This is an optimization exercise on Yosys and OpenROAD, whose aim is small area, a short achievable clock period and few clock cycles, not a production implementation.
Where RTL was checked, it was by simulation tests only, not by an equivalence proof against the original.
Not every run is shown, and edits may drop behaviour that the tests do not exercise.
No functional check of the RTL was part of runs 2 and 4.
No activity file was given, so power comes from the tool's default toggle rates.

==> flow/design.v <==
module alu (
    input [31:0] a, b,      
    input [2:0] f,             
    output reg [31:0] y,      
    output reg [2:0] t             
);
always @ (*)
begin
    t = 3'b000;
    case(f)
    3'b000: 
    begin
        y = a - b; 
        if(y == 0)
            t[0] = 1;
        if(a < b)
            t[2] = 1;
        if($signed(a) < $signed(b))
            t[1] = 1;
    end
    3'b001: y = a + b;
    3'b010: y = a & b;
    3'b011: y = a | b;
    3'b100: y = a ^ b;
    3'b101: y = a >> b;
    3'b110: y = a << b;
    3'b111: y = $signed(a) >>> b; 
    endcase
end
endmodule
module alu_control(
        input [6:0] opcode,
        input [2:0] funct3,
        input [6:0] funct7,
        output reg [2:0] alu_op);
    parameter R_TYPE = 7'b0110011;  
    parameter I_TYPE = 7'b0010011;  
    parameter I_LOAD = 7'b0000011;  
    parameter S_TYPE = 7'b0100011;  
    parameter I_JALR = 7'b1100111;  
    parameter B_TYPE = 7'b1100011;  
    parameter U_LUI = 7'b0110111;  
    parameter U_AUIPC = 7'b0010111;  
    parameter J_JAL  = 7'b1101111;  
    parameter SUB = 3'b000;
    parameter ADD = 3'b001;
    parameter AND = 3'b010;
    parameter OR  = 3'b011;
    parameter XOR = 3'b100;
    parameter SRL = 3'b101;
    parameter SL = 3'b110;
    parameter SRA = 3'b111;
    always @(*) begin
        alu_op = ADD;
        case(opcode)
            R_TYPE : begin
                case(funct3)
                    3'b000: alu_op = (funct7 == 0) ? ADD : SUB;  
                    3'b100: alu_op = XOR;  
                    3'b110: alu_op = OR;  
                    3'b111: alu_op = AND;  
                endcase
            end
            I_TYPE: begin
                case(funct3)
                    3'b000: alu_op = ADD;     
                    3'b001: alu_op = SL;     
                    3'b101: alu_op = (funct7 == 0) ? SRL : SRA;  
                endcase
            end
            B_TYPE: alu_op = SUB;
            default: alu_op = ADD;
        endcase
    end
endmodule
module branch_control(
        input [6:0] opcode,
        input [2:0] cc,
        input [2:0] funct3,
        output reg branch
    );
    parameter B_TYPE = 7'b1100011;  
    always @(*) begin
        if(opcode != B_TYPE)
            branch = 0;
        else begin
            case(funct3)
                0: branch = cc[0];  
                4: branch = cc[1];  
                6: branch = cc[2];
                default: branch = 0;
            endcase
        end
    end
endmodule
module control(
        input [6:0] opcode,
        input [2:0] funct3,
        input [6:0] funct7,
        output reg [2:0] reg_sel,
        output reg [2:0] pc_sel,
        output reg mem_write,
        output reg alu_src,
        output [2:0] alu_op,
        output reg reg_write
    );
    parameter R_TYPE = 7'b0110011;  
    parameter I_TYPE = 7'b0010011;  
    parameter I_LOAD = 7'b0000011;  
    parameter S_TYPE = 7'b0100011;  
    parameter I_JALR = 7'b1100111;  
    parameter B_TYPE = 7'b1100011;  
    parameter U_LUI = 7'b0110111;  
    parameter U_AUIPC = 7'b0010111;  
    parameter J_JAL  = 7'b1101111;  
    parameter FALSE = 1'b0;
    parameter TRUE = 1'b1;
    parameter rf_rd2 = 1'b0;
    parameter ext_imm = 1'b1;
    parameter next_pc = 3'b000;
    parameter mem_out = 3'b001;
    parameter alu_out = 3'b010;
    parameter imm_pc = 3'b011;
    parameter imm_only = 3'b100;
    always @(*) begin
        reg_sel = 0;
        pc_sel = 0;
        mem_write = 0;
        alu_src = 0;
        reg_write = 0;
        case(opcode)
            R_TYPE: begin
                reg_sel = alu_out;  
                pc_sel = next_pc;  
                mem_write = FALSE; 
                alu_src = rf_rd2;  
                reg_write = TRUE;
            end
            I_TYPE: begin
                reg_sel = alu_out;  
                pc_sel = next_pc;  
                mem_write = FALSE;
                alu_src = ext_imm;  
                reg_write = TRUE;
            end
            I_LOAD: begin
                reg_sel = mem_out;  
                pc_sel = next_pc;  
                mem_write = FALSE;
                alu_src = ext_imm;  
                reg_write = TRUE;
            end
            I_JALR: begin
                reg_sel = next_pc;  
                pc_sel = alu_out;  
                mem_write = FALSE;
                alu_src = ext_imm;  
                reg_write = TRUE;
            end
            S_TYPE: begin
                pc_sel = next_pc;  
                mem_write = TRUE;
                alu_src = ext_imm; 
                reg_write = FALSE;
            end
            B_TYPE: begin
                pc_sel = imm_pc;
                mem_write = FALSE;
                alu_src = rf_rd2;  
                reg_write = FALSE;
            end
            U_LUI: begin
                reg_sel = imm_only;  
                pc_sel = next_pc;  
                mem_write = FALSE;
                alu_src = ext_imm;
                reg_write = TRUE;
            end
            U_AUIPC: begin
                reg_sel = imm_pc;  
                pc_sel = next_pc;  
                mem_write = FALSE;
                alu_src = ext_imm;
                reg_write = TRUE;
            end
            J_JAL: begin
                reg_sel = next_pc;  
                pc_sel = imm_pc;  
                mem_write = FALSE;
                reg_write = TRUE;
            end
            default: begin
                reg_sel = 0;
                pc_sel = 0;
                mem_write = 0;
                alu_src = 0;
                reg_write = 0;
            end
        endcase
    end
    alu_control alu_control_inst(opcode, funct3, funct7,  alu_op);
endmodule
module forward (
    input [4:0] EX_rs1, EX_rs2, MEM_rd, WB_rd,
    input MEM_reg_write, WB_reg_write,
    input [2:0] MEM_reg_sel, WB_reg_sel,
    input [31:0] EX_a, EX_b, MEM_alu_out, WB_rf_wd, MEM_pc, MEM_dm_rd, MEM_imm,
    output reg [31:0] alu_in1, alu_in2
);
    parameter NEXT_PC = 3'b000;
    parameter MEM_OUT = 3'b001;
    parameter ALU_OUT = 3'b010;
    parameter IMM_PC = 3'b011;
    parameter IMM_ONLY = 3'b100;
    always@(*) begin
        if (MEM_rd == EX_rs1 && (MEM_rd != 0) && MEM_reg_write) begin
            case (MEM_reg_sel)
                ALU_OUT: alu_in1 = MEM_alu_out;
                NEXT_PC: alu_in1 = MEM_pc + 4;
                MEM_OUT: alu_in1 = MEM_dm_rd;
                IMM_PC: alu_in1 = MEM_pc + MEM_imm;
                IMM_ONLY: alu_in1 = MEM_imm;
                default: alu_in1 = MEM_alu_out;
            endcase
        end
        else if (WB_rd == EX_rs1 && (WB_rd != 0) && WB_reg_write) begin
            alu_in1 = WB_rf_wd;
        end
        else
            alu_in1 = EX_a;
        if (MEM_rd == EX_rs2 && (MEM_rd != 0) && MEM_reg_write) begin
            case (MEM_reg_sel)
                ALU_OUT: alu_in2 = MEM_alu_out;
                NEXT_PC: alu_in2 = MEM_pc + 4;
                MEM_OUT: alu_in2 = MEM_dm_rd;
                IMM_PC: alu_in2 = MEM_pc + MEM_imm;
                IMM_ONLY: alu_in2 = MEM_imm;
                default: alu_in2 = MEM_alu_out;
            endcase
        end
        else if (WB_rd == EX_rs2 && (WB_rd != 0) && WB_reg_write) begin
            alu_in2 = WB_rf_wd;
        end 
        else
            alu_in2 = EX_b;
    end
endmodule
module imm_gen (
    input [31:0] raw,
    input [6:0] opcode,
    input [2:0] funct3,
    output reg [31:0] ext_imm
);
parameter R_TYPE = 7'b0110011;  
parameter I_TYPE = 7'b0010011;  
parameter I_LOAD = 7'b0000011;  
parameter S_TYPE = 7'b0100011;  
parameter I_JALR = 7'b1100111;  
parameter B_TYPE = 7'b1100011;  
parameter U_LUI = 7'b0110111;  
parameter U_AUIPC = 7'b0010111;  
parameter J_JAL  = 7'b1101111;  
always @(*) begin
    case(opcode)
        R_TYPE: ext_imm = 0;
        I_TYPE: begin
            if (funct3)
                ext_imm = {27'b0, raw[24:20]};
            else 
                ext_imm = {{20{raw[31]}}, raw[31:20]};
        end
        I_JALR: ext_imm = {{20{raw[31]}}, raw[31:20]};
        I_LOAD: ext_imm = {{20{raw[31]}}, raw[31:20]};
        S_TYPE: ext_imm = {{20{raw[31]}}, raw[31:25], raw[11:7]};
        B_TYPE: ext_imm = {{19{raw[31]}}, raw[31], raw[7], raw[30:25], raw[11:8], {1'b0}};
        U_LUI: ext_imm = {raw[31:12], 12'b0};
        U_AUIPC: ext_imm = {raw[31:12], 12'b0};
        J_JAL: ext_imm = {{11{raw[31]}}, raw[31], raw[19:12], raw[20], raw[30:21], {1'b0}};
        default: ext_imm = 0;
    endcase
end
endmodule
module next_pc_sel(
        input [2:0] pc_sel,
        input branch,
        input [31:0] alu_out,
        input [31:0] pc,
        input [31:0] ext_imm,
        input [6:0] opcode,
        output reg [31:0] npc
    );
    parameter B_TYPE = 7'b1100011;  
    parameter J_JAL  = 7'b1101111;  
    parameter NEXT_PC = 3'b000;
    parameter MEM_OUT = 3'b001;
    parameter ALU_OUT = 3'b010;
    parameter IMM_PC = 3'b011;
    parameter IMM_ONLY = 3'b100;
    always@(*) begin
        case (pc_sel)
            ALU_OUT: npc = alu_out;
            NEXT_PC: npc = pc + 4;
            IMM_PC: begin
                if(opcode == B_TYPE)
                    npc = branch ? pc - 8 + ext_imm : pc + 4;
                else if (opcode == J_JAL)
                    npc = pc - 8 + ext_imm;
                else
                    npc = pc + 4;
            end
            default: npc = pc + 4;
        endcase
    end
endmodule
module IF_ID_reg (
    input rstn,
    input clk,
    input stall,
    input flush,
    input [31:0] pcd,
    input [31:0] ir,
    output reg [31:0] _pcd,
    output reg [4:0] _ra1, _ra2,
    output reg [31:0] _ir,
    output reg [4:0] _ire
);
always @ (posedge clk) begin
    if(!rstn) begin
        _pcd <= 0;
        _ir <= 0;
        _ra1 <= 0;
        _ra2 <= 0;
        _ire <= 0;
    end
    else begin
        if (!stall) begin
            if (flush) begin
                _pcd <= 0;
                _ir <= 0;
                _ra1 <= 0;
                _ra2 <= 0;
                _ire <= 0;
            end
            else begin
                _pcd <= pcd;
                _ir <= ir;
                _ra1 <= ir[19:15];
                _ra2 <= ir[24:20];
                _ire <= ir[11:7]; 
            end
        end
    end
end
endmodule
module ID_EX_reg (
    input rstn,
    input clk,
    input stall,
    input flush,
    input [31:0] ir,
    input alu_src,
    input [2:0] alu_op,
    input [2:0] pc_sel,
    input mem_write,
    input reg_write,
    input [2:0] reg_sel,
    input [4:0] rs1, rs2,
    input [31:0] pce,
    input [31:0] a, b,
    input [31:0] imm,
    input [4:0] ire,
    output reg [6:0] _EX,
    output reg _mem_write,
    output reg [3:0] _WB,
    output reg [4:0] _rs1, _rs2,
    output reg [31:0] _pce,
    output reg [31:0] _a, _b,
    output reg [31:0] _imm,
    output reg [4:0] _ire,
    output reg [31:0] _ir
);
always @ (posedge clk) begin
    if (!rstn) begin
        _EX <= 0;
        _mem_write <= 0;
        _WB <= 0;
        _rs1 <= 0;
        _rs2 <= 0;
        _pce <= 0;
        _a <= 0;
        _b <= 0;
        _imm <= 0;
        _ire <= 0;
        _ir <= 0;
    end
    else begin
        if (!stall && !flush) begin
            _EX <= {alu_src, alu_op, pc_sel};
            _mem_write <= mem_write;
            _WB <= {reg_write, reg_sel};
            _pce <= pce;
            _a <= a;
            _b <= b;
            _imm <= imm;
            _ire <= ire;
            _rs1 <= rs1;
            _rs2 <= rs2;
            _ir <= ir;
        end
        else begin
            _EX <= 0;
            _mem_write <= 0;
            _WB <= 0;
            _rs1 <= 0;
            _rs2 <= 0;
            _pce <= 0;
            _a <= 0;
            _b <= 0;
            _imm <= 0;
            _ire <= 0;
            _ir <= 0;
        end
    end
end
endmodule
module EX_MEM_reg (
    input rstn,
    input clk,
    input mem_write,
    input [3:0] WB,
    input [31:0] pcm,
    input [31:0] y,
    input [31:0] mdw,
    input [31:0] imm,
    input [4:0] irm,
    input [31:0] ir,
    input [6:0] opcode,
    output reg _mem_write,
    output reg [3:0] _WB,
    output reg [31:0] _pcm,
    output reg [31:0] _y,
    output reg [31:0] _mdw,
    output reg [4:0] _irm,
    output reg [31:0] _imm,
    output reg [31:0] _ir,
    output reg [6:0] _opcode
);
always @ (posedge clk) begin
    if (!rstn) begin
        _mem_write <= 0;
        _WB <= 0;
        _pcm <= 0;
        _y <= 0;
        _mdw <= 0;
        _irm <= 0;
        _imm <= 0;
        _ir <= 0;
        _opcode <= 0;
    end
    else begin
    _mem_write <= mem_write;
    _WB <= WB;
    _y <= y;
    _mdw <= mdw;
    _irm <= irm;
    _imm <= imm;
    _pcm <= pcm;
    _ir <= ir;
    _opcode <= opcode;
    end
end
endmodule
module MEM_WB_reg (
    input clk,
    input rstn,
    input [3:0] WB,
    input [31:0] pcw,
    input [31:0] mdr,
    input [31:0] vw,
    input [4:0] irw,
    input [31:0] _imm,
    input [31:0] ir,
    input [6:0] opcode,
    output reg [31:0] _pcw,
    output reg _reg_write,
    output reg [2:0] _reg_sel,
    output reg [31:0] _mdr,
    output reg [31:0] _vw,
    output reg [4:0] _irw,
    output reg [31:0] __imm,
    output reg [31:0] _ir,
    output reg [6:0] _opcode
);
always @ (posedge clk) begin
    if(!rstn) begin
        _pcw <= 0;
        _reg_write <= 0;
        _reg_sel <= 0;
        _mdr <= 0;
        _vw <= 0;
        _irw <= 0;
        __imm <= 0;
        _ir <= 0;
        _opcode <= 0;
    end
    else begin
    _reg_write <= WB[3];
    _reg_sel <= WB[2:0];
    _mdr <= mdr;
    _vw <= vw;
    _irw <= irw;
    __imm <= _imm;
    _pcw <= pcw;
    _ir <= ir;
    _opcode <= opcode;
    end
end
endmodule
module  reg_file(
    input  clk,                  
    input [4:0]  ra1, ra2,       
    output [31:0] rd1, rd2,      
    input [4:0]  wa,             
    input [31:0] wd,             
    input we                     
);
reg [31:0] rf [1:31];            
always  @(posedge  clk)
begin
    if (we && wa != 0)  rf[wa]  <=  wd;    
end
    assign rd1 = (ra1 == wa && we && wa != 0) ? wd : ((ra1 == 0) ? 0 : rf[ra1]);
    assign rd2 = (ra2 == wa && we && wa != 0) ? wd : ((ra2 == 0) ? 0 : rf[ra2]);
endmodule
module reg_file_sel(
        input [2:0] reg_sel,
        input [31:0] alu_out,
        input [31:0] pc,
        input [31:0] dm_rd,
        input [31:0] ext_imm,
        output reg [31:0] rf_wd
    );
    parameter NEXT_PC = 3'b000;
    parameter MEM_OUT = 3'b001;
    parameter ALU_OUT = 3'b010;
    parameter IMM_PC = 3'b011;
    parameter IMM_ONLY = 3'b100;
    always@(*) begin
        case (reg_sel)
            ALU_OUT: rf_wd = alu_out;
            NEXT_PC: rf_wd = pc + 4;
            MEM_OUT: rf_wd = dm_rd;
            IMM_PC: rf_wd = pc + ext_imm;
            IMM_ONLY: rf_wd = ext_imm;
            default: rf_wd = alu_out;
            endcase
    end
endmodule
module stall_flush (
    input branch,
    input [6:0] opcode,
    input [4:0] ire, rf_rs1, rf_rs2,
    output reg stall, flush
);
    parameter J_JAL = 7'b1101111;  
    parameter I_JALR = 7'b1100111;  
    parameter I_LOAD = 7'b0000011;  
    always@(*) begin
        stall = 0;
        if (branch || (opcode == J_JAL) || (opcode == I_JALR)) begin
            flush = 1;
        end
        else begin
            flush = 0;
        end
    end
endmodule
module cpu (
        input clk, rstn,
        output [31:0] imem_addr,
        input  [31:0] imem_rdata,
        output [31:0] dmem_addr,
        output [31:0] dmem_wdata,
        output        dmem_we,
        input  [31:0] dmem_rdata
    );
    wire stall, flush;
    wire flag;
    wire branch;
    wire [31:0] a_forward, b_forward;
    reg [31:0] IF_pc;
    wire [31:0] IF_ir;
    wire [31:0] IF_npc_temp;
    wire [31:0] IF_npc;
    wire [4:0] ID_rf_rs1, ID_rf_rs2, ID_rf_rd;
    wire [31:0] ID_pc, ID_ir;
    wire [31:0] ID_rf_rd1, ID_rf_rd2;
    wire [31:0] ID_imm;
    wire [6:0] ID_opcode;
    wire [2:0] ID_funct3;
    wire [6:0] ID_funct7;
    wire [2:0] ID_reg_sel;
    wire [2:0] ID_pc_sel, ID_alu_op;
    wire ID_mem_write;
    wire ID_alu_src;
    wire ID_reg_write;
    wire [31:0] EX_a, EX_b, EX_imm;
    wire [31:0] EX_pc, EX_ir;
    wire [4:0] EX_rf_rs1, EX_rf_rs2, EX_rf_rd;
    wire [6:0] EX_EX;
    wire EX_mem_write;
    wire [3:0] EX_WB;
    wire [31:0] EX_alu_in1, EX_alu_in2, EX_alu_out;
    wire [2:0] EX_alu_flag;
    wire [2:0] EX_alu_op, EX_pc_sel;
    wire EX_alu_src;
    wire [6:0] EX_opcode;
    wire [2:0] EX_funct3;
    wire MEM_mem_write; 
    wire [3:0] MEM_WB;
    wire [31:0] MEM_d, MEM_dm_rd;
    wire [4:0] MEM_rf_rd;
    wire [31:0]  MEM_addr;
    wire [31:0] MEM_pc, MEM_imm, MEM_y, MEM_ir;
    wire [6:0] MEM_opcode;
    wire [4:0] WB_rf_rd;
    wire [31:0] WB_vw, WB_data, WB_rf_wd;
    wire [31:0] WB_pc, WB_imm, WB_ir;
    wire [6:0] WB_opcode;
    wire WB_reg_write;
    wire [2:0] WB_reg_sel;
    assign imem_addr = IF_pc;
    assign IF_ir = imem_rdata;
    assign dmem_addr = MEM_addr;
    assign dmem_wdata = MEM_d;
    assign dmem_we = MEM_mem_write;
    assign MEM_dm_rd = dmem_rdata;
    assign IF_npc = rstn ? IF_npc_temp : 0;
    always@(posedge clk) begin
        if (~rstn) begin
            IF_pc <= 0;
        end
        else if(!stall) begin
            IF_pc <= IF_npc;
        end
    end
    assign ID_opcode = ID_ir[6:0];
    assign ID_funct3 = ID_ir[14:12];
    assign ID_funct7 = ID_ir[31:25];
    stall_flush stall_flush_inst(
        .branch(branch),
        .opcode(EX_opcode),
        .ire(EX_rf_rd),
        .rf_rs1(ID_rf_rs1),
        .rf_rs2(ID_rf_rs2),
        .stall(stall),
        .flush(flush)
    );
    IF_ID_reg IF_ID_reg_inst(
        .clk(clk), 
        .rstn(rstn),
        .stall(stall),
        .flush(flush),
        .pcd(IF_pc), 
        .ir(IF_ir), 
        ._pcd(ID_pc), 
        ._ir(ID_ir), 
        ._ra1(ID_rf_rs1), 
        ._ra2(ID_rf_rs2), 
        ._ire(ID_rf_rd)
    );
    reg_file rf_inst(
        .clk(clk), 
        .ra1(ID_rf_rs1), 
        .ra2(ID_rf_rs2), 
        .rd1(ID_rf_rd1), 
        .rd2(ID_rf_rd2), 
        .wa(WB_rf_rd),      
        .wd(WB_rf_wd), 
        .we(WB_reg_write)     
    );
    imm_gen imm_gen_inst(
        .raw(ID_ir), 
        .opcode(ID_opcode), 
        .funct3(ID_funct3), 
        .ext_imm(ID_imm)
    );
    control control_isnt(
        .opcode(ID_opcode), 
        .funct3(ID_funct3), 
        .funct7(ID_funct7), 
        .reg_sel(ID_reg_sel), 
        .pc_sel(ID_pc_sel), 
        .mem_write(ID_mem_write), 
        .alu_src(ID_alu_src), 
        .alu_op(ID_alu_op), 
        .reg_write(ID_reg_write)
    );
    assign EX_opcode = EX_ir[6:0];
    assign EX_funct3 = EX_ir[14:12];
    assign EX_alu_src = EX_EX[6];
    assign EX_alu_op = EX_EX[5:3];
    assign EX_pc_sel = EX_EX[2:0];
    ID_EX_reg ID_EX_reg_inst(
        .clk(clk), 
        .rstn(rstn),
        .stall(stall),
        .flush(flush),
        .alu_src(ID_alu_src), 
        .alu_op(ID_alu_op),
        .pc_sel(ID_pc_sel),
        .mem_write(ID_mem_write),
        .reg_write(ID_reg_write),
        .reg_sel(ID_reg_sel),
        .pce(ID_pc),
        .ir(ID_ir),
        .a(ID_rf_rd1),
        .b(ID_rf_rd2),
        .rs1(ID_rf_rs1),
        .rs2(ID_rf_rs2),
        .imm(ID_imm),
        .ire(ID_rf_rd),
        ._EX(EX_EX),
        ._mem_write(EX_mem_write),
        ._WB(EX_WB),
        ._pce(EX_pc),
        ._ir(EX_ir),
        ._a(EX_a),
        ._b(EX_b),
        ._imm(EX_imm),
        ._ire(EX_rf_rd),
        ._rs1(EX_rf_rs1),
        ._rs2(EX_rf_rs2)
    );
    assign EX_alu_in1 = a_forward;
    assign EX_alu_in2 = EX_alu_src ? EX_imm : b_forward;
    alu alu_inst(
        .a(EX_alu_in1), 
        .b(EX_alu_in2), 
        .f(EX_alu_op), 
        .y(EX_alu_out), 
        .t(EX_alu_flag)
    );
    branch_control branch_control_inst(
        .opcode(EX_opcode), 
        .cc(EX_alu_flag), 
        .funct3(EX_funct3), 
        .branch(branch)
    );
    next_pc_sel npc_sel_inst(
        .pc_sel(EX_pc_sel), 
        .branch(branch),
        .opcode(EX_opcode),
        .alu_out(EX_alu_out), 
        .pc(IF_pc), 
        .ext_imm(EX_imm), 
        .npc(IF_npc_temp)  
    );
    EX_MEM_reg EX_MEM_reg_inst (
        .clk(clk),
        .rstn(rstn),
        .mem_write(EX_mem_write),
        .WB(EX_WB),
        .imm(EX_imm),
        .pcm(EX_pc),
        .y(EX_alu_out),
        .mdw(b_forward),
        .irm(EX_rf_rd),
        .ir(EX_ir),
        .opcode(EX_opcode),
        ._mem_write(MEM_mem_write),
        ._WB(MEM_WB),
        ._y(MEM_addr),
        ._pcm(MEM_pc),
        ._imm(MEM_imm),
        ._mdw(MEM_d),
        ._irm(MEM_rf_rd),
        ._ir(MEM_ir),
        ._opcode(MEM_opcode)
    );
    MEM_WB_reg MEM_WB_reg_inst(
        .clk(clk),
        .rstn(rstn),
        .WB(MEM_WB),
        ._imm(MEM_imm),
        .pcw(MEM_pc),
        .mdr(MEM_dm_rd),
        .vw(MEM_addr),
        .irw(MEM_rf_rd),
        .ir(MEM_ir),
        .opcode(MEM_opcode),
        ._reg_write(WB_reg_write),
        ._reg_sel(WB_reg_sel),
        ._mdr(WB_data),
        ._vw(WB_vw),
        ._irw(WB_rf_rd),
        ._pcw(WB_pc),
        .__imm(WB_imm),
        ._ir(WB_ir),
        ._opcode(WB_opcode)
    );
    reg_file_sel rf_sel_inst(
        .reg_sel(WB_reg_sel), 
        .alu_out(WB_vw),
        .pc(WB_pc), 
        .dm_rd(WB_data), 
        .ext_imm(WB_imm), 
        .rf_wd(WB_rf_wd)
    );
    forward forward_inst(
        .EX_rs1(EX_rf_rs1),
        .EX_rs2(EX_rf_rs2),
        .MEM_rd(MEM_rf_rd),
        .WB_rd(WB_rf_rd),
        .MEM_reg_write(MEM_WB[3]),
        .WB_reg_write(WB_reg_write),
        .MEM_reg_sel(MEM_WB[2:0]),
        .WB_reg_sel(WB_reg_sel),
        .EX_a(EX_a),
        .EX_b(EX_b),
        .MEM_alu_out(MEM_addr),
        .WB_rf_wd(WB_rf_wd),
        .alu_in1(a_forward),
        .alu_in2(b_forward),
        .MEM_pc(MEM_pc),
        .MEM_dm_rd(MEM_dm_rd),
        .MEM_imm(MEM_imm)
    );
endmodule
==> flow/run.sh <==
#!/bin/bash
# synth_recipe.tcl (not shown) runs the flow's synth.tcl, then flattens the netlist and writes it again
# the make line also repeats each setting of config.mk as NAME=value (left out here)
make -C /OpenROAD-flow-scripts/flow DESIGN_CONFIG=/design/flow/config.mk WORK_HOME=/design/flow/orfs CLKGATE_MAP_FILE= SYNTH_SCRIPT=/design/flow/synth_recipe.tcl finish
==> flow/config.mk <==
export PLATFORM = sky130hd
export DESIGN_NAME = cpu
export DESIGN_NICKNAME = cpu
export VERILOG_FILES = /design/flow/design.v
export SDC_FILE = /design/flow/constraint.sdc
export NUM_CORES = 4
export LEC_CHECK = 0
export CAP_MARGIN = 20
export CORE_MARGIN = 2
export CORE_UTILIZATION = 40
export PLACE_DENSITY = 0.6
export SLEW_MARGIN = 20
==> flow/constraint.sdc <==
create_clock -name core_clock -period 10.0 [get_ports {clk}]
set_input_delay 2.0000 -clock core_clock [delete_from_list [all_inputs] [get_ports {clk}]]
set_output_delay 2.0000 -clock core_clock [all_outputs]
set_load 0.01 [all_outputs]
Figure 1. Sequential cells colored by netlist name (run 1).
(1.5 px per um) Other sequential cells in the stronger gray, the rest of the logic in the fainter gray.
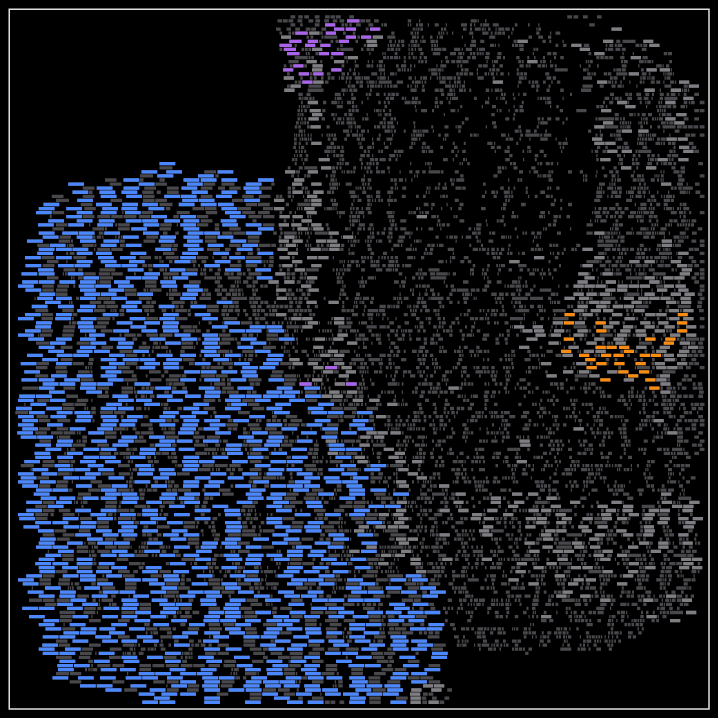
| color | name in the netlist | flops |
|---|---|---|
| purple | `IF_ID_reg_inst._ir` | 28 |
| blue | `rf_inst.rf` | 992 |
| orange | `EX_MEM_reg_inst._pcm` | 32 |

Figure 2. The metal 2 layer (run 1).
(1 px per um)
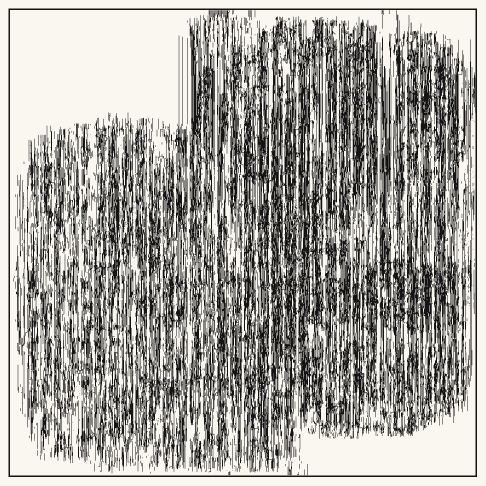
share of all routed wire: 44%
main direction: vertical
wire length on this layer: 171 mm

Figure 3. Cell outlines without signal wires (run 1).
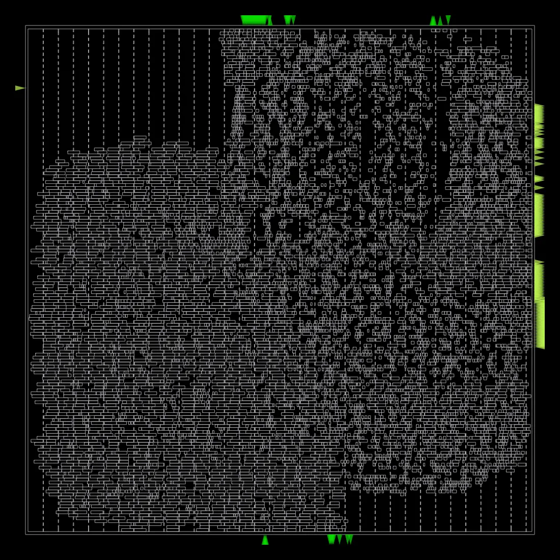
Seq cells: 1527
core footprint: 212000 um2
row cnt: 169

Figure 4. Full-chip view from the flow's report step (run 1).
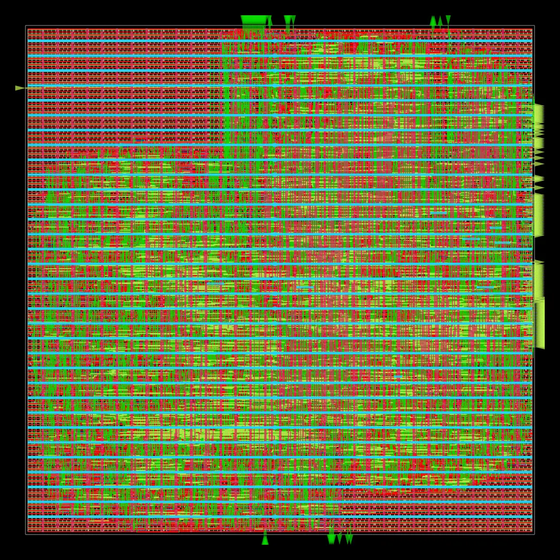
DIE AREA: 217000 um2
Finished Core Util: 45.5%
Die Y: 466 um
Non-Filler Instances: 10600
die span in x: 466 um

==> impl_metrics.json, run 1 <==
{
  "grt_max_degree": 197,
  "drt_wl_total_um": 385000,
  "grt_pass1_wl_um": 530000,
  "cts_max_level": 4,
  "nClkBuffers": 212,
  "routed-via-count": 70400,
  "avgSynthCellArea_um2": 11.2,
  "n_tap_cell": 2821,
  "nonClkBufAreaFrac_pct": 3.81,
  "top_usage_layer": "met2",
  "synth_most_common_cell": "edfxtp_1",
  "grt_use_met3_pct": 8.83,
  "initial_utilization_pct": 40.2,
  "power_density_nw_per_um2": 158,
  "grt_pass1_vias": 67000,
  "worstPathArrival_ns": 9.97,
  "drt_first_pass_iters": 9,
  "cpPeakStageDelay_ns": 1.02,
  "total_power_w": 0.0152,
  "cts_setup_buffers": 0,
  "nFillCells": 19400,
  "route.detailed.drc": 0,
  "wire_per_inst_um": 36.3,
  "min_path_type": "reg -> reg",
  "use_met2_pct": 53.1,
  "cpMostUsedCell": "o21ai_0",
  "rrSetupSlack_ns": 0.76,
  "power_leakage_nw": 34.0,
  "fin_ws_ns": 0.757,
  "multi_input_area_share_pct": 43.7,
  "synth_largest_area_cell": "edfxtp_1",
  "required_ns": 10.72,
  "timing_worst_slew_pin_value_ns": 1.29,
  "regArea_um2": 40500,
  "syn-cell-area_um2": 85200,
  "globalplace.congestion": 1.06,
  "hold_end": "EX_MEM_reg_inst._pcm[14]",
  "final_area_um2": 96400,
  "fmax_mhz": 108,
  "grt-ovfl-total": 0,
  "n_all_buffers": 414,
  "antenna_found_initial": 38,
  "hold_start": "ID_EX_reg_inst._pce[14]",
  "dp.cells": 10300,
  "synthCells": 7590,
  "cp_max_fo": 29,
  "routed_via_density": 6.63,
  "diodes": 25,
  "hold_buffers": 0,
  "critPathKind": "reg -> reg",
  "ir_drop_uv": 205,
  "yosys.area_share.adder_pct": 3.38,
  "cp_cell_sequence": "nor2b_1, and2_1, a221oi_1, nor2_1, a21oi_1, o21ai_0, o21ai_0, buf_4, ha_1, o21ai_0, o211ai_1, a221o_1, a211oi_1, o211a_1, nor2_1, o21a_1, o311ai_0, nor4b_2, buf_4, o31ai_4, buf_4, mux2i_1, o21ai_0, a41o_1",
  "synth_top_family_by_area": "multiplexers",
  "place_area_um2": 90800,
  "startpoint": "EX_MEM_reg_inst._WB[0]",
  "synthTopCellsByCount": "992 x edfxtp_1, 669 x nor2_1, 536 x a21oi_1",
  "cts_tree": "yes",
  "cts.clk_slew.worst_paths_ns": 0.07,
  "endpoint_kind": "flop",
  "grtUsageTotal_pct": 34.6,
  "r2r.worst_path.cells": 24,
  "use_met1_pct": 43.6,
  "cts.sink_count": 1527,
  "drt_iter0_markers": 10200,
  "final_cell_mix": "992 x edfxtp_1, 629 x nor2_1, 534 x a21oi_1, 521 x dfxtp_1, 463 x mux4_2",
  "wl_met1_um": 144000,
  "status": "complete, no violations",
  "pre_cts_slack_ns": 0.702,
  "finalSetupViolCount": 0,
  "ant_nets": 0,
  "syn-num-nets": 7883,
  "timing.critical_path.slowest_stage_cell": "o21ai_0",
  "synth_warnings": 15,
  "crit_end": "IF_pc[19]",
  "nets": 7931,
  "synth_xor_area_share_pct": 1.79,
  "synth_area_leaders": "edfxtp_1 35%, dfxtp_1 13%, mux4_2 12%, mux2i_1 3.7%, ha_1 3.3%",
  "synth_flop_cell": "edfxtp_1",
  "synth-compound-area-share_pct": 14.5,
  "regToRegStartpoint": "EX_MEM_reg_inst._WB[0]",
  "whs_ns": 0.423,
  "timing.rr.end": "IF_pc[19]",
  "cts_resized": 0,
  "async_reset_ff_share_pct": 0,
  "yosysTopAreaCellShare_pct": 35.0,
  "dr_wl_met3_um": 40200,
  "numCtsBuffers": 164,
  "hold_viol": 0,
  "layout_commonest_cell": "edfxtp_1",
  "period_share_pct": 92.4,
  "synth.distinct_cells": 109,
  "ios": 163,
  "dp_hpwl_um": 277000,
  "clockNetworkAreaShare_pct": 5.65,
  "seq_share_pct": 42.0,
  "slew_headroom_pct": 13.2,
  "multi_input_area_um2": 42200,
  "top_layer": "met5",
  "finClkSkew_ns": 0.0592
}
Testbench counts for the RTL of run 1, summed over its fixed seeds: cycles 197,364.
-- run 1: worst max-delay path, delay by kind of cell (launching register included) --
kind            cells  cell delay [ns]
mux                 1             0.19
buf+inv             3             0.76
flops               1             0.73
fa+ha+maj           1             0.44
simple gates        5             2.21
compound gates     14             4.78
-- run 1: flip-flops by register name, indices dropped and copies added, names as in the netlist, 28 cells and up --
name                   count
MEM_WB_reg_inst._mdr      32
IF_ID_reg_inst._ir        28
EX_MEM_reg_inst._y        32
EX_MEM_reg_inst._imm      32
MEM_WB_reg_inst._pcw      32
MEM_WB_reg_inst.__imm     32
IF_pc                     32
ID_EX_reg_inst._b         32
rf_inst.rf               992
ID_EX_reg_inst._a         32
EX_MEM_reg_inst._pcm      32
EX_MEM_reg_inst._mdw      32
MEM_WB_reg_inst._vw       32
ID_EX_reg_inst._imm       32
IF_ID_reg_inst._pcd       32
ID_EX_reg_inst._pce       32
-- run 1: where the power goes --
group          internal (W)  switching, W
Combinational      0.000735       0.00148
Sequential          0.00672      0.000145
Clock               0.00343       0.00272
Total                0.0109       0.00434
==> run 2: a larger rewrite; changed files in full <==
==> flow/design.v <==
module cpu (
        input clk, rstn,
        output [31:0] imem_addr,
        input  [31:0] imem_rdata,
        output [31:0] dmem_addr,
        output [31:0] dmem_wdata,
        output        dmem_we,
        input  [31:0] dmem_rdata
    );
    reg [31:0] pc;
    reg        d_v;
    reg [31:0] d_ir, d_pc;
    reg [31:0] e_a, e_b, e_c;
    reg [4:0]  e_rd;
    reg        e_wr, e_ld, e_st, e_jalr, e_pred;
    reg        e_beq, e_blt, e_bltu;
    reg        e_selc, e_fa, e_fb, e_sub, e_left, e_arith;
    reg        e_rsum, e_rand, e_ror, e_rxor, e_rsh, e_rc;
    reg        m_we, m_wr, m_ld;
    reg [4:0]  m_rd;
    reg [31:0] m_y, m_sd;
    reg [31:0] rf [1:31];
    assign dmem_addr  = m_y;
    assign dmem_wdata = m_sd;
    assign dmem_we    = m_we;
    wire [31:0] w_data = m_ld ? dmem_rdata : m_y;
    always @(posedge clk)
        if (m_wr) rf[m_rd] <= w_data;
    wire [4:0] op  = d_ir[6:2];
    wire [2:0] f3  = d_ir[14:12];
    wire [4:0] rs1 = d_ir[19:15];
    wire [4:0] rs2 = d_ir[24:20];
    wire [4:0] rd  = d_ir[11:7];
    wire is_r    = op == 5'b01100;
    wire is_i    = op == 5'b00100;
    wire is_ld   = op == 5'b00000;
    wire is_st   = op == 5'b01000;
    wire is_br   = op == 5'b11000;
    wire is_lui  = op == 5'b01101;
    wire is_aui  = op == 5'b00101;
    wire is_jal  = op == 5'b11011;
    wire is_jalr = op == 5'b11001;
    wire use1 = is_r | is_i | is_ld | is_st | is_br | is_jalr;
    wire use2 = is_r | is_st | is_br;
    wire wr   = (is_r | is_i | is_ld | is_lui | is_aui | is_jal | is_jalr) & (rd != 5'd0);
    wire [31:0] imm_i = {{20{d_ir[31]}}, d_ir[31:20]};
    wire [31:0] imm_s = {{20{d_ir[31]}}, d_ir[31:25], d_ir[11:7]};
    wire [31:0] imm_b = {{20{d_ir[31]}}, d_ir[7], d_ir[30:25], d_ir[11:8], 1'b0};
    wire [31:0] imm_u = {d_ir[31:12], 12'b0};
    wire [31:0] imm_j = {{12{d_ir[31]}}, d_ir[19:12], d_ir[20], d_ir[30:21], 1'b0};
    wire [31:0] pc_off = is_jal ? imm_j : is_br ? imm_b : imm_u;
    wire [31:0] pcimm  = d_pc + pc_off;
    wire [31:0] link   = d_pc + 32'd4;
    wire        pred   = is_br & d_ir[31];
    wire [31:0] r1 = (m_wr && m_rd == rs1) ? w_data : (rs1 == 5'd0) ? 32'd0 : rf[rs1];
    wire [31:0] r2 = (m_wr && m_rd == rs2) ? w_data : (rs2 == 5'd0) ? 32'd0 : rf[rs2];
    wire stall = d_v & e_ld & ((use1 && e_rd == rs1) || (use2 && e_rd == rs2));
    wire [31:0] a_f = e_fa ? m_y : e_a;
    wire [31:0] b_f = e_fb ? m_y : e_b;
    wire [31:0] in2 = e_selc ? e_c : b_f;
    wire [32:0] sum33 = {1'b0, a_f} + {1'b0, in2 ^ {32{e_sub}}} + {32'd0, e_sub};
    wire [31:0] sum   = sum33[31:0];
    wire        ltu   = ~sum33[32];
    wire        lts   = (a_f[31] ^ b_f[31]) ? a_f[31] : ltu;
    wire        eq    = a_f == b_f;
    wire        taken = (e_beq & eq) | (e_blt & lts) | (e_bltu & ltu);
    function [31:0] rev32(input [31:0] x);
        integer k;
        for (k = 0; k < 32; k = k + 1) rev32[k] = x[31-k];
    endfunction
    wire [31:0] sh_in = e_left ? rev32(a_f) : a_f;
    wire [32:0] sh_x  = {e_arith & a_f[31], sh_in};
    wire [32:0] sh_r  = $signed(sh_x) >>> e_b[4:0];
    wire [31:0] sh    = e_left ? rev32(sh_r[31:0]) : sh_r[31:0];
    wire [31:0] res = ({32{e_rsum}} & sum)
                    | ({32{e_rand}} & (a_f & b_f))
                    | ({32{e_ror}}  & (a_f | b_f))
                    | ({32{e_rxor}} & (a_f ^ b_f))
                    | ({32{e_rsh}}  & sh)
                    | ({32{e_rc}}   & e_c);
    wire        redir_ex  = e_jalr | (taken ^ e_pred);
    wire [31:0] target_ex = e_jalr ? sum : e_c;
    wire        redir_id  = d_v & ~stall & (is_jal | pred);
    assign imem_addr = pc;
    always @(posedge clk) begin
        if (!rstn)
            pc <= 32'd0;
        else if (redir_ex)
            pc <= target_ex;
        else if (redir_id)
            pc <= pcimm;
        else if (!stall)
            pc <= pc + 32'd4;
    end
    always @(posedge clk) begin
        if (!rstn || redir_ex || redir_id)
            d_v <= 1'b0;
        else if (!stall)
            d_v <= 1'b1;
        if (!stall) begin
            d_ir <= imem_rdata;
            d_pc <= pc;
        end
    end
    wire issue = rstn & d_v & ~stall & ~redir_ex;
    wire alt   = d_ir[30];
    always @(posedge clk) begin
        e_wr   <= issue & wr;
        e_ld   <= issue & is_ld & (rd != 5'd0);
        e_st   <= issue & is_st;
        e_jalr <= issue & is_jalr;
        e_pred <= issue & pred;
        e_beq  <= issue & is_br & (f3 == 3'b000);
        e_blt  <= issue & is_br & (f3 == 3'b100);
        e_bltu <= issue & is_br & (f3 == 3'b110);
        e_rd    <= rd;
        e_fa    <= e_wr & ~e_ld & (e_rd == rs1);
        e_fb    <= e_wr & ~e_ld & (e_rd == rs2) & use2;
        e_selc  <= is_st;
        e_sub   <= is_br | (is_r & f3 == 3'b000 & alt);
        e_left  <= f3 == 3'b001;
        e_arith <= alt;
        e_rsum  <= is_ld | is_st | ((is_r | is_i) & f3 == 3'b000);
        e_rand  <= is_r & f3 == 3'b111;
        e_ror   <= is_r & f3 == 3'b110;
        e_rxor  <= is_r & f3 == 3'b100;
        e_rsh   <= is_i & (f3 == 3'b001 || f3 == 3'b101);
        e_rc    <= is_lui | is_aui | is_jal | is_jalr;
        e_a <= r1;
        e_b <= use2 ? r2 : imm_i;
        e_c <= is_st  ? imm_s :
               is_lui ? imm_u :
               (is_jal | is_jalr | pred) ? link : pcimm;
    end
    always @(posedge clk) begin
        m_we <= rstn & e_st;
        m_wr <= rstn & e_wr;
        m_ld <= e_ld;
        m_rd <= e_rd;
        m_y  <= res;
        m_sd <= b_f;
    end
endmodule
Figure 5. Cell outlines without signal wires (run 2).
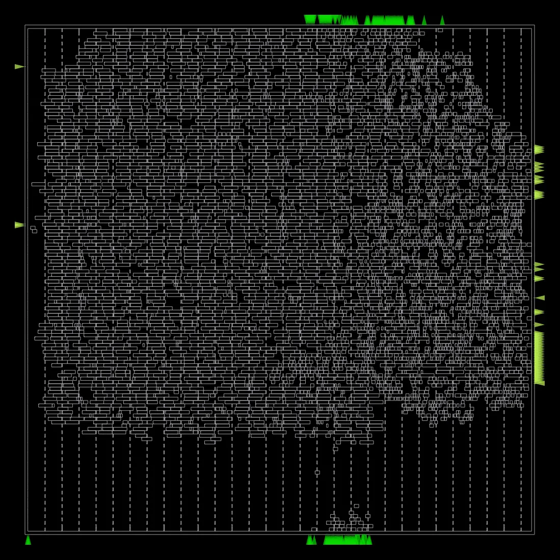
core footprint: 167000 um2
Seq cells: 1290
FILL cells: 14600

==> impl_metrics.json, run 2 <==
{
  "synth_warnings": 1,
  "cp_top_family": "compound AO/OA/AOI/OAI gates",
  "power_leakage_nw": 25.7,
  "core.rowCount": 150,
  "ios": 163,
  "synthTopCellsByCount": "1054 x edfxtp_1, 589 x mux4_2, 304 x nand2_1",
  "timing.critical_path.slowest_stage_cell": "o21ai_0",
  "wl_met1_um": 87500,
  "synth_flop_cell": "edfxtp_1",
  "antenna_found_initial": 12,
  "cp_max_fo": 34,
  "synth_area_leaders": "edfxtp_1 47%, mux4_2 20%, dfxtp_1 7.0%, mux2i_1 3.9%, ha_1 2.4%",
  "synth_largest_area_cell": "edfxtp_1",
  "grt_use_met3_pct": 5.75,
  "regMostFlops": "rf",
  "largest_reg_flops": 992,
  "use_met1_pct": 34.3,
  "syn-num-nets": 4816,
  "final_area_um2": 75600,
  "worstPathArrival_ns": 6.31,
  "drt_first_pass_iters": 8,
  "syn-cell-area_um2": 67100,
  "status": "complete, no violations",
  "total_power_w": 0.0129,
  "cts.clk_slew.worst_paths_ns": 0.06,
  "grtUsageTotal_pct": 26.4,
  "hold_start": "e_rd[2]",
  "cts_resized": 0,
  "timing.rr.end": "e_bltu",
  "drt_wl_total_um": 228000,
  "r2r.worst_path.cells": 18,
  "numCtsBuffers": 139,
  "layout_commonest_cell": "edfxtp_1",
  "top_usage_layer": "met2",
  "hold_buffers": 0,
  "slew_headroom_pct": 24.4,
  "yosysTopAreaCellShare_pct": 47.2,
  "cp_cell_sequence": "buf_4, inv_1, o21ai_0, mux2i_1, xnor2_1, inv_1, fa_1, nand2b_1, a211o_1, a31o_1, o31ai_2, a211oi_2, a21oi_4, xnor2_4, buf_4, nor2_4, nand4_2, nor4_1",
  "p_clk_share_pct": 38.7,
  "grt_max_degree": 90,
  "cts_max_level": 4,
  "critPathBufInv": 4,
  "ir_drop_uv": 129,
  "pwr-share-seq_pct": 47.6,
  "place_area_um2": 71300
}
Figure 6. The metal 2 layer (run 2).
(1 px per um)
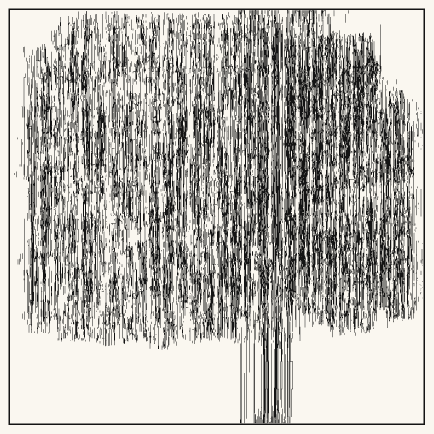
longest straight run: 164 um
main direction: vertical
nets with wire on the layer: 4226
share of all routed wire: 47%

run 2: layout make-up:
type                    instances  share of cell area (%)
repair buffers                266                    3.22
well taps                    2204                    3.65
inverters                     126                   0.627
clock buffers                 174                    4.95
flip-flops and latches       1290                    48.2
clock inverters                75                   0.796
diodes                          2                 0.00662
multi-input cells            2860                    38.6
run 2: per-stage QoR:
step / setup slack (ns) / util [%]
finish: 4.38 / 45.3
global route: 4.08 / 45.3
CTS: 4.52 / 45.3
detailed placement: 4.53 / 42.7
global placement: 4.49 / 42.7
floorplan: 5.72 / -
run 2: how the worst max path moves through the flow:
stage	endpoint	slack (ns)	start
2_1_floorplan	pc[16]	5.72	e_b[1]
3_3_place_gp	e_bltu	4.49	e_b[2]
3_5_place_dp	e_bltu	4.53	e_b[2]
4_1_cts	pc[16]	4.52	e_fa
5_1_grt	e_bltu	4.08	e_b[1]
6_report	e_bltu	4.38	e_b[1]
run 2: cell families after synthesis:
| kind of cell | share of synthesized area [%] |
|---|---|
| multiplexers | 24.7 |
| adder cells (fa/ha/maj) | 2.43 |
| AO/OA/AOI/OAI | 8.07 |
| AND/OR/NAND/NOR | 5.67 |
| flip-flops | 54.2 |
| XOR/XNOR | 2.17 |
| buffers and inverters | 2.76 |
==> run 2 -> run 3 <==
--- a/flow/design.v
+++ b/flow/design.v
@@ -18,2 +18,3 @@
     reg        e_rsum, e_rand, e_ror, e_rxor, e_rsh, e_rc;
+    reg [4:0]  e_shamt;
     reg        m_we, m_wr, m_ld;
@@ -54,4 +55,14 @@
     wire        pred   = is_br & d_ir[31];
-    wire [31:0] r1 = (m_wr && m_rd == rs1) ? w_data : (rs1 == 5'd0) ? 32'd0 : rf[rs1];
-    wire [31:0] r2 = (m_wr && m_rd == rs2) ? w_data : (rs2 == 5'd0) ? 32'd0 : rf[rs2];
+    reg [31:0] rf1, rf2;
+    integer i;
+    always @(*) begin
+        rf1 = 32'd0;
+        rf2 = 32'd0;
+        for (i = 1; i < 32; i = i + 1) begin
+            rf1 = rf1 | ({32{rs1 == i}} & rf[i]);
+            rf2 = rf2 | ({32{rs2 == i}} & rf[i]);
+        end
+    end
+    wire [31:0] r1 = (m_wr && m_rd == rs1) ? w_data : rf1;
+    wire [31:0] r2 = (m_wr && m_rd == rs2) ? w_data : rf2;
     wire stall = d_v & e_ld & ((use1 && e_rd == rs1) || (use2 && e_rd == rs2));
@@ -72,3 +83,3 @@
     wire [32:0] sh_x  = {e_arith & a_f[31], sh_in};
-    wire [32:0] sh_r  = $signed(sh_x) >>> e_b[4:0];
+    wire [32:0] sh_r  = $signed(sh_x) >>> e_shamt;
     wire [31:0] sh    = e_left ? rev32(sh_r[31:0]) : sh_r[31:0];
@@ -116,2 +127,3 @@
         e_rd    <= rd;
+        e_shamt <= rs2;
         e_fa    <= e_wr & ~e_ld & (e_rd == rs1);
--- a/flow/config.mk
+++ b/flow/config.mk
@@ -11,2 +11,3 @@
 export PLACE_DENSITY = 0.6
+export SETUP_SLACK_MARGIN = 5
 export SLEW_MARGIN = 20
Figure 7. Cell outlines without signal wires (run 3).
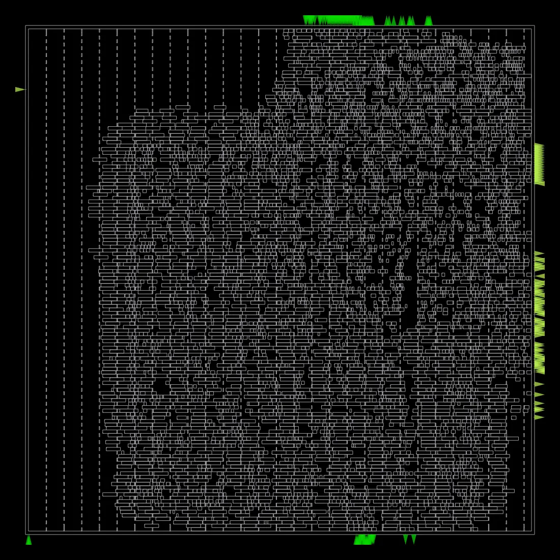
Finished Core Util: 46.2%
core footprint: 154000 um2
Seq cells: 1285
sequential portion of the cell area: 51.2%

==> impl_metrics.json, run 3 <==
{
  "dr_wl_met3_um": 49400,
  "cts_setup_buffers": 0,
  "async_reset_ff_share_pct": 0,
  "status": "complete, no violations",
  "top_usage_layer": "met2",
  "largest_reg_flops": 992,
  "syn-cell-area_um2": 61800,
  "grt_max_degree": 82,
  "avgSynthCellArea_um2": 12.5,
  "nets": 5201,
  "cp_top_family": "compound AO/OA/AOI/OAI gates",
  "critPathKind": "reg -> reg",
  "cts.clk_slew.worst_paths_ns": 0.06,
  "cts_max_level": 4,
  "die_area_um2": 158000,
  "nFillCells": 13700,
  "p_int_w": 0.00936,
  "route.detailed.drc": 0,
  "synthTopCellsByCount": "1054 x edfxtp_1, 341 x a221oi_1, 325 x a22o_1",
  "grt_pass1_vias": 49600,
  "wire_per_inst_um": 42.2,
  "switching_share_pct": 27.2,
  "stdcell_count": 7177,
  "numCtsBuffers": 137,
  "fmax_mhz": 211,
  "ant_nets": 0,
  "timing.rr.end": "m_y[31]",
  "cp_cell_sequence": "buf_8, mux2_2, mux2i_1, xnor2_1, ha_1, a21o_1, a2111o_1, o22a_1, a41o_1, o21ai_1, a31oi_1, a41oi_1, xor2_1, o21ai_0",
  "period_share_pct": 47.4,
  "top_layer": "met5",
  "grt-ovfl-total": 0,
  "combPwrFrac_pct": 12.2,
  "yosysTopAreaCellShare_pct": 51.2,
  "place_area_um2": 66300,
  "required_ns": 10.63,
  "timing_worst_slew_pin_value_ns": 1.18,
  "r2r.worst_path.cells": 14,
  "hold_start": "e_ld",
  "dp_hpwl_um": 172000,
  "routed-via-count": 54100,
  "cts_resized": 7,
  "power_density_nw_per_um2": 181,
  "p_switching_w": 0.00351,
  "total_power_w": 0.0129,
  "rrSetupSlack_ns": 5.26,
  "drt_wl_total_um": 303000,
  "pwr-share-seq_pct": 47.4,
  "final_cell_mix": "1054 x edfxtp_1, 341 x a221oi_1, 325 x a22o_1, 280 x a22oi_1, 223 x dfxtp_1",
  "synth_flop_cell": "edfxtp_1",
  "endpoint_kind": "flop",
  "finClkSkew_ns": 0.0288,
  "timing.critical_path.slowest_stage_cell": "mux2_2",
  "hold_viol": 0,
  "die_h_um": 397,
  "antenna_found_initial": 15,
  "synth_warnings": 1,
  "globalplace.congestion": 1.02,
  "cts_tree": "yes",
  "slew_headroom_pct": 21.0,
  "final_area_um2": 70900,
  "grt_pass1_wl_um": 406000,
  "pre_cts_slack_ns": 4.69,
  "syn-num-nets": 5123,
  "use_met2_pct": 53.4,
  "powerClk_w": 0.00520,
  "top_power_group": "sequential cells",
  "finalSetupViolCount": 0,
  "chipWidth_um": 397,
  "hold_end": "m_ld"
}
Testbench counts for the RTL of run 3, summed over its fixed seeds: cycles 196,791.
Figure 8. The metal 2 layer (run 3).
(1 px per um)
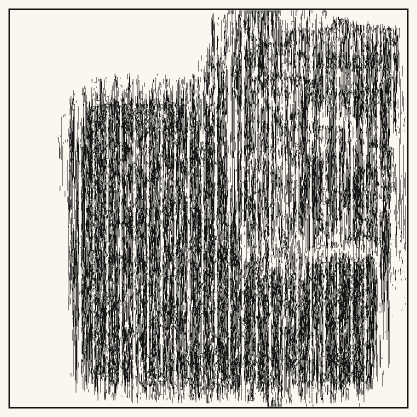
nets with wire on the layer: 4465
share of all routed wire: 41%
longest straight run: 124 um
main direction: vertical
wire length on this layer: 125 mm

[run 3: cell type report]
cell class	instances	area, um2	share of cell area (%)
tap	2044	2560	3.61
clock inverter	63	679	0.958
sequential	1285	36300	51.2
inverter	124	470	0.663
timing repair buffer	299	2670	3.76
multi-input combinational	3159	24400	34.4
antenna	17	42.5	0.0600
clock buffer	186	3820	5.39
[run 3: cells by family (layout without fill, tap and decap cells)]
group | count (synthesis) | in the layout | synth area share, %
and+or+nand+nor | 995 | 995 | 7.94
buffers and inverters | 484 | 672 | 3.10
AOI/OAI and AO/OA | 1657 | 1657 | 20.8
DFF | 1285 | 1285 | 58.7
adders and majority gates | 129 | 129 | 2.64
other | 0 | 17 | 0
muxes | 248 | 248 | 5.01
xor gates and xnor gates | 130 | 130 | 1.84
[run 3: worst max-delay path by stage]
stage            start  endpoint  slack [ns]  cells after the start
6_report          e_fb   m_y[31]        5.26                     14
2_1_floorplan     e_fa    pc[20]        5.84                     18
4_1_cts           e_fa    pc[26]        5.04                     14
5_1_grt        d_ir[4]    pc[30]        5.01                     16
3_5_place_dp      e_fa    pc[28]        4.69                     12
3_3_place_gp      e_fa    pc[28]        4.70                     12
==> run 3 -> run 4 <==
--- a/flow/design.v
+++ b/flow/design.v
@@ -16,3 +16,3 @@
     reg        e_beq, e_blt, e_bltu;
-    reg        e_selc, e_fa, e_fb, e_sub, e_left, e_arith;
+    reg        e_fa, e_fb, e_fc, e_sub, e_left, e_arith;
     reg        e_rsum, e_rand, e_ror, e_rxor, e_rsh, e_rc;
@@ -53,3 +53,3 @@
     wire [31:0] pcimm  = d_pc + pc_off;
-    wire [31:0] link   = d_pc + 32'd4;
+    wire [31:0] link   = pc;
     wire        pred   = is_br & d_ir[31];
@@ -69,10 +69,18 @@
     wire [31:0] a_f = e_fa ? m_y : e_a;
-    wire [31:0] b_f = e_fb ? m_y : e_b;
-    wire [31:0] in2 = e_selc ? e_c : b_f;
-    wire [32:0] sum33 = {1'b0, a_f} + {1'b0, in2 ^ {32{e_sub}}} + {32'd0, e_sub};
-    wire [31:0] sum   = sum33[31:0];
-    wire        ltu   = ~sum33[32];
-    wire        lts   = (a_f[31] ^ b_f[31]) ? a_f[31] : ltu;
-    wire        eq    = a_f == b_f;
-    wire        taken = (e_beq & eq) | (e_blt & lts) | (e_bltu & ltu);
+    wire [31:0] b_f = e_fb ? (m_y ^ {32{e_sub}}) : e_b;    
+    wire [31:0] c_f = e_fc ? m_y : e_c;                     
+    wire [32:0] sum33 = {a_f, 1'b1} + {b_f, e_sub};
+    wire [31:0] sum   = sum33[32:1];
+    wire [32:0] d_ab = {1'b0, e_a} - {1'b0, e_c};
+    wire [32:0] d_yb = {1'b0, m_y} - {1'b0, e_c};
+    wire [32:0] d_ay = {1'b0, e_a} - {1'b0, m_y};
+    wire eq_ab = e_a == e_c, eq_yb = m_y == e_c, eq_ay = e_a == m_y;
+    wire lu_ab = d_ab[32], lu_yb = d_yb[32], lu_ay = d_ay[32];
+    wire ls_ab = (e_a[31] ^ e_c[31]) ? e_a[31] : lu_ab;
+    wire ls_yb = (m_y[31] ^ e_c[31]) ? m_y[31] : lu_yb;
+    wire ls_ay = (e_a[31] ^ m_y[31]) ? e_a[31] : lu_ay;
+    wire eq  = e_fa ? (e_fc ? 1'b1 : eq_yb) : (e_fc ? eq_ay : eq_ab);
+    wire ltu = e_fa ? (e_fc ? 1'b0 : lu_yb) : (e_fc ? lu_ay : lu_ab);
+    wire lts = e_fa ? (e_fc ? 1'b0 : ls_yb) : (e_fc ? ls_ay : ls_ab);
+    wire taken = (e_beq & eq) | (e_blt & lts) | (e_bltu & ltu);
     function [31:0] rev32(input [31:0] x);
@@ -92,3 +100,3 @@
     wire        redir_ex  = e_jalr | (taken ^ e_pred);
-    wire [31:0] target_ex = e_jalr ? sum : e_c;
+    wire [31:0] target_ex = e_jalr ? sum : e_b;
     wire        redir_id  = d_v & ~stall & (is_jal | pred);
@@ -129,5 +137,5 @@
         e_fa    <= e_wr & ~e_ld & (e_rd == rs1);
-        e_fb    <= e_wr & ~e_ld & (e_rd == rs2) & use2;
-        e_selc  <= is_st;
-        e_sub   <= is_br | (is_r & f3 == 3'b000 & alt);
+        e_fb    <= e_wr & ~e_ld & (e_rd == rs2) & is_r;
+        e_fc    <= e_wr & ~e_ld & (e_rd == rs2) & (is_st | is_br);
+        e_sub   <= is_r & f3 == 3'b000 & alt;
         e_left  <= f3 == 3'b001;
@@ -141,6 +149,6 @@
         e_a <= r1;
-        e_b <= use2 ? r2 : imm_i;
-        e_c <= is_st  ? imm_s :
+        e_b <= is_r ? (r2 ^ {32{alt}}) : is_st ? imm_s : is_br ? (pred ? link : pcimm) : imm_i;
+        e_c <= (is_st | is_br) ? r2 :
                is_lui ? imm_u :
-               (is_jal | is_jalr | pred) ? link : pcimm;
+               (is_jal | is_jalr) ? link : pcimm;
     end
@@ -152,3 +160,3 @@
         m_y  <= res;
-        m_sd <= b_f;
+        m_sd <= c_f;
     end
==> flow/flow/run.sh (new file) <==
#!/bin/bash
# The standard layout, with a deeper setup repair target (repair_timing -setup_margin).
set -euo pipefail
sed -e "s/SETUP_SLACK_MARGIN=[-0-9.]*/SETUP_SLACK_MARGIN=7/" standard.sh > flow_std.sh
bash flow_std.sh > flow_std.log 2>&1
==> flow/standard.sh (new file) <==
#!/bin/bash
# synth_recipe.tcl (not shown) runs the flow's synth.tcl, then flattens the netlist and writes it again
# the make line also repeats each setting of config.mk as NAME=value (left out here)
make -C /OpenROAD-flow-scripts/flow DESIGN_CONFIG=/design/flow/config.mk WORK_HOME=/design/flow/orfs CLKGATE_MAP_FILE= SYNTH_SCRIPT=/design/flow/synth_recipe.tcl "${@:-finish}"
removed: flow/run.sh
Figure 9. The metal 2 layer (run 4).
(1 px per um)
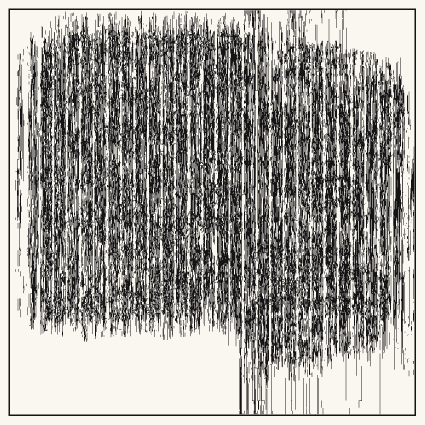
wire length on this layer: 141 mm
share of all routed wire: 40%

==> impl_metrics.json, run 4 <==
{
  "route.detailed.drc": 0,
  "async_reset_ff_share_pct": 0,
  "switching_share_pct": 29.7,
  "syn-cell-area_um2": 64200,
  "synthMuxAreaShare_pct": 3.86,
  "grt_pass1_wl_um": 470000,
  "regToRegStartpoint": "d_ir[4]",
  "fmax_mhz": 239,
  "synth_largest_area_cell": "edfxtp_1",
  "initial_utilization_pct": 40.1,
  "timing.rr.end": "pc[28]",
  "ir_drop_uv": 191,
  "grt_max_degree": 71,
  "period_share_pct": 41.8,
  "core.rowCount": 147,
  "whs_ns": 0.374,
  "min_path_type": "reg -> reg",
  "nFillCells": 13500,
  "grt_pass1_vias": 57500,
  "synthCells": 5555,
  "n_tap_cell": 2086,
  "synth_warnings": 1,
  "nonClkBufAreaFrac_pct": 10.2,
  "p_int_w": 0.0101,
  "yosys.area_share.simple_pct": 9.25,
  "timing.critical_path.slowest_stage_cell": "edfxtp_1",
  "cp_cell_sequence": "nand2b_4, or3_4, nor2_4, buf_12, nor2_4, nor2b_2, ha_4, a21oi_4, o211ai_1, a211oi_2, a21oi_2, o31a_1, a211oi_4, a21oi_2, xnor2_2, a2111o_1, a31oi_1",
  "yosys.area_share.adder_pct": 3.78,
  "synth_most_common_cell": "edfxtp_1",
  "largest_reg_flops": 992,
  "top_area_cell_class": "registers",
  "synth.distinct_cells": 79,
  "cpPeakStageDelay_ns": 0.44,
  "die_area_um2": 164000,
  "seq_share_pct": 43.6,
  "p_clk_share_pct": 38.0,
  "hold_start": "e_ld",
  "finClkSkew_ns": 0.0348,
  "diodes": 15,
  "rrSetupSlack_ns": 5.82,
  "numCtsBuffers": 140,
  "combPwrFrac_pct": 19.2,
  "layout_commonest_cell": "edfxtp_1",
  "timing_worst_slew_pin_value_ns": 1.30,
  "dp_hpwl_um": 191000,
  "ios": 163,
  "synth_flop_cell": "edfxtp_1",
  "regMostFlops": "rf",
  "fin_ws_ns": 5.82,
  "multi_input_area_um2": 30200,
  "synth-compound-area-share_pct": 21.0,
  "ant_nets": 0,
  "pre_cts_slack_ns": 4.50,
  "routed-via-count": 62200,
  "dp.cells": 7559,
  "n_all_buffers": 825,
  "synth_top_family_by_area": "compound AO/OA/AOI/OAI gates",
  "num-multi-input-gates": 3665,
  "p_switching_w": 0.00426,
  "power_leakage_nw": 29.4,
  "multi_input_area_share_pct": 36.0,
  "pwr-share-seq_pct": 42.8,
  "hold_buffers": 0,
  "cp.depth": 17,
  "nets": 6406,
  "final_area_um2": 83800,
  "drt_iter0_markers": 13300,
  "grt-ovfl-total": 0,
  "required_ns": 10.73,
  "hold_viol": 0,
  "regArea_um2": 36600,
  "cts.clk_slew.worst_paths_ns": 0.06,
  "nFlopsAndLatches": 1285,
  "grtUsageTotal_pct": 41.8,
  "critPathKind": "reg -> reg",
  "yosysTopAreaCellShare_pct": 49.3,
  "avgSynthCellArea_um2": 11.6,
  "synthTopCellsByCount": "1054 x edfxtp_1, 450 x a22oi_1, 423 x nand2_1",
  "routed_via_density": 7.44,
  "cts_tree": "yes",
  "cp_top_family": "compound AO/OA/AOI/OAI gates",
  "synth_xor_area_share_pct": 1.95,
  "r2r.worst_path.cells": 17,
  "finalSetupViolCount": 0,
  "clockNetworkAreaShare_pct": 5.69,
  "nClkBuffers": 174,
  "worstPathArrival_ns": 4.91,
  "inv_count": 230,
  "status": "complete, no violations"
}
Figure 10. Full-chip view from the flow's report step (run 4).
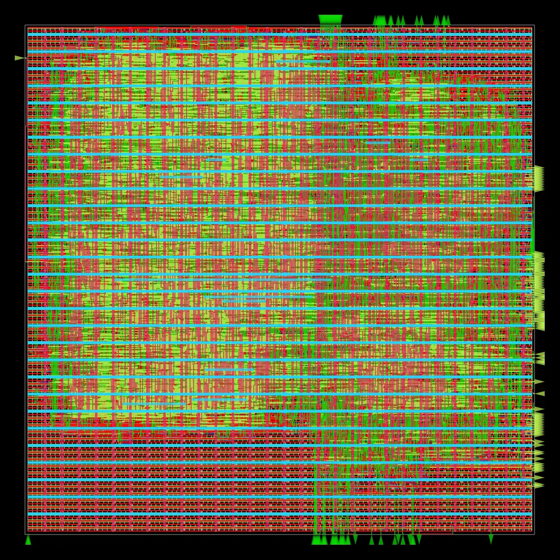
Non-Filler Instances: 8357
Post-Route WL: 356000 um
die span in x: 405 um
Die Y: 405 um
Finished Core Util: 52.4%

## run 4: worst max-delay path by stage
stage | start | end | slack, ns
global placement | d_ir[4] | pc[28] | 4.47
floorplan | d_ir[4] | pc[28] | 6.01
CTS | d_ir[4] | pc[28] | 5.90
finish | d_ir[4] | pc[28] | 5.82
detailed placement | d_ir[4] | pc[25] | 4.50
global route | d_ir[4] | e_c[28] | 5.76
## run 4: per-layer routing
layer	GRT usage (%)	routed length, um	up-vias
met5	1.31	529	-
met4	31.5	37200	22
met3	21.6	64900	2126
met2	59.0	141000	6853
met1	47.7	112000	29900
li1	-	-	23300
## run 4: repair_timing
action,in CTS,in global routing
setup buffers,350,129
resized for setup,1380,350
cloned,45,7
setup endpoints to repair,1103,1537
pin swaps,224,185
## run 4: power by group through the flow
stage	registers, W	clock network (W)	logic (W)
CTS	0.00613	0.00543	0.00243
finish	0.00615	0.00546	0.00276
global route	0.00614	0.00565	0.00283
detailed placement	0.00629	0	0.00189
global placement	0.00629	0	0.00187
floorplan	0.00616	0	0.00110
==> run 4 -> run 5 <==
--- a/flow/design.v
+++ b/flow/design.v
@@ -12,4 +12,9 @@
     reg [31:0] d_ir, d_pc;
+    reg        d_jal, d_br;    
+    reg        d_bt;           
+    reg        bt_v;
+    reg [11:2] bt_tag, bt_tgt;
     reg [31:0] e_a, e_b, e_c;
     reg [4:0]  e_rd;
+    reg        e_kill;      
     reg        e_wr, e_ld, e_st, e_jalr, e_pred;
@@ -23,2 +28,18 @@
     reg [31:0] rf [1:31];
+    function [32:0] add32(input [31:0] a, input [31:0] b, input ci);
+        reg [31:0] g, p, t;
+        integer i, d;
+        begin
+            t = a ^ b;
+            g = a & b;
+            p = t;
+            g[0] = g[0] | (p[0] & ci);
+            for (d = 1; d < 32; d = d * 2)
+                for (i = 31; i >= d; i = i - 1) begin
+                    g[i] = g[i] | (p[i] & g[i-d]);
+                    p[i] = p[i] & p[i-d];
+                end
+            add32 = {g[31], t ^ {g[30:0], ci}};
+        end
+    endfunction
     assign dmem_addr  = m_y;
@@ -51,5 +72,8 @@
     wire [31:0] imm_j = {{12{d_ir[31]}}, d_ir[19:12], d_ir[20], d_ir[30:21], 1'b0};
-    wire [31:0] pc_off = is_jal ? imm_j : is_br ? imm_b : imm_u;
-    wire [31:0] pcimm  = d_pc + pc_off;
+    wire [31:0] pc_off = d_jal ? imm_j : d_br ? imm_b : imm_u;
+    wire [31:0] pcimm  = add32(d_pc, pc_off, 1'b0);
     wire [31:0] link   = pc;
+    wire [11:2] seq_lo = d_pc[11:2] + 10'd1;
+    wire [12:0] lo_sum = {1'b0, d_pc[11:0]} + {1'b0, imm_b[11:0]};
+    wire        bt_ok  = lo_sum[12] & (d_pc[11:2] != 10'h3ff);
     wire        pred   = is_br & d_ir[31];
@@ -67,3 +91,3 @@
     wire [31:0] r2 = (m_wr && m_rd == rs2) ? w_data : rf2;
-    wire stall = d_v & e_ld & ((use1 && e_rd == rs1) || (use2 && e_rd == rs2));
+    wire stall = d_v & e_ld & ~e_kill & ((use1 && e_rd == rs1) || (use2 && e_rd == rs2));
     wire [31:0] a_f = e_fa ? m_y : e_a;
@@ -71,9 +95,8 @@
     wire [31:0] c_f = e_fc ? m_y : e_c;                     
-    wire [32:0] sum33 = {a_f, 1'b1} + {b_f, e_sub};
-    wire [31:0] sum   = sum33[32:1];
-    wire [32:0] d_ab = {1'b0, e_a} - {1'b0, e_c};
-    wire [32:0] d_yb = {1'b0, m_y} - {1'b0, e_c};
-    wire [32:0] d_ay = {1'b0, e_a} - {1'b0, m_y};
+    wire [31:0] sum   = add32(a_f, b_f, e_sub);
+    wire [32:0] d_ab = add32(e_a, ~e_c, 1'b1);
+    wire [32:0] d_yb = add32(m_y, ~e_c, 1'b1);
+    wire [32:0] d_ay = add32(e_a, ~m_y, 1'b1);
     wire eq_ab = e_a == e_c, eq_yb = m_y == e_c, eq_ay = e_a == m_y;
-    wire lu_ab = d_ab[32], lu_yb = d_yb[32], lu_ay = d_ay[32];
+    wire lu_ab = ~d_ab[32], lu_yb = ~d_yb[32], lu_ay = ~d_ay[32];
     wire ls_ab = (e_a[31] ^ e_c[31]) ? e_a[31] : lu_ab;
@@ -99,5 +122,6 @@
                     | ({32{e_rc}}   & e_c);
-    wire        redir_ex  = e_jalr | (taken ^ e_pred);
+    wire        redir_ex  = ~e_kill & (e_jalr | (taken ^ e_pred));
     wire [31:0] target_ex = e_jalr ? sum : e_b;
-    wire        redir_id  = d_v & ~stall & (is_jal | pred);
+    wire        redir_id  = d_v & ~stall & (is_jal | (pred & ~d_bt));
+    wire        bt_hit    = bt_v & (pc[11:2] == bt_tag);
     assign imem_addr = pc;
@@ -111,3 +135,3 @@
         else if (!stall)
-            pc <= pc + 32'd4;
+            pc <= bt_hit ? {pc[31:12], bt_tgt, 2'b00} : pc + 32'd4;
     end
@@ -121,7 +145,23 @@
             d_pc <= pc;
-        end
-    end
-    wire issue = rstn & d_v & ~stall & ~redir_ex;
+            d_jal <= imem_rdata[6:2] == 5'b11011;
+            d_bt  <= bt_hit;
+            d_br  <= imem_rdata[6:2] == 5'b11000;
+        end
+    end
+    wire bt_wr = d_v & ~stall & pred & bt_ok;
+    always @(posedge clk) begin
+        if (!rstn)
+            bt_v <= 1'b0;
+        else if (bt_wr)
+            bt_v <= 1'b1;
+        if (bt_wr) begin
+            bt_tag <= d_pc[11:2];
+            bt_tgt <= lo_sum[11:2];
+        end
+    end
+    wire issue = rstn & d_v & ~stall;
+    wire e_fwd = e_wr & ~e_ld & ~e_kill;
     wire alt   = d_ir[30];
     always @(posedge clk) begin
+        e_kill <= redir_ex;
         e_wr   <= issue & wr;
@@ -136,5 +176,5 @@
         e_shamt <= rs2;
-        e_fa    <= e_wr & ~e_ld & (e_rd == rs1);
-        e_fb    <= e_wr & ~e_ld & (e_rd == rs2) & is_r;
-        e_fc    <= e_wr & ~e_ld & (e_rd == rs2) & (is_st | is_br);
+        e_fa    <= e_fwd & (e_rd == rs1);
+        e_fb    <= e_fwd & (e_rd == rs2) & is_r;
+        e_fc    <= e_fwd & (e_rd == rs2) & (is_st | is_br);
         e_sub   <= is_r & f3 == 3'b000 & alt;
@@ -149,3 +189,3 @@
         e_a <= r1;
-        e_b <= is_r ? (r2 ^ {32{alt}}) : is_st ? imm_s : is_br ? (pred ? link : pcimm) : imm_i;
+        e_b <= is_r ? (r2 ^ {32{alt}}) : is_st ? imm_s : is_br ? (pred ? (d_bt ? {d_pc[31:12], seq_lo, 2'b00} : link) : pcimm) : imm_i;
         e_c <= (is_st | is_br) ? r2 :
@@ -155,4 +195,4 @@
     always @(posedge clk) begin
-        m_we <= rstn & e_st;
-        m_wr <= rstn & e_wr;
+        m_we <= rstn & e_st & ~e_kill;
+        m_wr <= rstn & e_wr & ~e_kill;
         m_ld <= e_ld;
==> flow/flow/run.sh (replaced) <==
#!/bin/bash
# The standard layout with a deeper setup repair target (repair_timing
# -setup_margin 7) and buf_4 port buffers; make's output goes to flow_std.log.
set -euo pipefail
sed -e "s/SETUP_SLACK_MARGIN=[-0-9.]*/SETUP_SLACK_MARGIN=7/" standard.sh > flow_std.sh
bash flow_std.sh "BUFFER_PORTS_ARGS=-buffer_cell sky130_fd_sc_hd__buf_4" finish > flow_std.log 2>&1
--- a/flow/config.mk
+++ b/flow/config.mk
@@ -10,2 +10,5 @@
 export CORE_UTILIZATION = 40
+export CTS_BUF_LIST = sky130_fd_sc_hd__clkbuf_16
+export CTS_CLUSTER_DIAMETER = 100
+export CTS_CLUSTER_SIZE = 20
 export PLACE_DENSITY = 0.6
@@ -13 +16,2 @@
 export SLEW_MARGIN = 20
+export TNS_END_PERCENT = 0
Figure 11. The metal 2 layer (run 5).
(1 px per um)
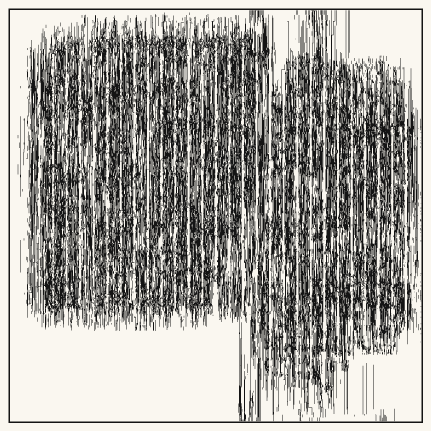
wire length on this layer: 139 mm
share of all routed wire: 41%

==> impl_metrics.json, run 5 <==
{
  "dp_hpwl_um": 201000,
  "hold_buffers": 0,
  "chipWidth_um": 411,
  "finalSetupViolCount": 0,
  "top_layer": "met5",
  "die_h_um": 411,
  "dp.cells": 7798,
  "r2r.worst_path.cells": 12,
  "use_met2_pct": 55.5,
  "status": "complete, no violations",
  "drt_iter0_markers": 13400,
  "synth_most_common_cell": "edfxtp_1",
  "whs_ns": 0.398,
  "grt-ovfl-total": 0,
  "timing.critical_path.slowest_stage_cell": "or3b_2",
  "place_area_um2": 71100,
  "period_share_pct": 38.3,
  "critPathBufInv": 3,
  "largest_reg_flops": 992,
  "final_cell_mix": "1077 x edfxtp_1, 456 x a22oi_1, 394 x buf_4, 309 x nand2_1, 251 x nor2_1",
  "synth-compound-area-share_pct": 20.3,
  "fmax_mhz": 261,
  "cts_tree": "yes",
  "wl_met1_um": 111000,
  "synth_largest_area_cell": "edfxtp_1",
  "synth.distinct_cells": 86,
  "critPathKind": "reg -> reg",
  "synth_xor_area_share_pct": 2.82,
  "finClkSkew_ns": 0.0957,
  "numCtsBuffers": 79,
  "layout_commonest_cell": "edfxtp_1",
  "ant_nets": 0,
  "power_density_nw_per_um2": 157,
  "synthCells": 5650,
  "min_path_type": "reg -> reg",
  "syn-cell-area_um2": 66400,
  "final_area_um2": 76400,
  "synth_flop_cell": "edfxtp_1",
  "dr_wl_met3_um": 57300,
  "use_met1_pct": 45.8,
  "routed-via-count": 59600,
  "nFillCells": 15000,
  "cpMostUsedCell": "buf_4",
  "synth_area_leaders": "edfxtp_1 49%, dfxtp_1 7.0%, a22oi_1 5.2%, ha_1 3.8%, a221oi_1 3.1%",
  "pre_cts_slack_ns": 4.60,
  "synth_warnings": 1,
  "wire_per_inst_um": 42.4,
  "cp_cell_sequence": "buf_4, or3b_2, nor2_4, buf_4, buf_8, a22oi_1, nand3_1, nor2_1, and3_1, a21oi_4, xnor2_1, o32ai_1",
  "ir_drop_uv": 149,
  "cp_max_fo": 19,
  "worstPathArrival_ns": 4.40,
  "cts_setup_buffers": 88,
  "yosys.area_share.simple_pct": 8.95,
  "cp.depth": 12,
  "ios": 163,
  "cp_top_family": "simple AND/OR/NAND/NOR gates",
  "required_ns": 10.57,
  "met2_wirelength_um": 139000,
  "synthMuxAreaShare_pct": 4.83,
  "drt_wl_total_um": 341000,
  "cts.sink_count": 1310,
  "async_reset_ff_share_pct": 0,
  "stdcell_count": 8040,
  "antenna_found_initial": 12,
  "routed_via_density": 7.42,
  "grt_max_degree": 48,
  "grt_use_met3_pct": 17.8,
  "hold_viol": 0,
  "grt_pass1_wl_um": 456000,
  "synth_top_family_by_area": "compound AO/OA/AOI/OAI gates",
  "cts_max_level": 3,
  "cpPeakStageDelay_ns": 0.61,
  "initial_utilization_pct": 40.3,
  "endpoint_kind": "flop",
  "synthTopCellsByCount": "1077 x edfxtp_1, 456 x a22oi_1, 356 x nor2_1"
}
Testbench counts for the RTL of run 5, summed over its fixed seeds: cycles 189,519.
Figure 12. Cell outlines without signal wires (run 5).
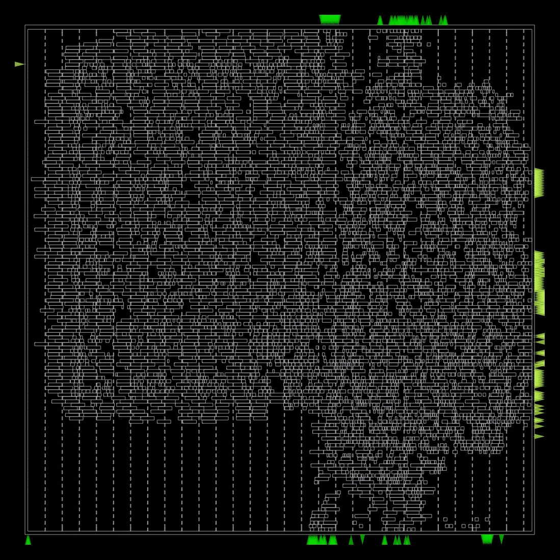
core footprint: 165000 um2
tap cells: 2189
sequential portion of the cell area: 48.6%
row cnt: 149
Finished Core Util: 46.3%

-- run 5: cell count changes in the layout (fill, tap and decap cells not counted), moves of 65 or more --
cell / delta
clkbuf_16: -66
inv_1: +78
clkinvlp_4: -67
a21oi_2: -65
nand2_1: -88
nor2_1: +79
buf_6: -151
-- run 5: path summary, 6_finish.rpt --
path | endpoint | startpoint | slack [ns]
max | e_b[29] | d_ir[24] | 6.17
min | m_rd[0] | e_rd[0] | 0.40
max reg2reg | e_b[29] | d_ir[24] | 6.17
min reg2reg | m_rd[0] | e_rd[0] | 0.40
-- run 5: power by group --
group	total, W	internal, W	switching, W
Clock	0.00350	0.00148	0.00202
Sequential	0.00626	0.00605	0.000212
Combinational	0.00227	0.000777	0.00149
-- run 5: cell type report --
cell class | count | area (um2) | share of cell area, %
multi-input cells | 3732 | 29200 | 38.2
repair buffers | 467 | 4170 | 5.45
clock inverters | 44 | 379 | 0.496
diodes | 5 | 12.5 | 0.0164
inverters | 213 | 812 | 1.06
well taps | 2189 | 2740 | 3.58
clock buffers | 79 | 1980 | 2.59
repair inverters | 1 | 6.26 | 0.00819
flip-flops and latches | 1310 | 37100 | 48.6
==> run 5 -> run 6 <==
--- a/flow/config.mk
+++ b/flow/config.mk
@@ -10,5 +10,2 @@
 export CORE_UTILIZATION = 40
-export CTS_BUF_LIST = sky130_fd_sc_hd__clkbuf_16
-export CTS_CLUSTER_DIAMETER = 100
-export CTS_CLUSTER_SIZE = 20
 export PLACE_DENSITY = 0.6
Figure 13. Sequential cells colored by netlist name (run 6).
(2 px per um) Other sequential cells in the stronger gray, the rest of the logic in the fainter gray.
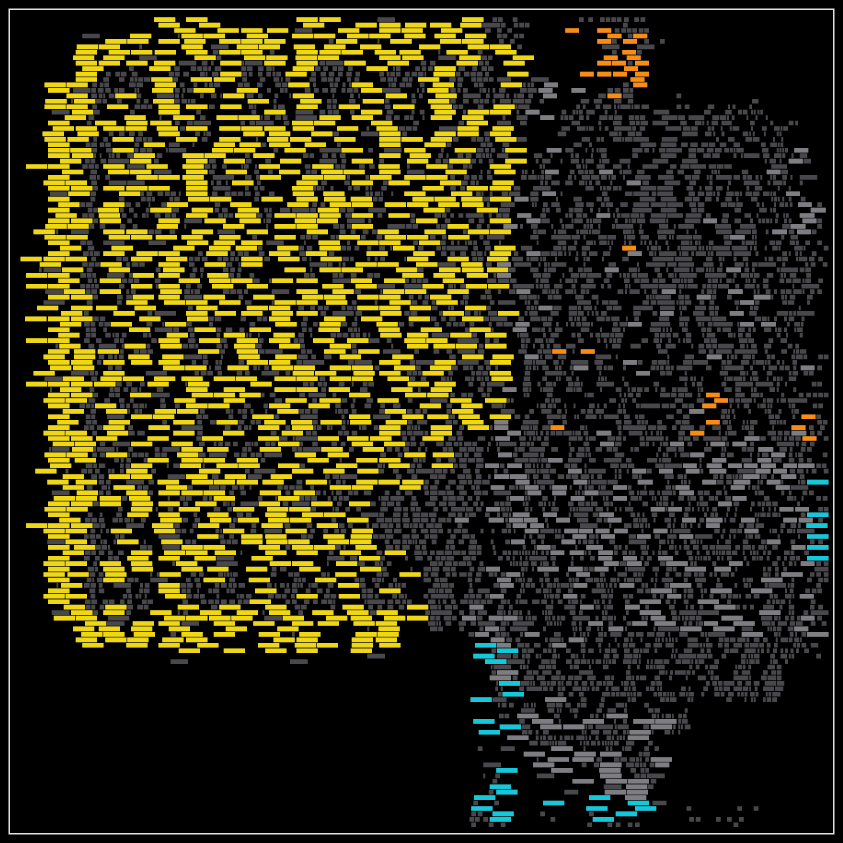
| color | name in the netlist | flops |
|---|---|---|
| orange | `m_sd` | 32 |
| cyan | `d_ir` | 30 |
| yellow | `rf` | 992 |
not colored: 256

==> impl_metrics.json, run 6 <==
{
  "nClkBuffers": 182,
  "hold_viol": 0,
  "cts.clk_slew.worst_paths_ns": 0.05,
  "drt_first_pass_iters": 29,
  "num-multi-input-gates": 3733,
  "synth_warnings": 1,
  "inv_count": 215,
  "layout_commonest_cell": "edfxtp_1",
  "synth.distinct_cells": 86,
  "dr_wl_met3_um": 58600,
  "p_comb_w": 0.00227,
  "whs_ns": 0.395,
  "top_power_group": "sequential cells",
  "period_share_pct": 38.6,
  "nets": 6132,
  "grt_use_met3_pct": 18.5,
  "switching_share_pct": 29.1,
  "multi_input_area_um2": 29200,
  "final_cell_mix": "1077 x edfxtp_1, 456 x a22oi_1, 378 x buf_4, 309 x nand2_1, 254 x nor2_1",
  "power_leakage_nw": 27.8,
  "clockNetworkAreaShare_pct": 6.38,
  "r2r.worst_path.cells": 8,
  "globalplace.congestion": 1.04,
  "async_reset_ff_share_pct": 0,
  "routed-via-count": 60500,
  "status": "complete, no violations",
  "regArea_um2": 37100,
  "hold_start": "e_rd[2]",
  "core_um2": 165000,
  "cts.sink_count": 1310,
  "synth_largest_area_cell": "edfxtp_1",
  "grt-ovfl-total": 0,
  "routed_via_density": 7.40,
  "diodes": 4,
  "wire_per_inst_um": 41.9,
  "timing.rr.end": "e_a[9]",
  "synthCells": 5650,
  "slew_headroom_pct": 19.6,
  "wl_met1_um": 111000,
  "die_area_um2": 169000,
  "hold_buffers": 0,
  "nFlopsAndLatches": 1310,
  "ios": 163,
  "startpoint": "d_ir[19]",
  "die_h_um": 411,
  "synth_flop_cell": "edfxtp_1"
}
Figure 14. The metal 2 layer (run 6).
(1 px per um)
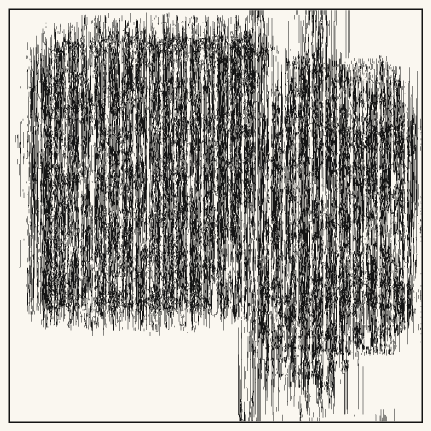
longest straight run: 145 um
nets with wire on the layer: 5291
share of all routed wire: 41%
wire length on this layer: 139 mm
main direction: vertical

-- run 6: cell counts after synthesis --
No cell type changed its count.
-- run 6: critical path: stages (launching register included) --
cell      delay [ns]
edfxtp_1        0.82
nand2_2         0.47
nor2_4          0.69
buf_6           0.54
a22o_1          0.21
a221oi_1        0.05
nand4_1         0.14
nor3_1          0.09
a21oi_1         0.68
-- run 6: kinds of logic after synthesis --
group,after synthesis,share of synthesized area (%)
buffers and inverters,611,3.52
xor gates and xnor gates,214,2.82
DFF,1310,55.7
muxes,262,4.83
AOI/OAI and AO/OA,1806,20.3
and+or+nand+nor,1243,8.95
adders and majority gates,204,3.89
-- run 6: through the flow --
step | area [um2] | worst slack, ns | instances | util (%)
finish | 79000 | 6.14 | 8175 | 47.9
global placement | 71100 | 4.60 | 7798 | 43.1
floorplan | 66500 | 6.58 | 5650 | -
CTS | 77900 | 6.35 | 8137 | 47.2
global route | 79000 | 6.25 | 8171 | 47.9
detailed placement | 71100 | 4.60 | 7798 | 43.1
-- run 6: what timing repair did --
item,in CTS,in global routing
pin swaps,47,40
buffers inserted,62,27
gates resized for setup,275,154
cloned,9,6
hold endpoints to repair,0,0
endpoints found under the setup margin,536,619
==> run 6 -> run 7 <==
--- a/flow/design.v
+++ b/flow/design.v
@@ -13,2 +13,4 @@
     reg        d_jal, d_br;    
+    reg [3:0]  d_r1h, d_r2h;   
+    reg [7:0]  d_r1l, d_r2l;   
     reg        d_bt;           
@@ -85,4 +87,4 @@
         for (i = 1; i < 32; i = i + 1) begin
-            rf1 = rf1 | ({32{rs1 == i}} & rf[i]);
-            rf2 = rf2 | ({32{rs2 == i}} & rf[i]);
+            rf1 = rf1 | ({32{d_r1h[i/8] & d_r1l[i%8]}} & rf[i]);
+            rf2 = rf2 | ({32{d_r2h[i/8] & d_r2l[i%8]}} & rf[i]);
         end
@@ -146,2 +148,6 @@
             d_jal <= imem_rdata[6:2] == 5'b11011;
+            d_r1h <= 4'b0001 << imem_rdata[19:18];
+            d_r1l <= 8'b00000001 << imem_rdata[17:15];
+            d_r2h <= 4'b0001 << imem_rdata[24:23];
+            d_r2l <= 8'b00000001 << imem_rdata[22:20];
             d_bt  <= bt_hit;
--- a/flow/config.mk
+++ b/flow/config.mk
@@ -10,2 +10,5 @@
 export CORE_UTILIZATION = 40
+export CTS_BUF_LIST = sky130_fd_sc_hd__clkbuf_16
+export CTS_CLUSTER_DIAMETER = 100
+export CTS_CLUSTER_SIZE = 20
 export PLACE_DENSITY = 0.6
Figure 15. Full-chip view from the flow's report step (run 7).
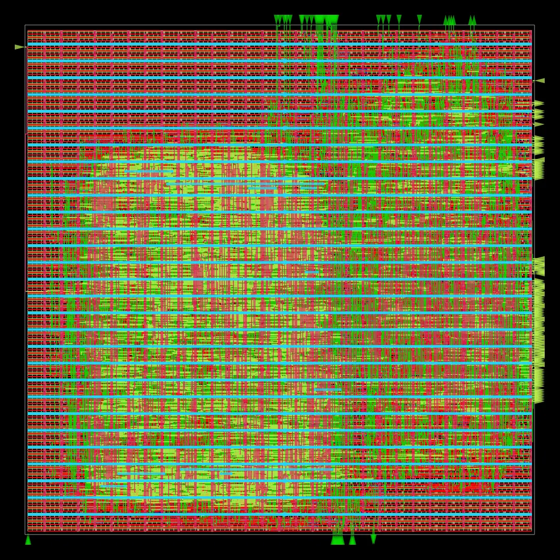
io pins: 163
DIE AREA: 170000 um2
Post-Route WL: 333000 um
final instance area: 74600 um2
die span in x: 413 um

==> impl_metrics.json, run 7 <==
{
  "status": "complete, no violations",
  "synth_flop_cell": "edfxtp_1",
  "worstPathArrival_ns": 4.59,
  "avgSynthCellArea_um2": 12.0,
  "regArea_um2": 37800,
  "timing_worst_slew_pin_value_ns": 1.32,
  "n_tap_cell": 2189,
  "finClkSkew_ns": 0.0623,
  "place_area_um2": 70700,
  "switching_share_pct": 30.0,
  "critPathKind": "reg -> reg",
  "slew_headroom_pct": 11.5,
  "total_power_w": 0.0120,
  "synth_top_family_by_area": "compound AO/OA/AOI/OAI gates",
  "yosysTopAreaCellShare_pct": 49.5,
  "p_switching_w": 0.00361,
  "ant_nets": 0,
  "fin_ws_ns": 6.08,
  "cpPeakStageDelay_ns": 0.81,
  "dp.cells": 7632,
  "period_share_pct": 39.2,
  "hold_viol": 0,
  "finalSetupViolCount": 0,
  "numCtsBuffers": 80,
  "hold_buffers": 0,
  "multi_input_area_share_pct": 37.1,
  "cts_max_level": 3,
  "initial_utilization_pct": 40.4,
  "synth_largest_area_cell": "edfxtp_1",
  "synth.distinct_cells": 81,
  "core_um2": 165000,
  "cts_tree": "yes",
  "cp_max_fo": 34,
  "required_ns": 10.66,
  "n_all_buffers": 394,
  "cpMostUsedCell": "buf_4",
  "synth_area_leaders": "edfxtp_1 50%, dfxtp_1 7.0%, a221oi_1 4.9%, a22o_1 4.7%, ha_1 3.7%",
  "antenna_found_initial": 9,
  "wire_per_inst_um": 42.6,
  "cts_setup_buffers": 26,
  "cts_resized": 112,
  "synthTopCellsByCount": "1101 x edfxtp_1, 370 x a221oi_1, 365 x clkbuf_1",
  "combPwrFrac_pct": 16.8,
  "fmax_mhz": 255,
  "dp_hpwl_um": 205000,
  "p_int_w": 0.00841,
  "cts.clk_slew.worst_paths_ns": 0.09,
  "yosys.area_share.adder_pct": 3.87,
  "nClkBuffers": 82,
  "inv_count": 206,
  "whs_ns": 0.395,
  "grt_pass1_vias": 53100,
  "seq_share_pct": 50.6,
  "stdcell_count": 7822,
  "power_leakage_nw": 26.1,
  "layout_commonest_cell": "edfxtp_1",
  "synthCells": 5554,
  "nets": 5859,
  "pre_cts_slack_ns": 5.07,
  "fin_util_pct": 45.1,
  "nFillCells": 15000,
  "async_reset_ff_share_pct": 0,
  "power_density_nw_per_um2": 161,
  "grt_max_degree": 57,
  "yosys.area_share.simple_pct": 8.04,
  "diodes": 8,
  "nFlopsAndLatches": 1334,
  "endpoint_kind": "flop",
  "pwr-share-seq_pct": 53.5,
  "cp_cell_sequence": "buf_4, xor2_1, nor4_1, and3_2, buf_4, buf_4, nor3_1, a21oi_1, xnor2_1, a21o_1",
  "syn-num-nets": 5824,
  "synth-compound-area-share_pct": 20.2,
  "synth_warnings": 1,
  "synth_xor_area_share_pct": 2.87
}
Testbench counts for the RTL of run 7, summed over its fixed seeds: cycles 189,519.
Figure 16. The metal 2 layer (run 7).
(1 px per um)
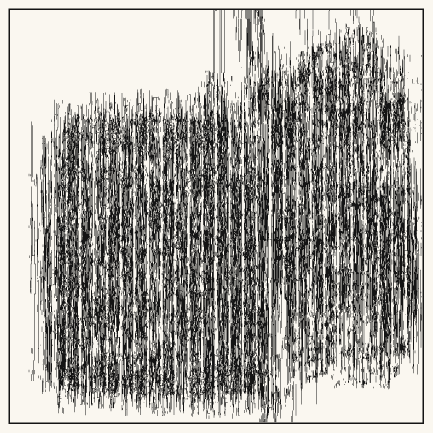
Via Count: 57900
met2 Use GR: 54.4%

-- run 7: layer usage --
metal  GRT usage, %  vias up  part of all wire [%]
li1               -    22100                     -
met1           45.7    28200                    34
met2           54.4     5870                    41
met3           14.5     1695                    16
met4           26.9       21                   9.3
met5          0.820        -                  0.12
-- run 7: critical path, delay by kind of cell (launching register included) --
| family | cells | cell delay [ns] |
|---|---|---|
| buf+inv | 3 | 1.20 |
| flops | 1 | 0.37 |
| compound gates | 2 | 1.01 |
| xor+xnor | 2 | 0.34 |
| simple gates | 3 | 0.84 |
-- run 7: power by group through the flow --
stage,Sequential (W),Combinational [W],Clock (W)
floorplan,0.00637,0.00108,0
global placement,0.00653,0.00179,0
detailed placement,0.00653,0.00180,0
CTS,0.00640,0.00186,0.00355
global route,0.00641,0.00210,0.00373
finish,0.00642,0.00202,0.00357
-- run 7: final timing paths --
check / start / end / slack [ns] / cells past startpoint
setup / recovery: d_ir[22] / e_b[17] / 6.08 / 10
hold / removal: e_rd[0] / m_rd[0] / 0.40 / 0
setup reg to reg: d_ir[22] / e_b[17] / 6.08 / 10
hold reg to reg: e_rd[0] / m_rd[0] / 0.40 / 0
==> run 7 -> run 8 <==
==> flow/flow/run.sh (replaced) <==
#!/bin/bash
# The standard layout with a deeper setup repair target (repair_timing
# -setup_margin 7), buf_4 port buffers and a clock tree without dummy loads;
# make's output goes to flow_std.log (each step's log is under orfs/logs/).
set -euo pipefail
sed -e "s/SETUP_SLACK_MARGIN=[-0-9.]*/SETUP_SLACK_MARGIN=7/" standard.sh > flow_std.sh
bash flow_std.sh "BUFFER_PORTS_ARGS=-buffer_cell sky130_fd_sc_hd__buf_4" \
  "CTS_ARGS=-sink_clustering_enable -repair_clock_nets -sink_clustering_size 20 -sink_clustering_max_diameter 100 -buf_list sky130_fd_sc_hd__clkbuf_16 -dont_use_dummy_load" \
  finish > flow_std.log 2>&1
Figure 17. Sequential cells colored by netlist name (run 8).
(2 px per um) Other sequential cells in the stronger gray, the rest of the logic in the fainter gray.
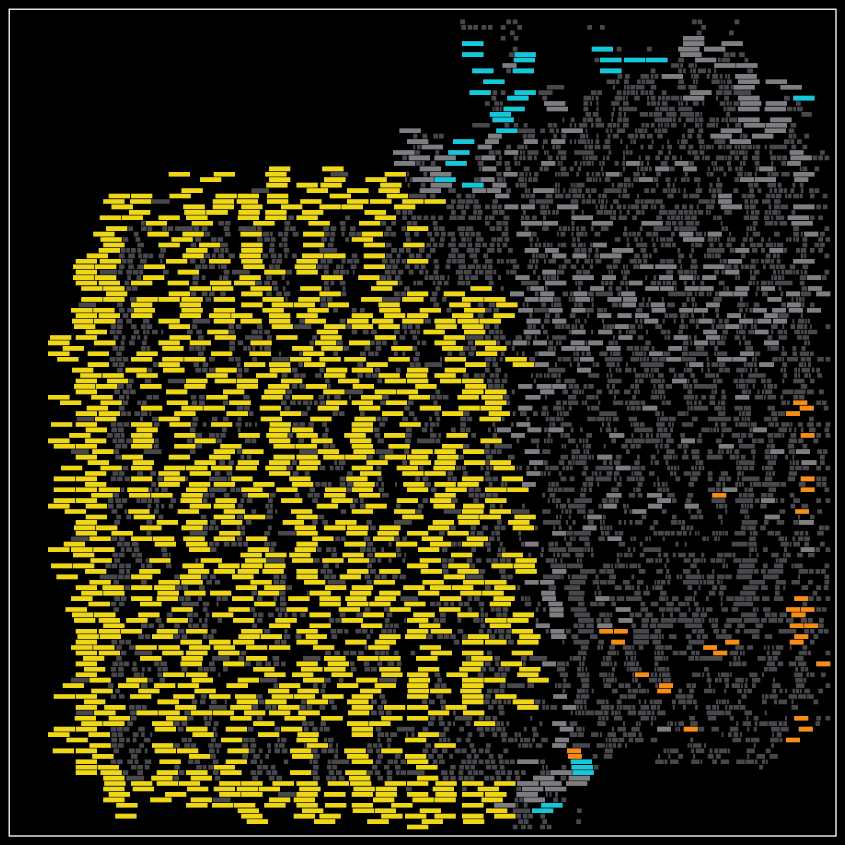
| color | name in the netlist | flops |
|---|---|---|
| cyan | `d_ir` | 30 |
| orange | `m_sd` | 32 |
| yellow | `rf` | 992 |

==> impl_metrics.json, run 8 <==
{
  "cpMostUsedCell": "a21oi_1",
  "finClkSkew_ns": 0.0897,
  "status": "complete, no violations",
  "dr_wl_met3_um": 52400,
  "power_leakage_nw": 25.9,
  "cts_tree": "yes",
  "routed_via_density": 7.45,
  "cpPeakStageDelay_ns": 0.86,
  "cp_max_fo": 17,
  "synth_top_family_by_area": "compound AO/OA/AOI/OAI gates",
  "whs_ns": 0.403,
  "power_density_nw_per_um2": 158,
  "core.rowCount": 149,
  "synth_flop_cell": "edfxtp_1",
  "routed-via-count": 58000,
  "required_ns": 10.63,
  "antenna_found_initial": 9,
  "cts.clk_slew.worst_paths_ns": 0.09,
  "syn-cell-area_um2": 66800,
  "wire_per_inst_um": 42.8,
  "nets": 5865,
  "period_share_pct": 38.3,
  "p_comb_w": 0.00203,
  "pre_cts_slack_ns": 5.07,
  "die_area_um2": 170000,
  "initial_utilization_pct": 40.4,
  "synthCells": 5554,
  "switching_share_pct": 29.5,
  "top_power_group": "sequential cells",
  "cts_max_level": 3,
  "powerClk_w": 0.00329,
  "combPwrFrac_pct": 17.3,
  "async_reset_ff_share_pct": 0,
  "p_switching_w": 0.00346,
  "pwr-share-seq_pct": 54.7,
  "synth_area_leaders": "edfxtp_1 50%, dfxtp_1 7.0%, a221oi_1 4.9%, a22o_1 4.7%, ha_1 3.7%",
  "cp_top_family": "compound AO/OA/AOI/OAI gates",
  "top_layer": "met5",
  "critPathBufInv": 1,
  "synth_warnings": 1,
  "min_path_type": "reg -> reg",
  "synth_xor_area_share_pct": 2.87,
  "numCtsBuffers": 80,
  "ios": 163,
  "drt_first_pass_iters": 14,
  "hold_viol": 0,
  "timing.critical_path.slowest_stage_cell": "a21oi_1",
  "wl_met1_um": 113000,
  "synth_most_common_cell": "edfxtp_1",
  "critPathKind": "reg -> reg",
  "rrSetupSlack_ns": 6.17,
  "synth_largest_area_cell": "edfxtp_1",
  "cp_cell_sequence": "and2_2, buf_4, a22o_1, a221oi_1, nand4_1, nor3_1, a21oi_1, o22ai_1, a21oi_1",
  "fmax_mhz": 261,
  "globalplace.congestion": 1.05,
  "synth.distinct_cells": 81,
  "fin_ws_ns": 6.17,
  "largest_reg_flops": 992,
  "regMostFlops": "rf",
  "dp_hpwl_um": 205000
}
Figure 18. Cell outlines without signal wires (run 8).
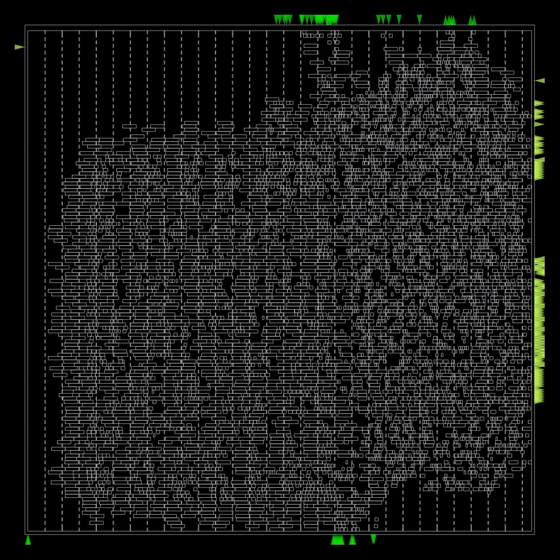
Non-Filler Instances: 7789
FILL cells: 15000
Finished Core Util: 44.9%
sequential portion of the cell area: 50.8%
core footprint: 165000 um2

[run 8: layout make-up]
| cell class | instances | area [um2] |
|---|---|---|
| flip-flops and latches | 1334 | 37800 |
| fillers | 15000 | 91000 |
| diodes | 7 | 17.5 |
| clock buffers | 80 | 2000 |
| multi-input cells | 3573 | 27700 |
| repair buffers | 400 | 3310 |
| well taps | 2189 | 2740 |
| inverters | 206 | 782 |
[run 8: timing repair]
action / CTS / global route
cloned: 4 / 4
resized for setup: 111 / 81
setup endpoints to repair: 766 / 1039
pin swaps: 13 / 28
buffers inserted: 27 / 31
[run 8: final timing paths]
path,startpoint,end,cells past startpoint
max,d_r2h[0],e_c[27],9
min,e_rd[3],m_rd[3],0
max reg2reg,d_r2h[0],e_c[27],9
min reg2reg,e_rd[3],m_rd[3],0
[run 8: per-layer routing]
layer | up-vias | global-route usage (%)
met5 | - | 0
met4 | 13 | 27.2
met3 | 1721 | 14.4
met2 | 6005 | 54.2
met1 | 28200 | 45.7
li1 | 22100 | -
[run 8: stage by stage]
step | area [um2] | total power (W)
after CTS | 73500 | 0.0115
after floorplan | 66900 | 0.00745
after global routing | 74300 | 0.0120
final | 74300 | 0.0117
after global placement | 70700 | 0.00832
after detailed placement | 70700 | 0.00833
==> run 8 -> run 9 <==
--- a/flow/config.mk
+++ b/flow/config.mk
@@ -9,3 +9,3 @@
 export CORE_MARGIN = 2
-export CORE_UTILIZATION = 40
+export CORE_UTILIZATION = 50
 export CTS_BUF_LIST = sky130_fd_sc_hd__clkbuf_16
Figure 19. Cell outlines without signal wires (run 9).
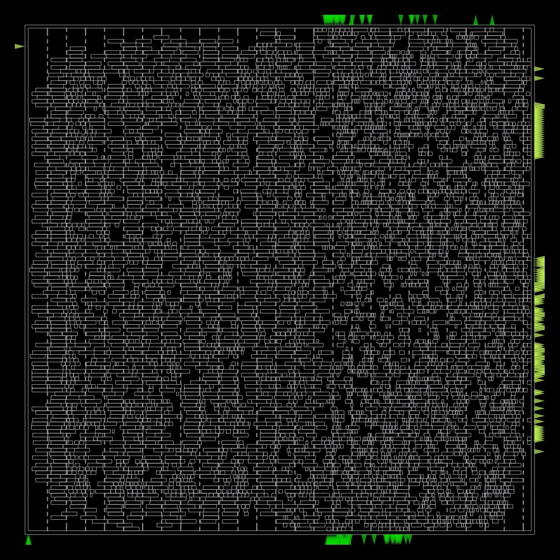
tap cells: 1768
sequential portion of the cell area: 51.0%
Non-Filler Instances: 7367
Finished Core Util: 55.8%
row cnt: 134

==> impl_metrics.json, run 9 <==
{
  "synth_flop_cell": "edfxtp_1",
  "min_path_type": "reg -> reg",
  "status": "complete, no violations",
  "timing.rr.end": "e_c[20]",
  "whs_ns": 0.410,
  "cts_max_level": 3,
  "p_switching_w": 0.00348,
  "finalSetupViolCount": 0,
  "regToRegStartpoint": "d_r2h[3]",
  "cp_top_family": "compound AO/OA/AOI/OAI gates",
  "largest_reg_flops": 992,
  "p_clk_share_pct": 27.7,
  "multi_input_area_um2": 28000,
  "total_power_w": 0.0118,
  "ant_nets": 0,
  "synth_most_common_cell": "edfxtp_1",
  "drt_iter0_markers": 13500,
  "synthCells": 5554,
  "crit_end": "e_c[20]",
  "synth.distinct_cells": 81,
  "hold_depth": 0,
  "critPathBufInv": 1,
  "use_met2_pct": 68.7,
  "power_leakage_nw": 26.0,
  "powerClk_w": 0.00327,
  "cts.sink_count": 1334,
  "cpPeakStageDelay_ns": 0.79,
  "die_area_um2": 137000,
  "hold_start": "e_rd[0]",
  "slew_headroom_pct": 13.5,
  "final_cell_mix": "1101 x edfxtp_1, 376 x buf_4, 366 x a221oi_1, 358 x a22o_1, 267 x a21oi_1",
  "period_share_pct": 39.2,
  "fmax_mhz": 255,
  "cp.depth": 9,
  "hold_end": "m_rd[0]",
  "pwr-share-seq_pct": 54.4,
  "synth_largest_area_cell": "edfxtp_1",
  "switching_share_pct": 29.5,
  "synth_area_leaders": "edfxtp_1 50%, dfxtp_1 7.0%, a221oi_1 4.9%, a22o_1 4.7%, ha_1 3.7%",
  "dp_hpwl_um": 203000,
  "globalplace.congestion": 0.989,
  "nFillCells": 11100,
  "layout_commonest_cell": "edfxtp_1",
  "grtUsageTotal_pct": 47.4,
  "dp.cells": 7208,
  "timing_worst_slew_pin_value_ns": 1.30,
  "pre_cts_slack_ns": 4.46,
  "finClkSkew_ns": 0.114,
  "fin_ws_ns": 6.08,
  "route.detailed.drc": 0,
  "final_area_um2": 74100,
  "syn-cell-area_um2": 66800
}
Figure 20. Sequential cells colored by netlist name (run 9).
(2 px per um) Other sequential cells in the stronger gray, the rest of the logic in the fainter gray.
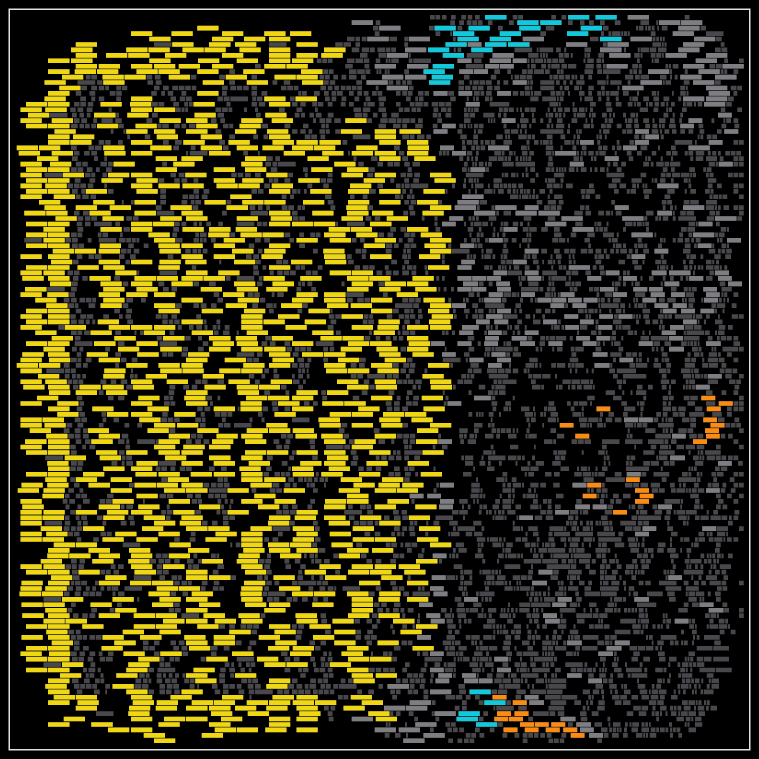
seq pwr: 0.00640 W
FF/Latch Area: 37800 um2

-- run 9: cell counts after synthesis --
No cell type changed its count.
-- run 9: repair_timing --
action,4_1_cts,5_1_grt
pin swaps,31,36
setup endpoints to repair,752,886
hold buffers,0,0
buffers inserted,43,20
endpoints found under the hold margin,0,0
gates cloned,7,0
gates resized for setup,179,87
-- run 9: logic make-up (layout without fill, tap and decap cells) --
family | Yosys count | after routing | share of synthesized area, %
flops | 1334 | 1334 | 56.5
fa+ha+maj | 204 | 204 | 3.87
mux | 262 | 262 | 4.71
other cells | 0 | 10 | 0
simple gates | 1079 | 1079 | 8.04
buf+inv | 648 | 683 | 3.77
xor+xnor | 219 | 219 | 2.87
compound gates | 1808 | 1808 | 20.2
-- run 9: area by class of cell --
class                   count  share of cell area [%]
flip-flops and latches   1334                    51.0
multi-input cells        3572                    37.8
repair buffers            398                    4.47
well taps                1768                    2.98
clock buffers              79                    2.67
inverters                 206                    1.06
diodes                     10                  0.0338
-- run 9: per-layer routing --
layer / vias up / routed length, um
met4: 32 / 33800
met1: 27900 / 111000
li1: 22100 / -
met3: 1771 / 49200
met2: 6074 / 138000
met5: - / 979
==> run 9 -> run 10 <==
--- a/flow/config.mk
+++ b/flow/config.mk
@@ -9,3 +9,3 @@
 export CORE_MARGIN = 2
-export CORE_UTILIZATION = 50
+export CORE_UTILIZATION = 45
 export CTS_BUF_LIST = sky130_fd_sc_hd__clkbuf_16
@@ -13,3 +13,3 @@
 export CTS_CLUSTER_SIZE = 20
-export PLACE_DENSITY = 0.6
+export PLACE_DENSITY = 0.65
 export SETUP_SLACK_MARGIN = 5
Figure 21. Cell outlines without signal wires (run 10).
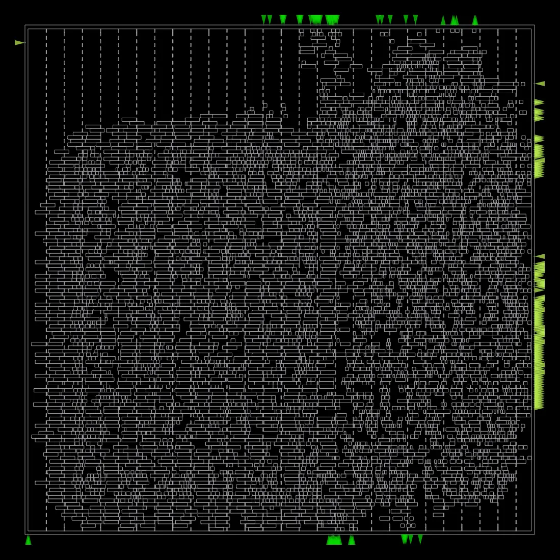
Seq cells: 1334
Non-Filler Instances: 7513
Finished Core Util: 50.2%
FILL cells: 12800

==> impl_metrics.json, run 10 <==
{
  "synth_warnings": 1,
  "ant_nets": 0,
  "timing.rr.end": "e_b[12]",
  "hold_viol": 0,
  "synth-compound-area-share_pct": 20.2,
  "regMostFlops": "rf",
  "avgSynthCellArea_um2": 12.0,
  "drt_wl_total_um": 330000,
  "syn-num-nets": 5824,
  "use_met1_pct": 49.4,
  "p_clk_share_pct": 27.9,
  "grt_pass1_vias": 53400,
  "cp_max_fo": 19,
  "synthCells": 5554,
  "pre_cts_slack_ns": 4.85,
  "layout-drive-gt1-share_pct": 15.7,
  "fmax_mhz": 247,
  "dr_wl_met3_um": 56300,
  "layout_commonest_cell": "edfxtp_1",
  "hold_buffers": 0,
  "hold_end": "m_rd[4]",
  "antenna_found_initial": 11,
  "regToRegStartpoint": "d_r2h[3]",
  "ios": 163,
  "cpPeakStageDelay_ns": 0.87,
  "cp_cell_sequence": "and2_2, buf_4, a22o_1, a221oi_1, nand4_1, nor3_1, a21oi_1, xnor2_1, o21ai_0",
  "route.detailed.drc": 0,
  "yosys.area_share.adder_pct": 3.87,
  "grt_max_degree": 57,
  "power_sequential_w": 0.00643,
  "globalplace.congestion": 1.09,
  "drt_iter0_markers": 13300,
  "power_leakage_nw": 25.8,
  "whs_ns": 0.389,
  "use_met2_pct": 59.5,
  "timing.critical_path.slowest_stage_cell": "nor3_1",
  "p_switching_w": 0.00347,
  "met2_wirelength_um": 133000,
  "min_path_type": "reg -> reg",
  "routed-via-count": 58500,
  "routed_via_density": 7.79,
  "synthTopCellsByCount": "1101 x edfxtp_1, 370 x a221oi_1, 365 x clkbuf_1",
  "cts.clk_slew.worst_paths_ns": 0.10,
  "hold_start": "e_rd[4]",
  "yosysTopAreaCellShare_pct": 49.5,
  "synth_xor_area_share_pct": 2.87,
  "powerClk_w": 0.00328,
  "finalSetupViolCount": 0,
  "power_density_nw_per_um2": 159,
  "synthMuxAreaShare_pct": 4.71,
  "p_comb_w": 0.00204,
  "grt_pass1_wl_um": 440000,
  "syn-cell-area_um2": 66800,
  "p_int_w": 0.00828,
  "synth_area_leaders": "edfxtp_1 50%, dfxtp_1 7.0%, a221oi_1 4.9%, a22o_1 4.7%, ha_1 3.7%",
  "core.rowCount": 141,
  "period_share_pct": 40.5,
  "async_reset_ff_share_pct": 0,
  "die_h_um": 389,
  "grt_use_met3_pct": 19.0,
  "cp.depth": 9,
  "numCtsBuffers": 80,
  "final_area_um2": 74000,
  "top_layer": "met5",
  "drt_first_pass_iters": 13,
  "critPathBufInv": 1,
  "switching_share_pct": 29.5,
  "largest_reg_flops": 992,
  "cp_top_family": "simple AND/OR/NAND/NOR gates",
  "wl_met1_um": 107000,
  "grt-ovfl-total": 0,
  "place_area_um2": 70300,
  "startpoint": "d_r2h[3]",
  "synth_top_family_by_area": "compound AO/OA/AOI/OAI gates",
  "wire_per_inst_um": 44.0,
  "cts_tree": "yes",
  "synth.distinct_cells": 81,
  "top_power_group": "sequential cells",
  "maxSlewViolCount": 0,
  "yosys.area_share.simple_pct": 8.04,
  "status": "complete, no violations",
  "final_cell_mix": "1101 x edfxtp_1, 368 x a221oi_1, 358 x a22o_1, 353 x buf_4, 277 x a21oi_1",
  "regArea_um2": 37800,
  "finClkSkew_ns": 0.0998,
  "synth_largest_area_cell": "edfxtp_1",
  "crit_end": "e_b[12]",
  "required_ns": 10.59,
  "chipWidth_um": 389,
  "grtUsageTotal_pct": 41.9,
  "slew_headroom_pct": 2.63,
  "top_usage_layer": "met2",
  "r2r.worst_path.cells": 9,
  "rrSetupSlack_ns": 5.95,
  "die_area_um2": 152000,
  "worstPathArrival_ns": 4.65,
  "synth_most_common_cell": "edfxtp_1",
  "core_um2": 147000,
  "initial_utilization_pct": 45.3,
  "combPwrFrac_pct": 17.3,
  "nets": 5845,
  "critPathKind": "reg -> reg",
  "timing_worst_slew_pin_value_ns": 1.45,
  "endpoint_kind": "flop",
  "dp_hpwl_um": 198000,
  "multi_input_area_um2": 27700,
  "pwr-share-seq_pct": 54.8,
  "fin_ws_ns": 5.95,
  "ir_drop_uv": 125,
  "hold_depth": 0,
  "cts.sink_count": 1334
}
Figure 22. Sequential cells colored by netlist name (run 10).
(2 px per um) Other sequential cells in the stronger gray, the rest of the logic in the fainter gray.
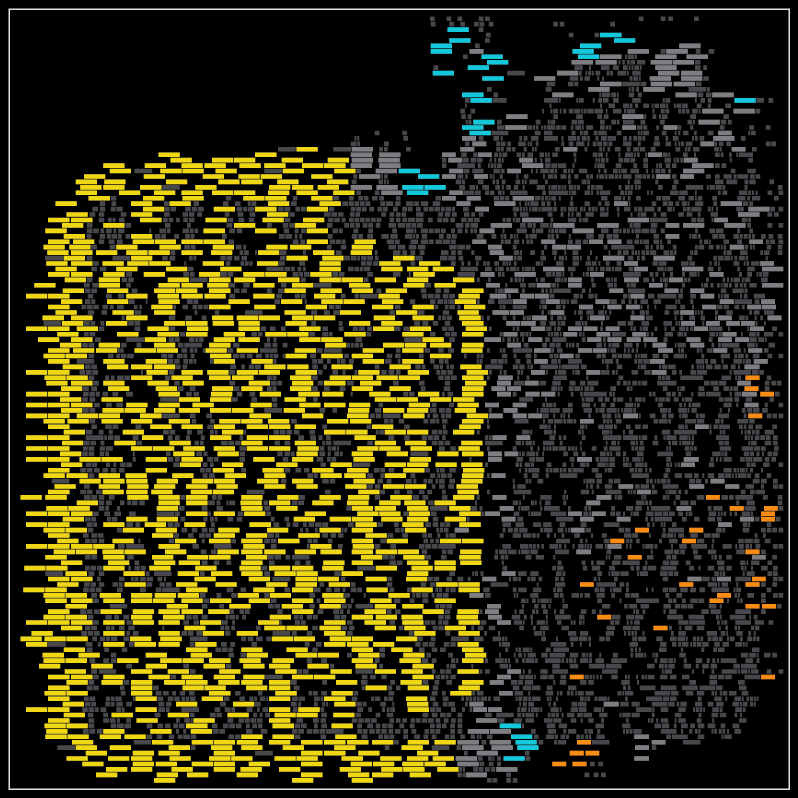
| color | name in the netlist | flops |
|---|---|---|
| cyan | `d_ir` | 30 |
| orange | `m_sd` | 32 |
| yellow | `rf` | 992 |

## run 10: worst register-to-register path: cells and delay by family, from the launching register on
kind	cells	cell delay (ns)
xor+xnor	1	0.24
simple gates	3	1.60
flops	1	0.52
compound gates	4	1.10
buf+inv	1	0.47
## run 10: metrics by stage
| stage | total power, W | utilization, % | std cells |
|---|---|---|---|
| final | 0.0117 | 50.2 | 7513 |
| after floorplan | 0.00745 | - | 5554 |
| after global placement | 0.00832 | 47.7 | 7362 |
| after CTS | 0.0116 | 49.9 | 7490 |
| after detailed placement | 0.00833 | 47.7 | 7363 |
| after global routing | 0.0119 | 50.1 | 7504 |
## run 10: final cells by class
type / instances / share of cell area [%]
Inverter: 206 / 1.07
Sequential cell: 1334 / 51.1
Clock buffer: 80 / 2.71
Multi-Input combinational cell: 3572 / 37.5
Timing Repair Buffer: 381 / 4.38
Antenna cell: 10 / 0.0338
Tap cell: 1930 / 3.26
## run 10: repair_timing
action / in CTS / in global routing
pin swaps: 34 / 19
hold endpoints to repair: 0 / 0
resized for setup: 147 / 45
cloned: 7 / 1
setup buffers: 40 / 12
setup endpoints to repair: 747 / 1126

==> screenshots <==
The metal 2 layer.
(1 px per um)
picture 1
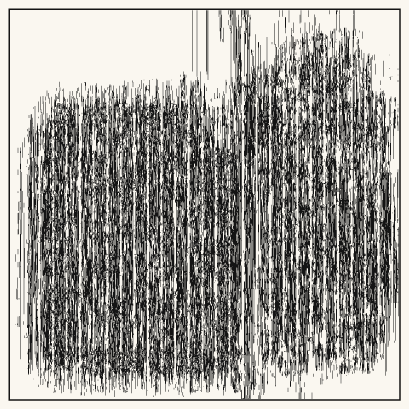
picture 2
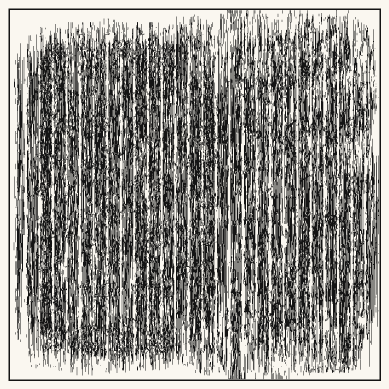
For run 9, see picture 2.
For run 10, see picture 1.

## what the ideal ports hide
No port has a modelled driver above. Below, the same layouts with a new extraction and two added sets of constraints. Step 1 assumes that a clkbuf_16 drives the clock port and a buf_2 every other input. Step 2 moves the port delays by t, midway between the first and last clock arrival at a register: inputs arrive t later, outputs are due t later. That takes back most of the time a late clock gives input paths. Slacks: ideal / step 1 / step 2; pairs: ideal / step 1.
run	shift t [ns]	slack for setup (ns)	hold WS [ns]	cell pins on the clock port's net
run 1	0.911	0.757 / 0.757 / 0.241	0.423 / 0.423 / 0.423	1
run 2	0.849	4.382 / 4.382 / 4.382	0.392 / 0.392 / 0.392	1
run 3	0.867	5.257 / 5.257 / 5.257	0.372 / 0.372 / 0.372	1
run 4	0.883	5.820 / 5.820 / 5.820	0.374 / 0.374 / 0.374	1
run 5	0.844	6.170 / 6.170 / 5.601	0.398 / 0.398 / 0.398	1
run 6	0.898	6.141 / 6.141 / 5.512	0.395 / 0.395 / 0.395	1
run 7	0.824	6.076 / 6.076 / 5.657	0.395 / 0.395 / 0.395	1
run 8	0.787	6.174 / 6.174 / 5.662	0.403 / 0.403 / 0.403	1
run 9	0.793	6.075 / 6.075 / 5.738	0.410 / 0.410 / 0.410	1
run 10	0.796	5.949 / 5.949 / 5.492	0.389 / 0.389 / 0.389	1
After both steps every run listed still meets setup and hold. The setup slack of run 6, which loses most, moves by 0.000 ns with the drivers and by -0.629 ns with both steps.
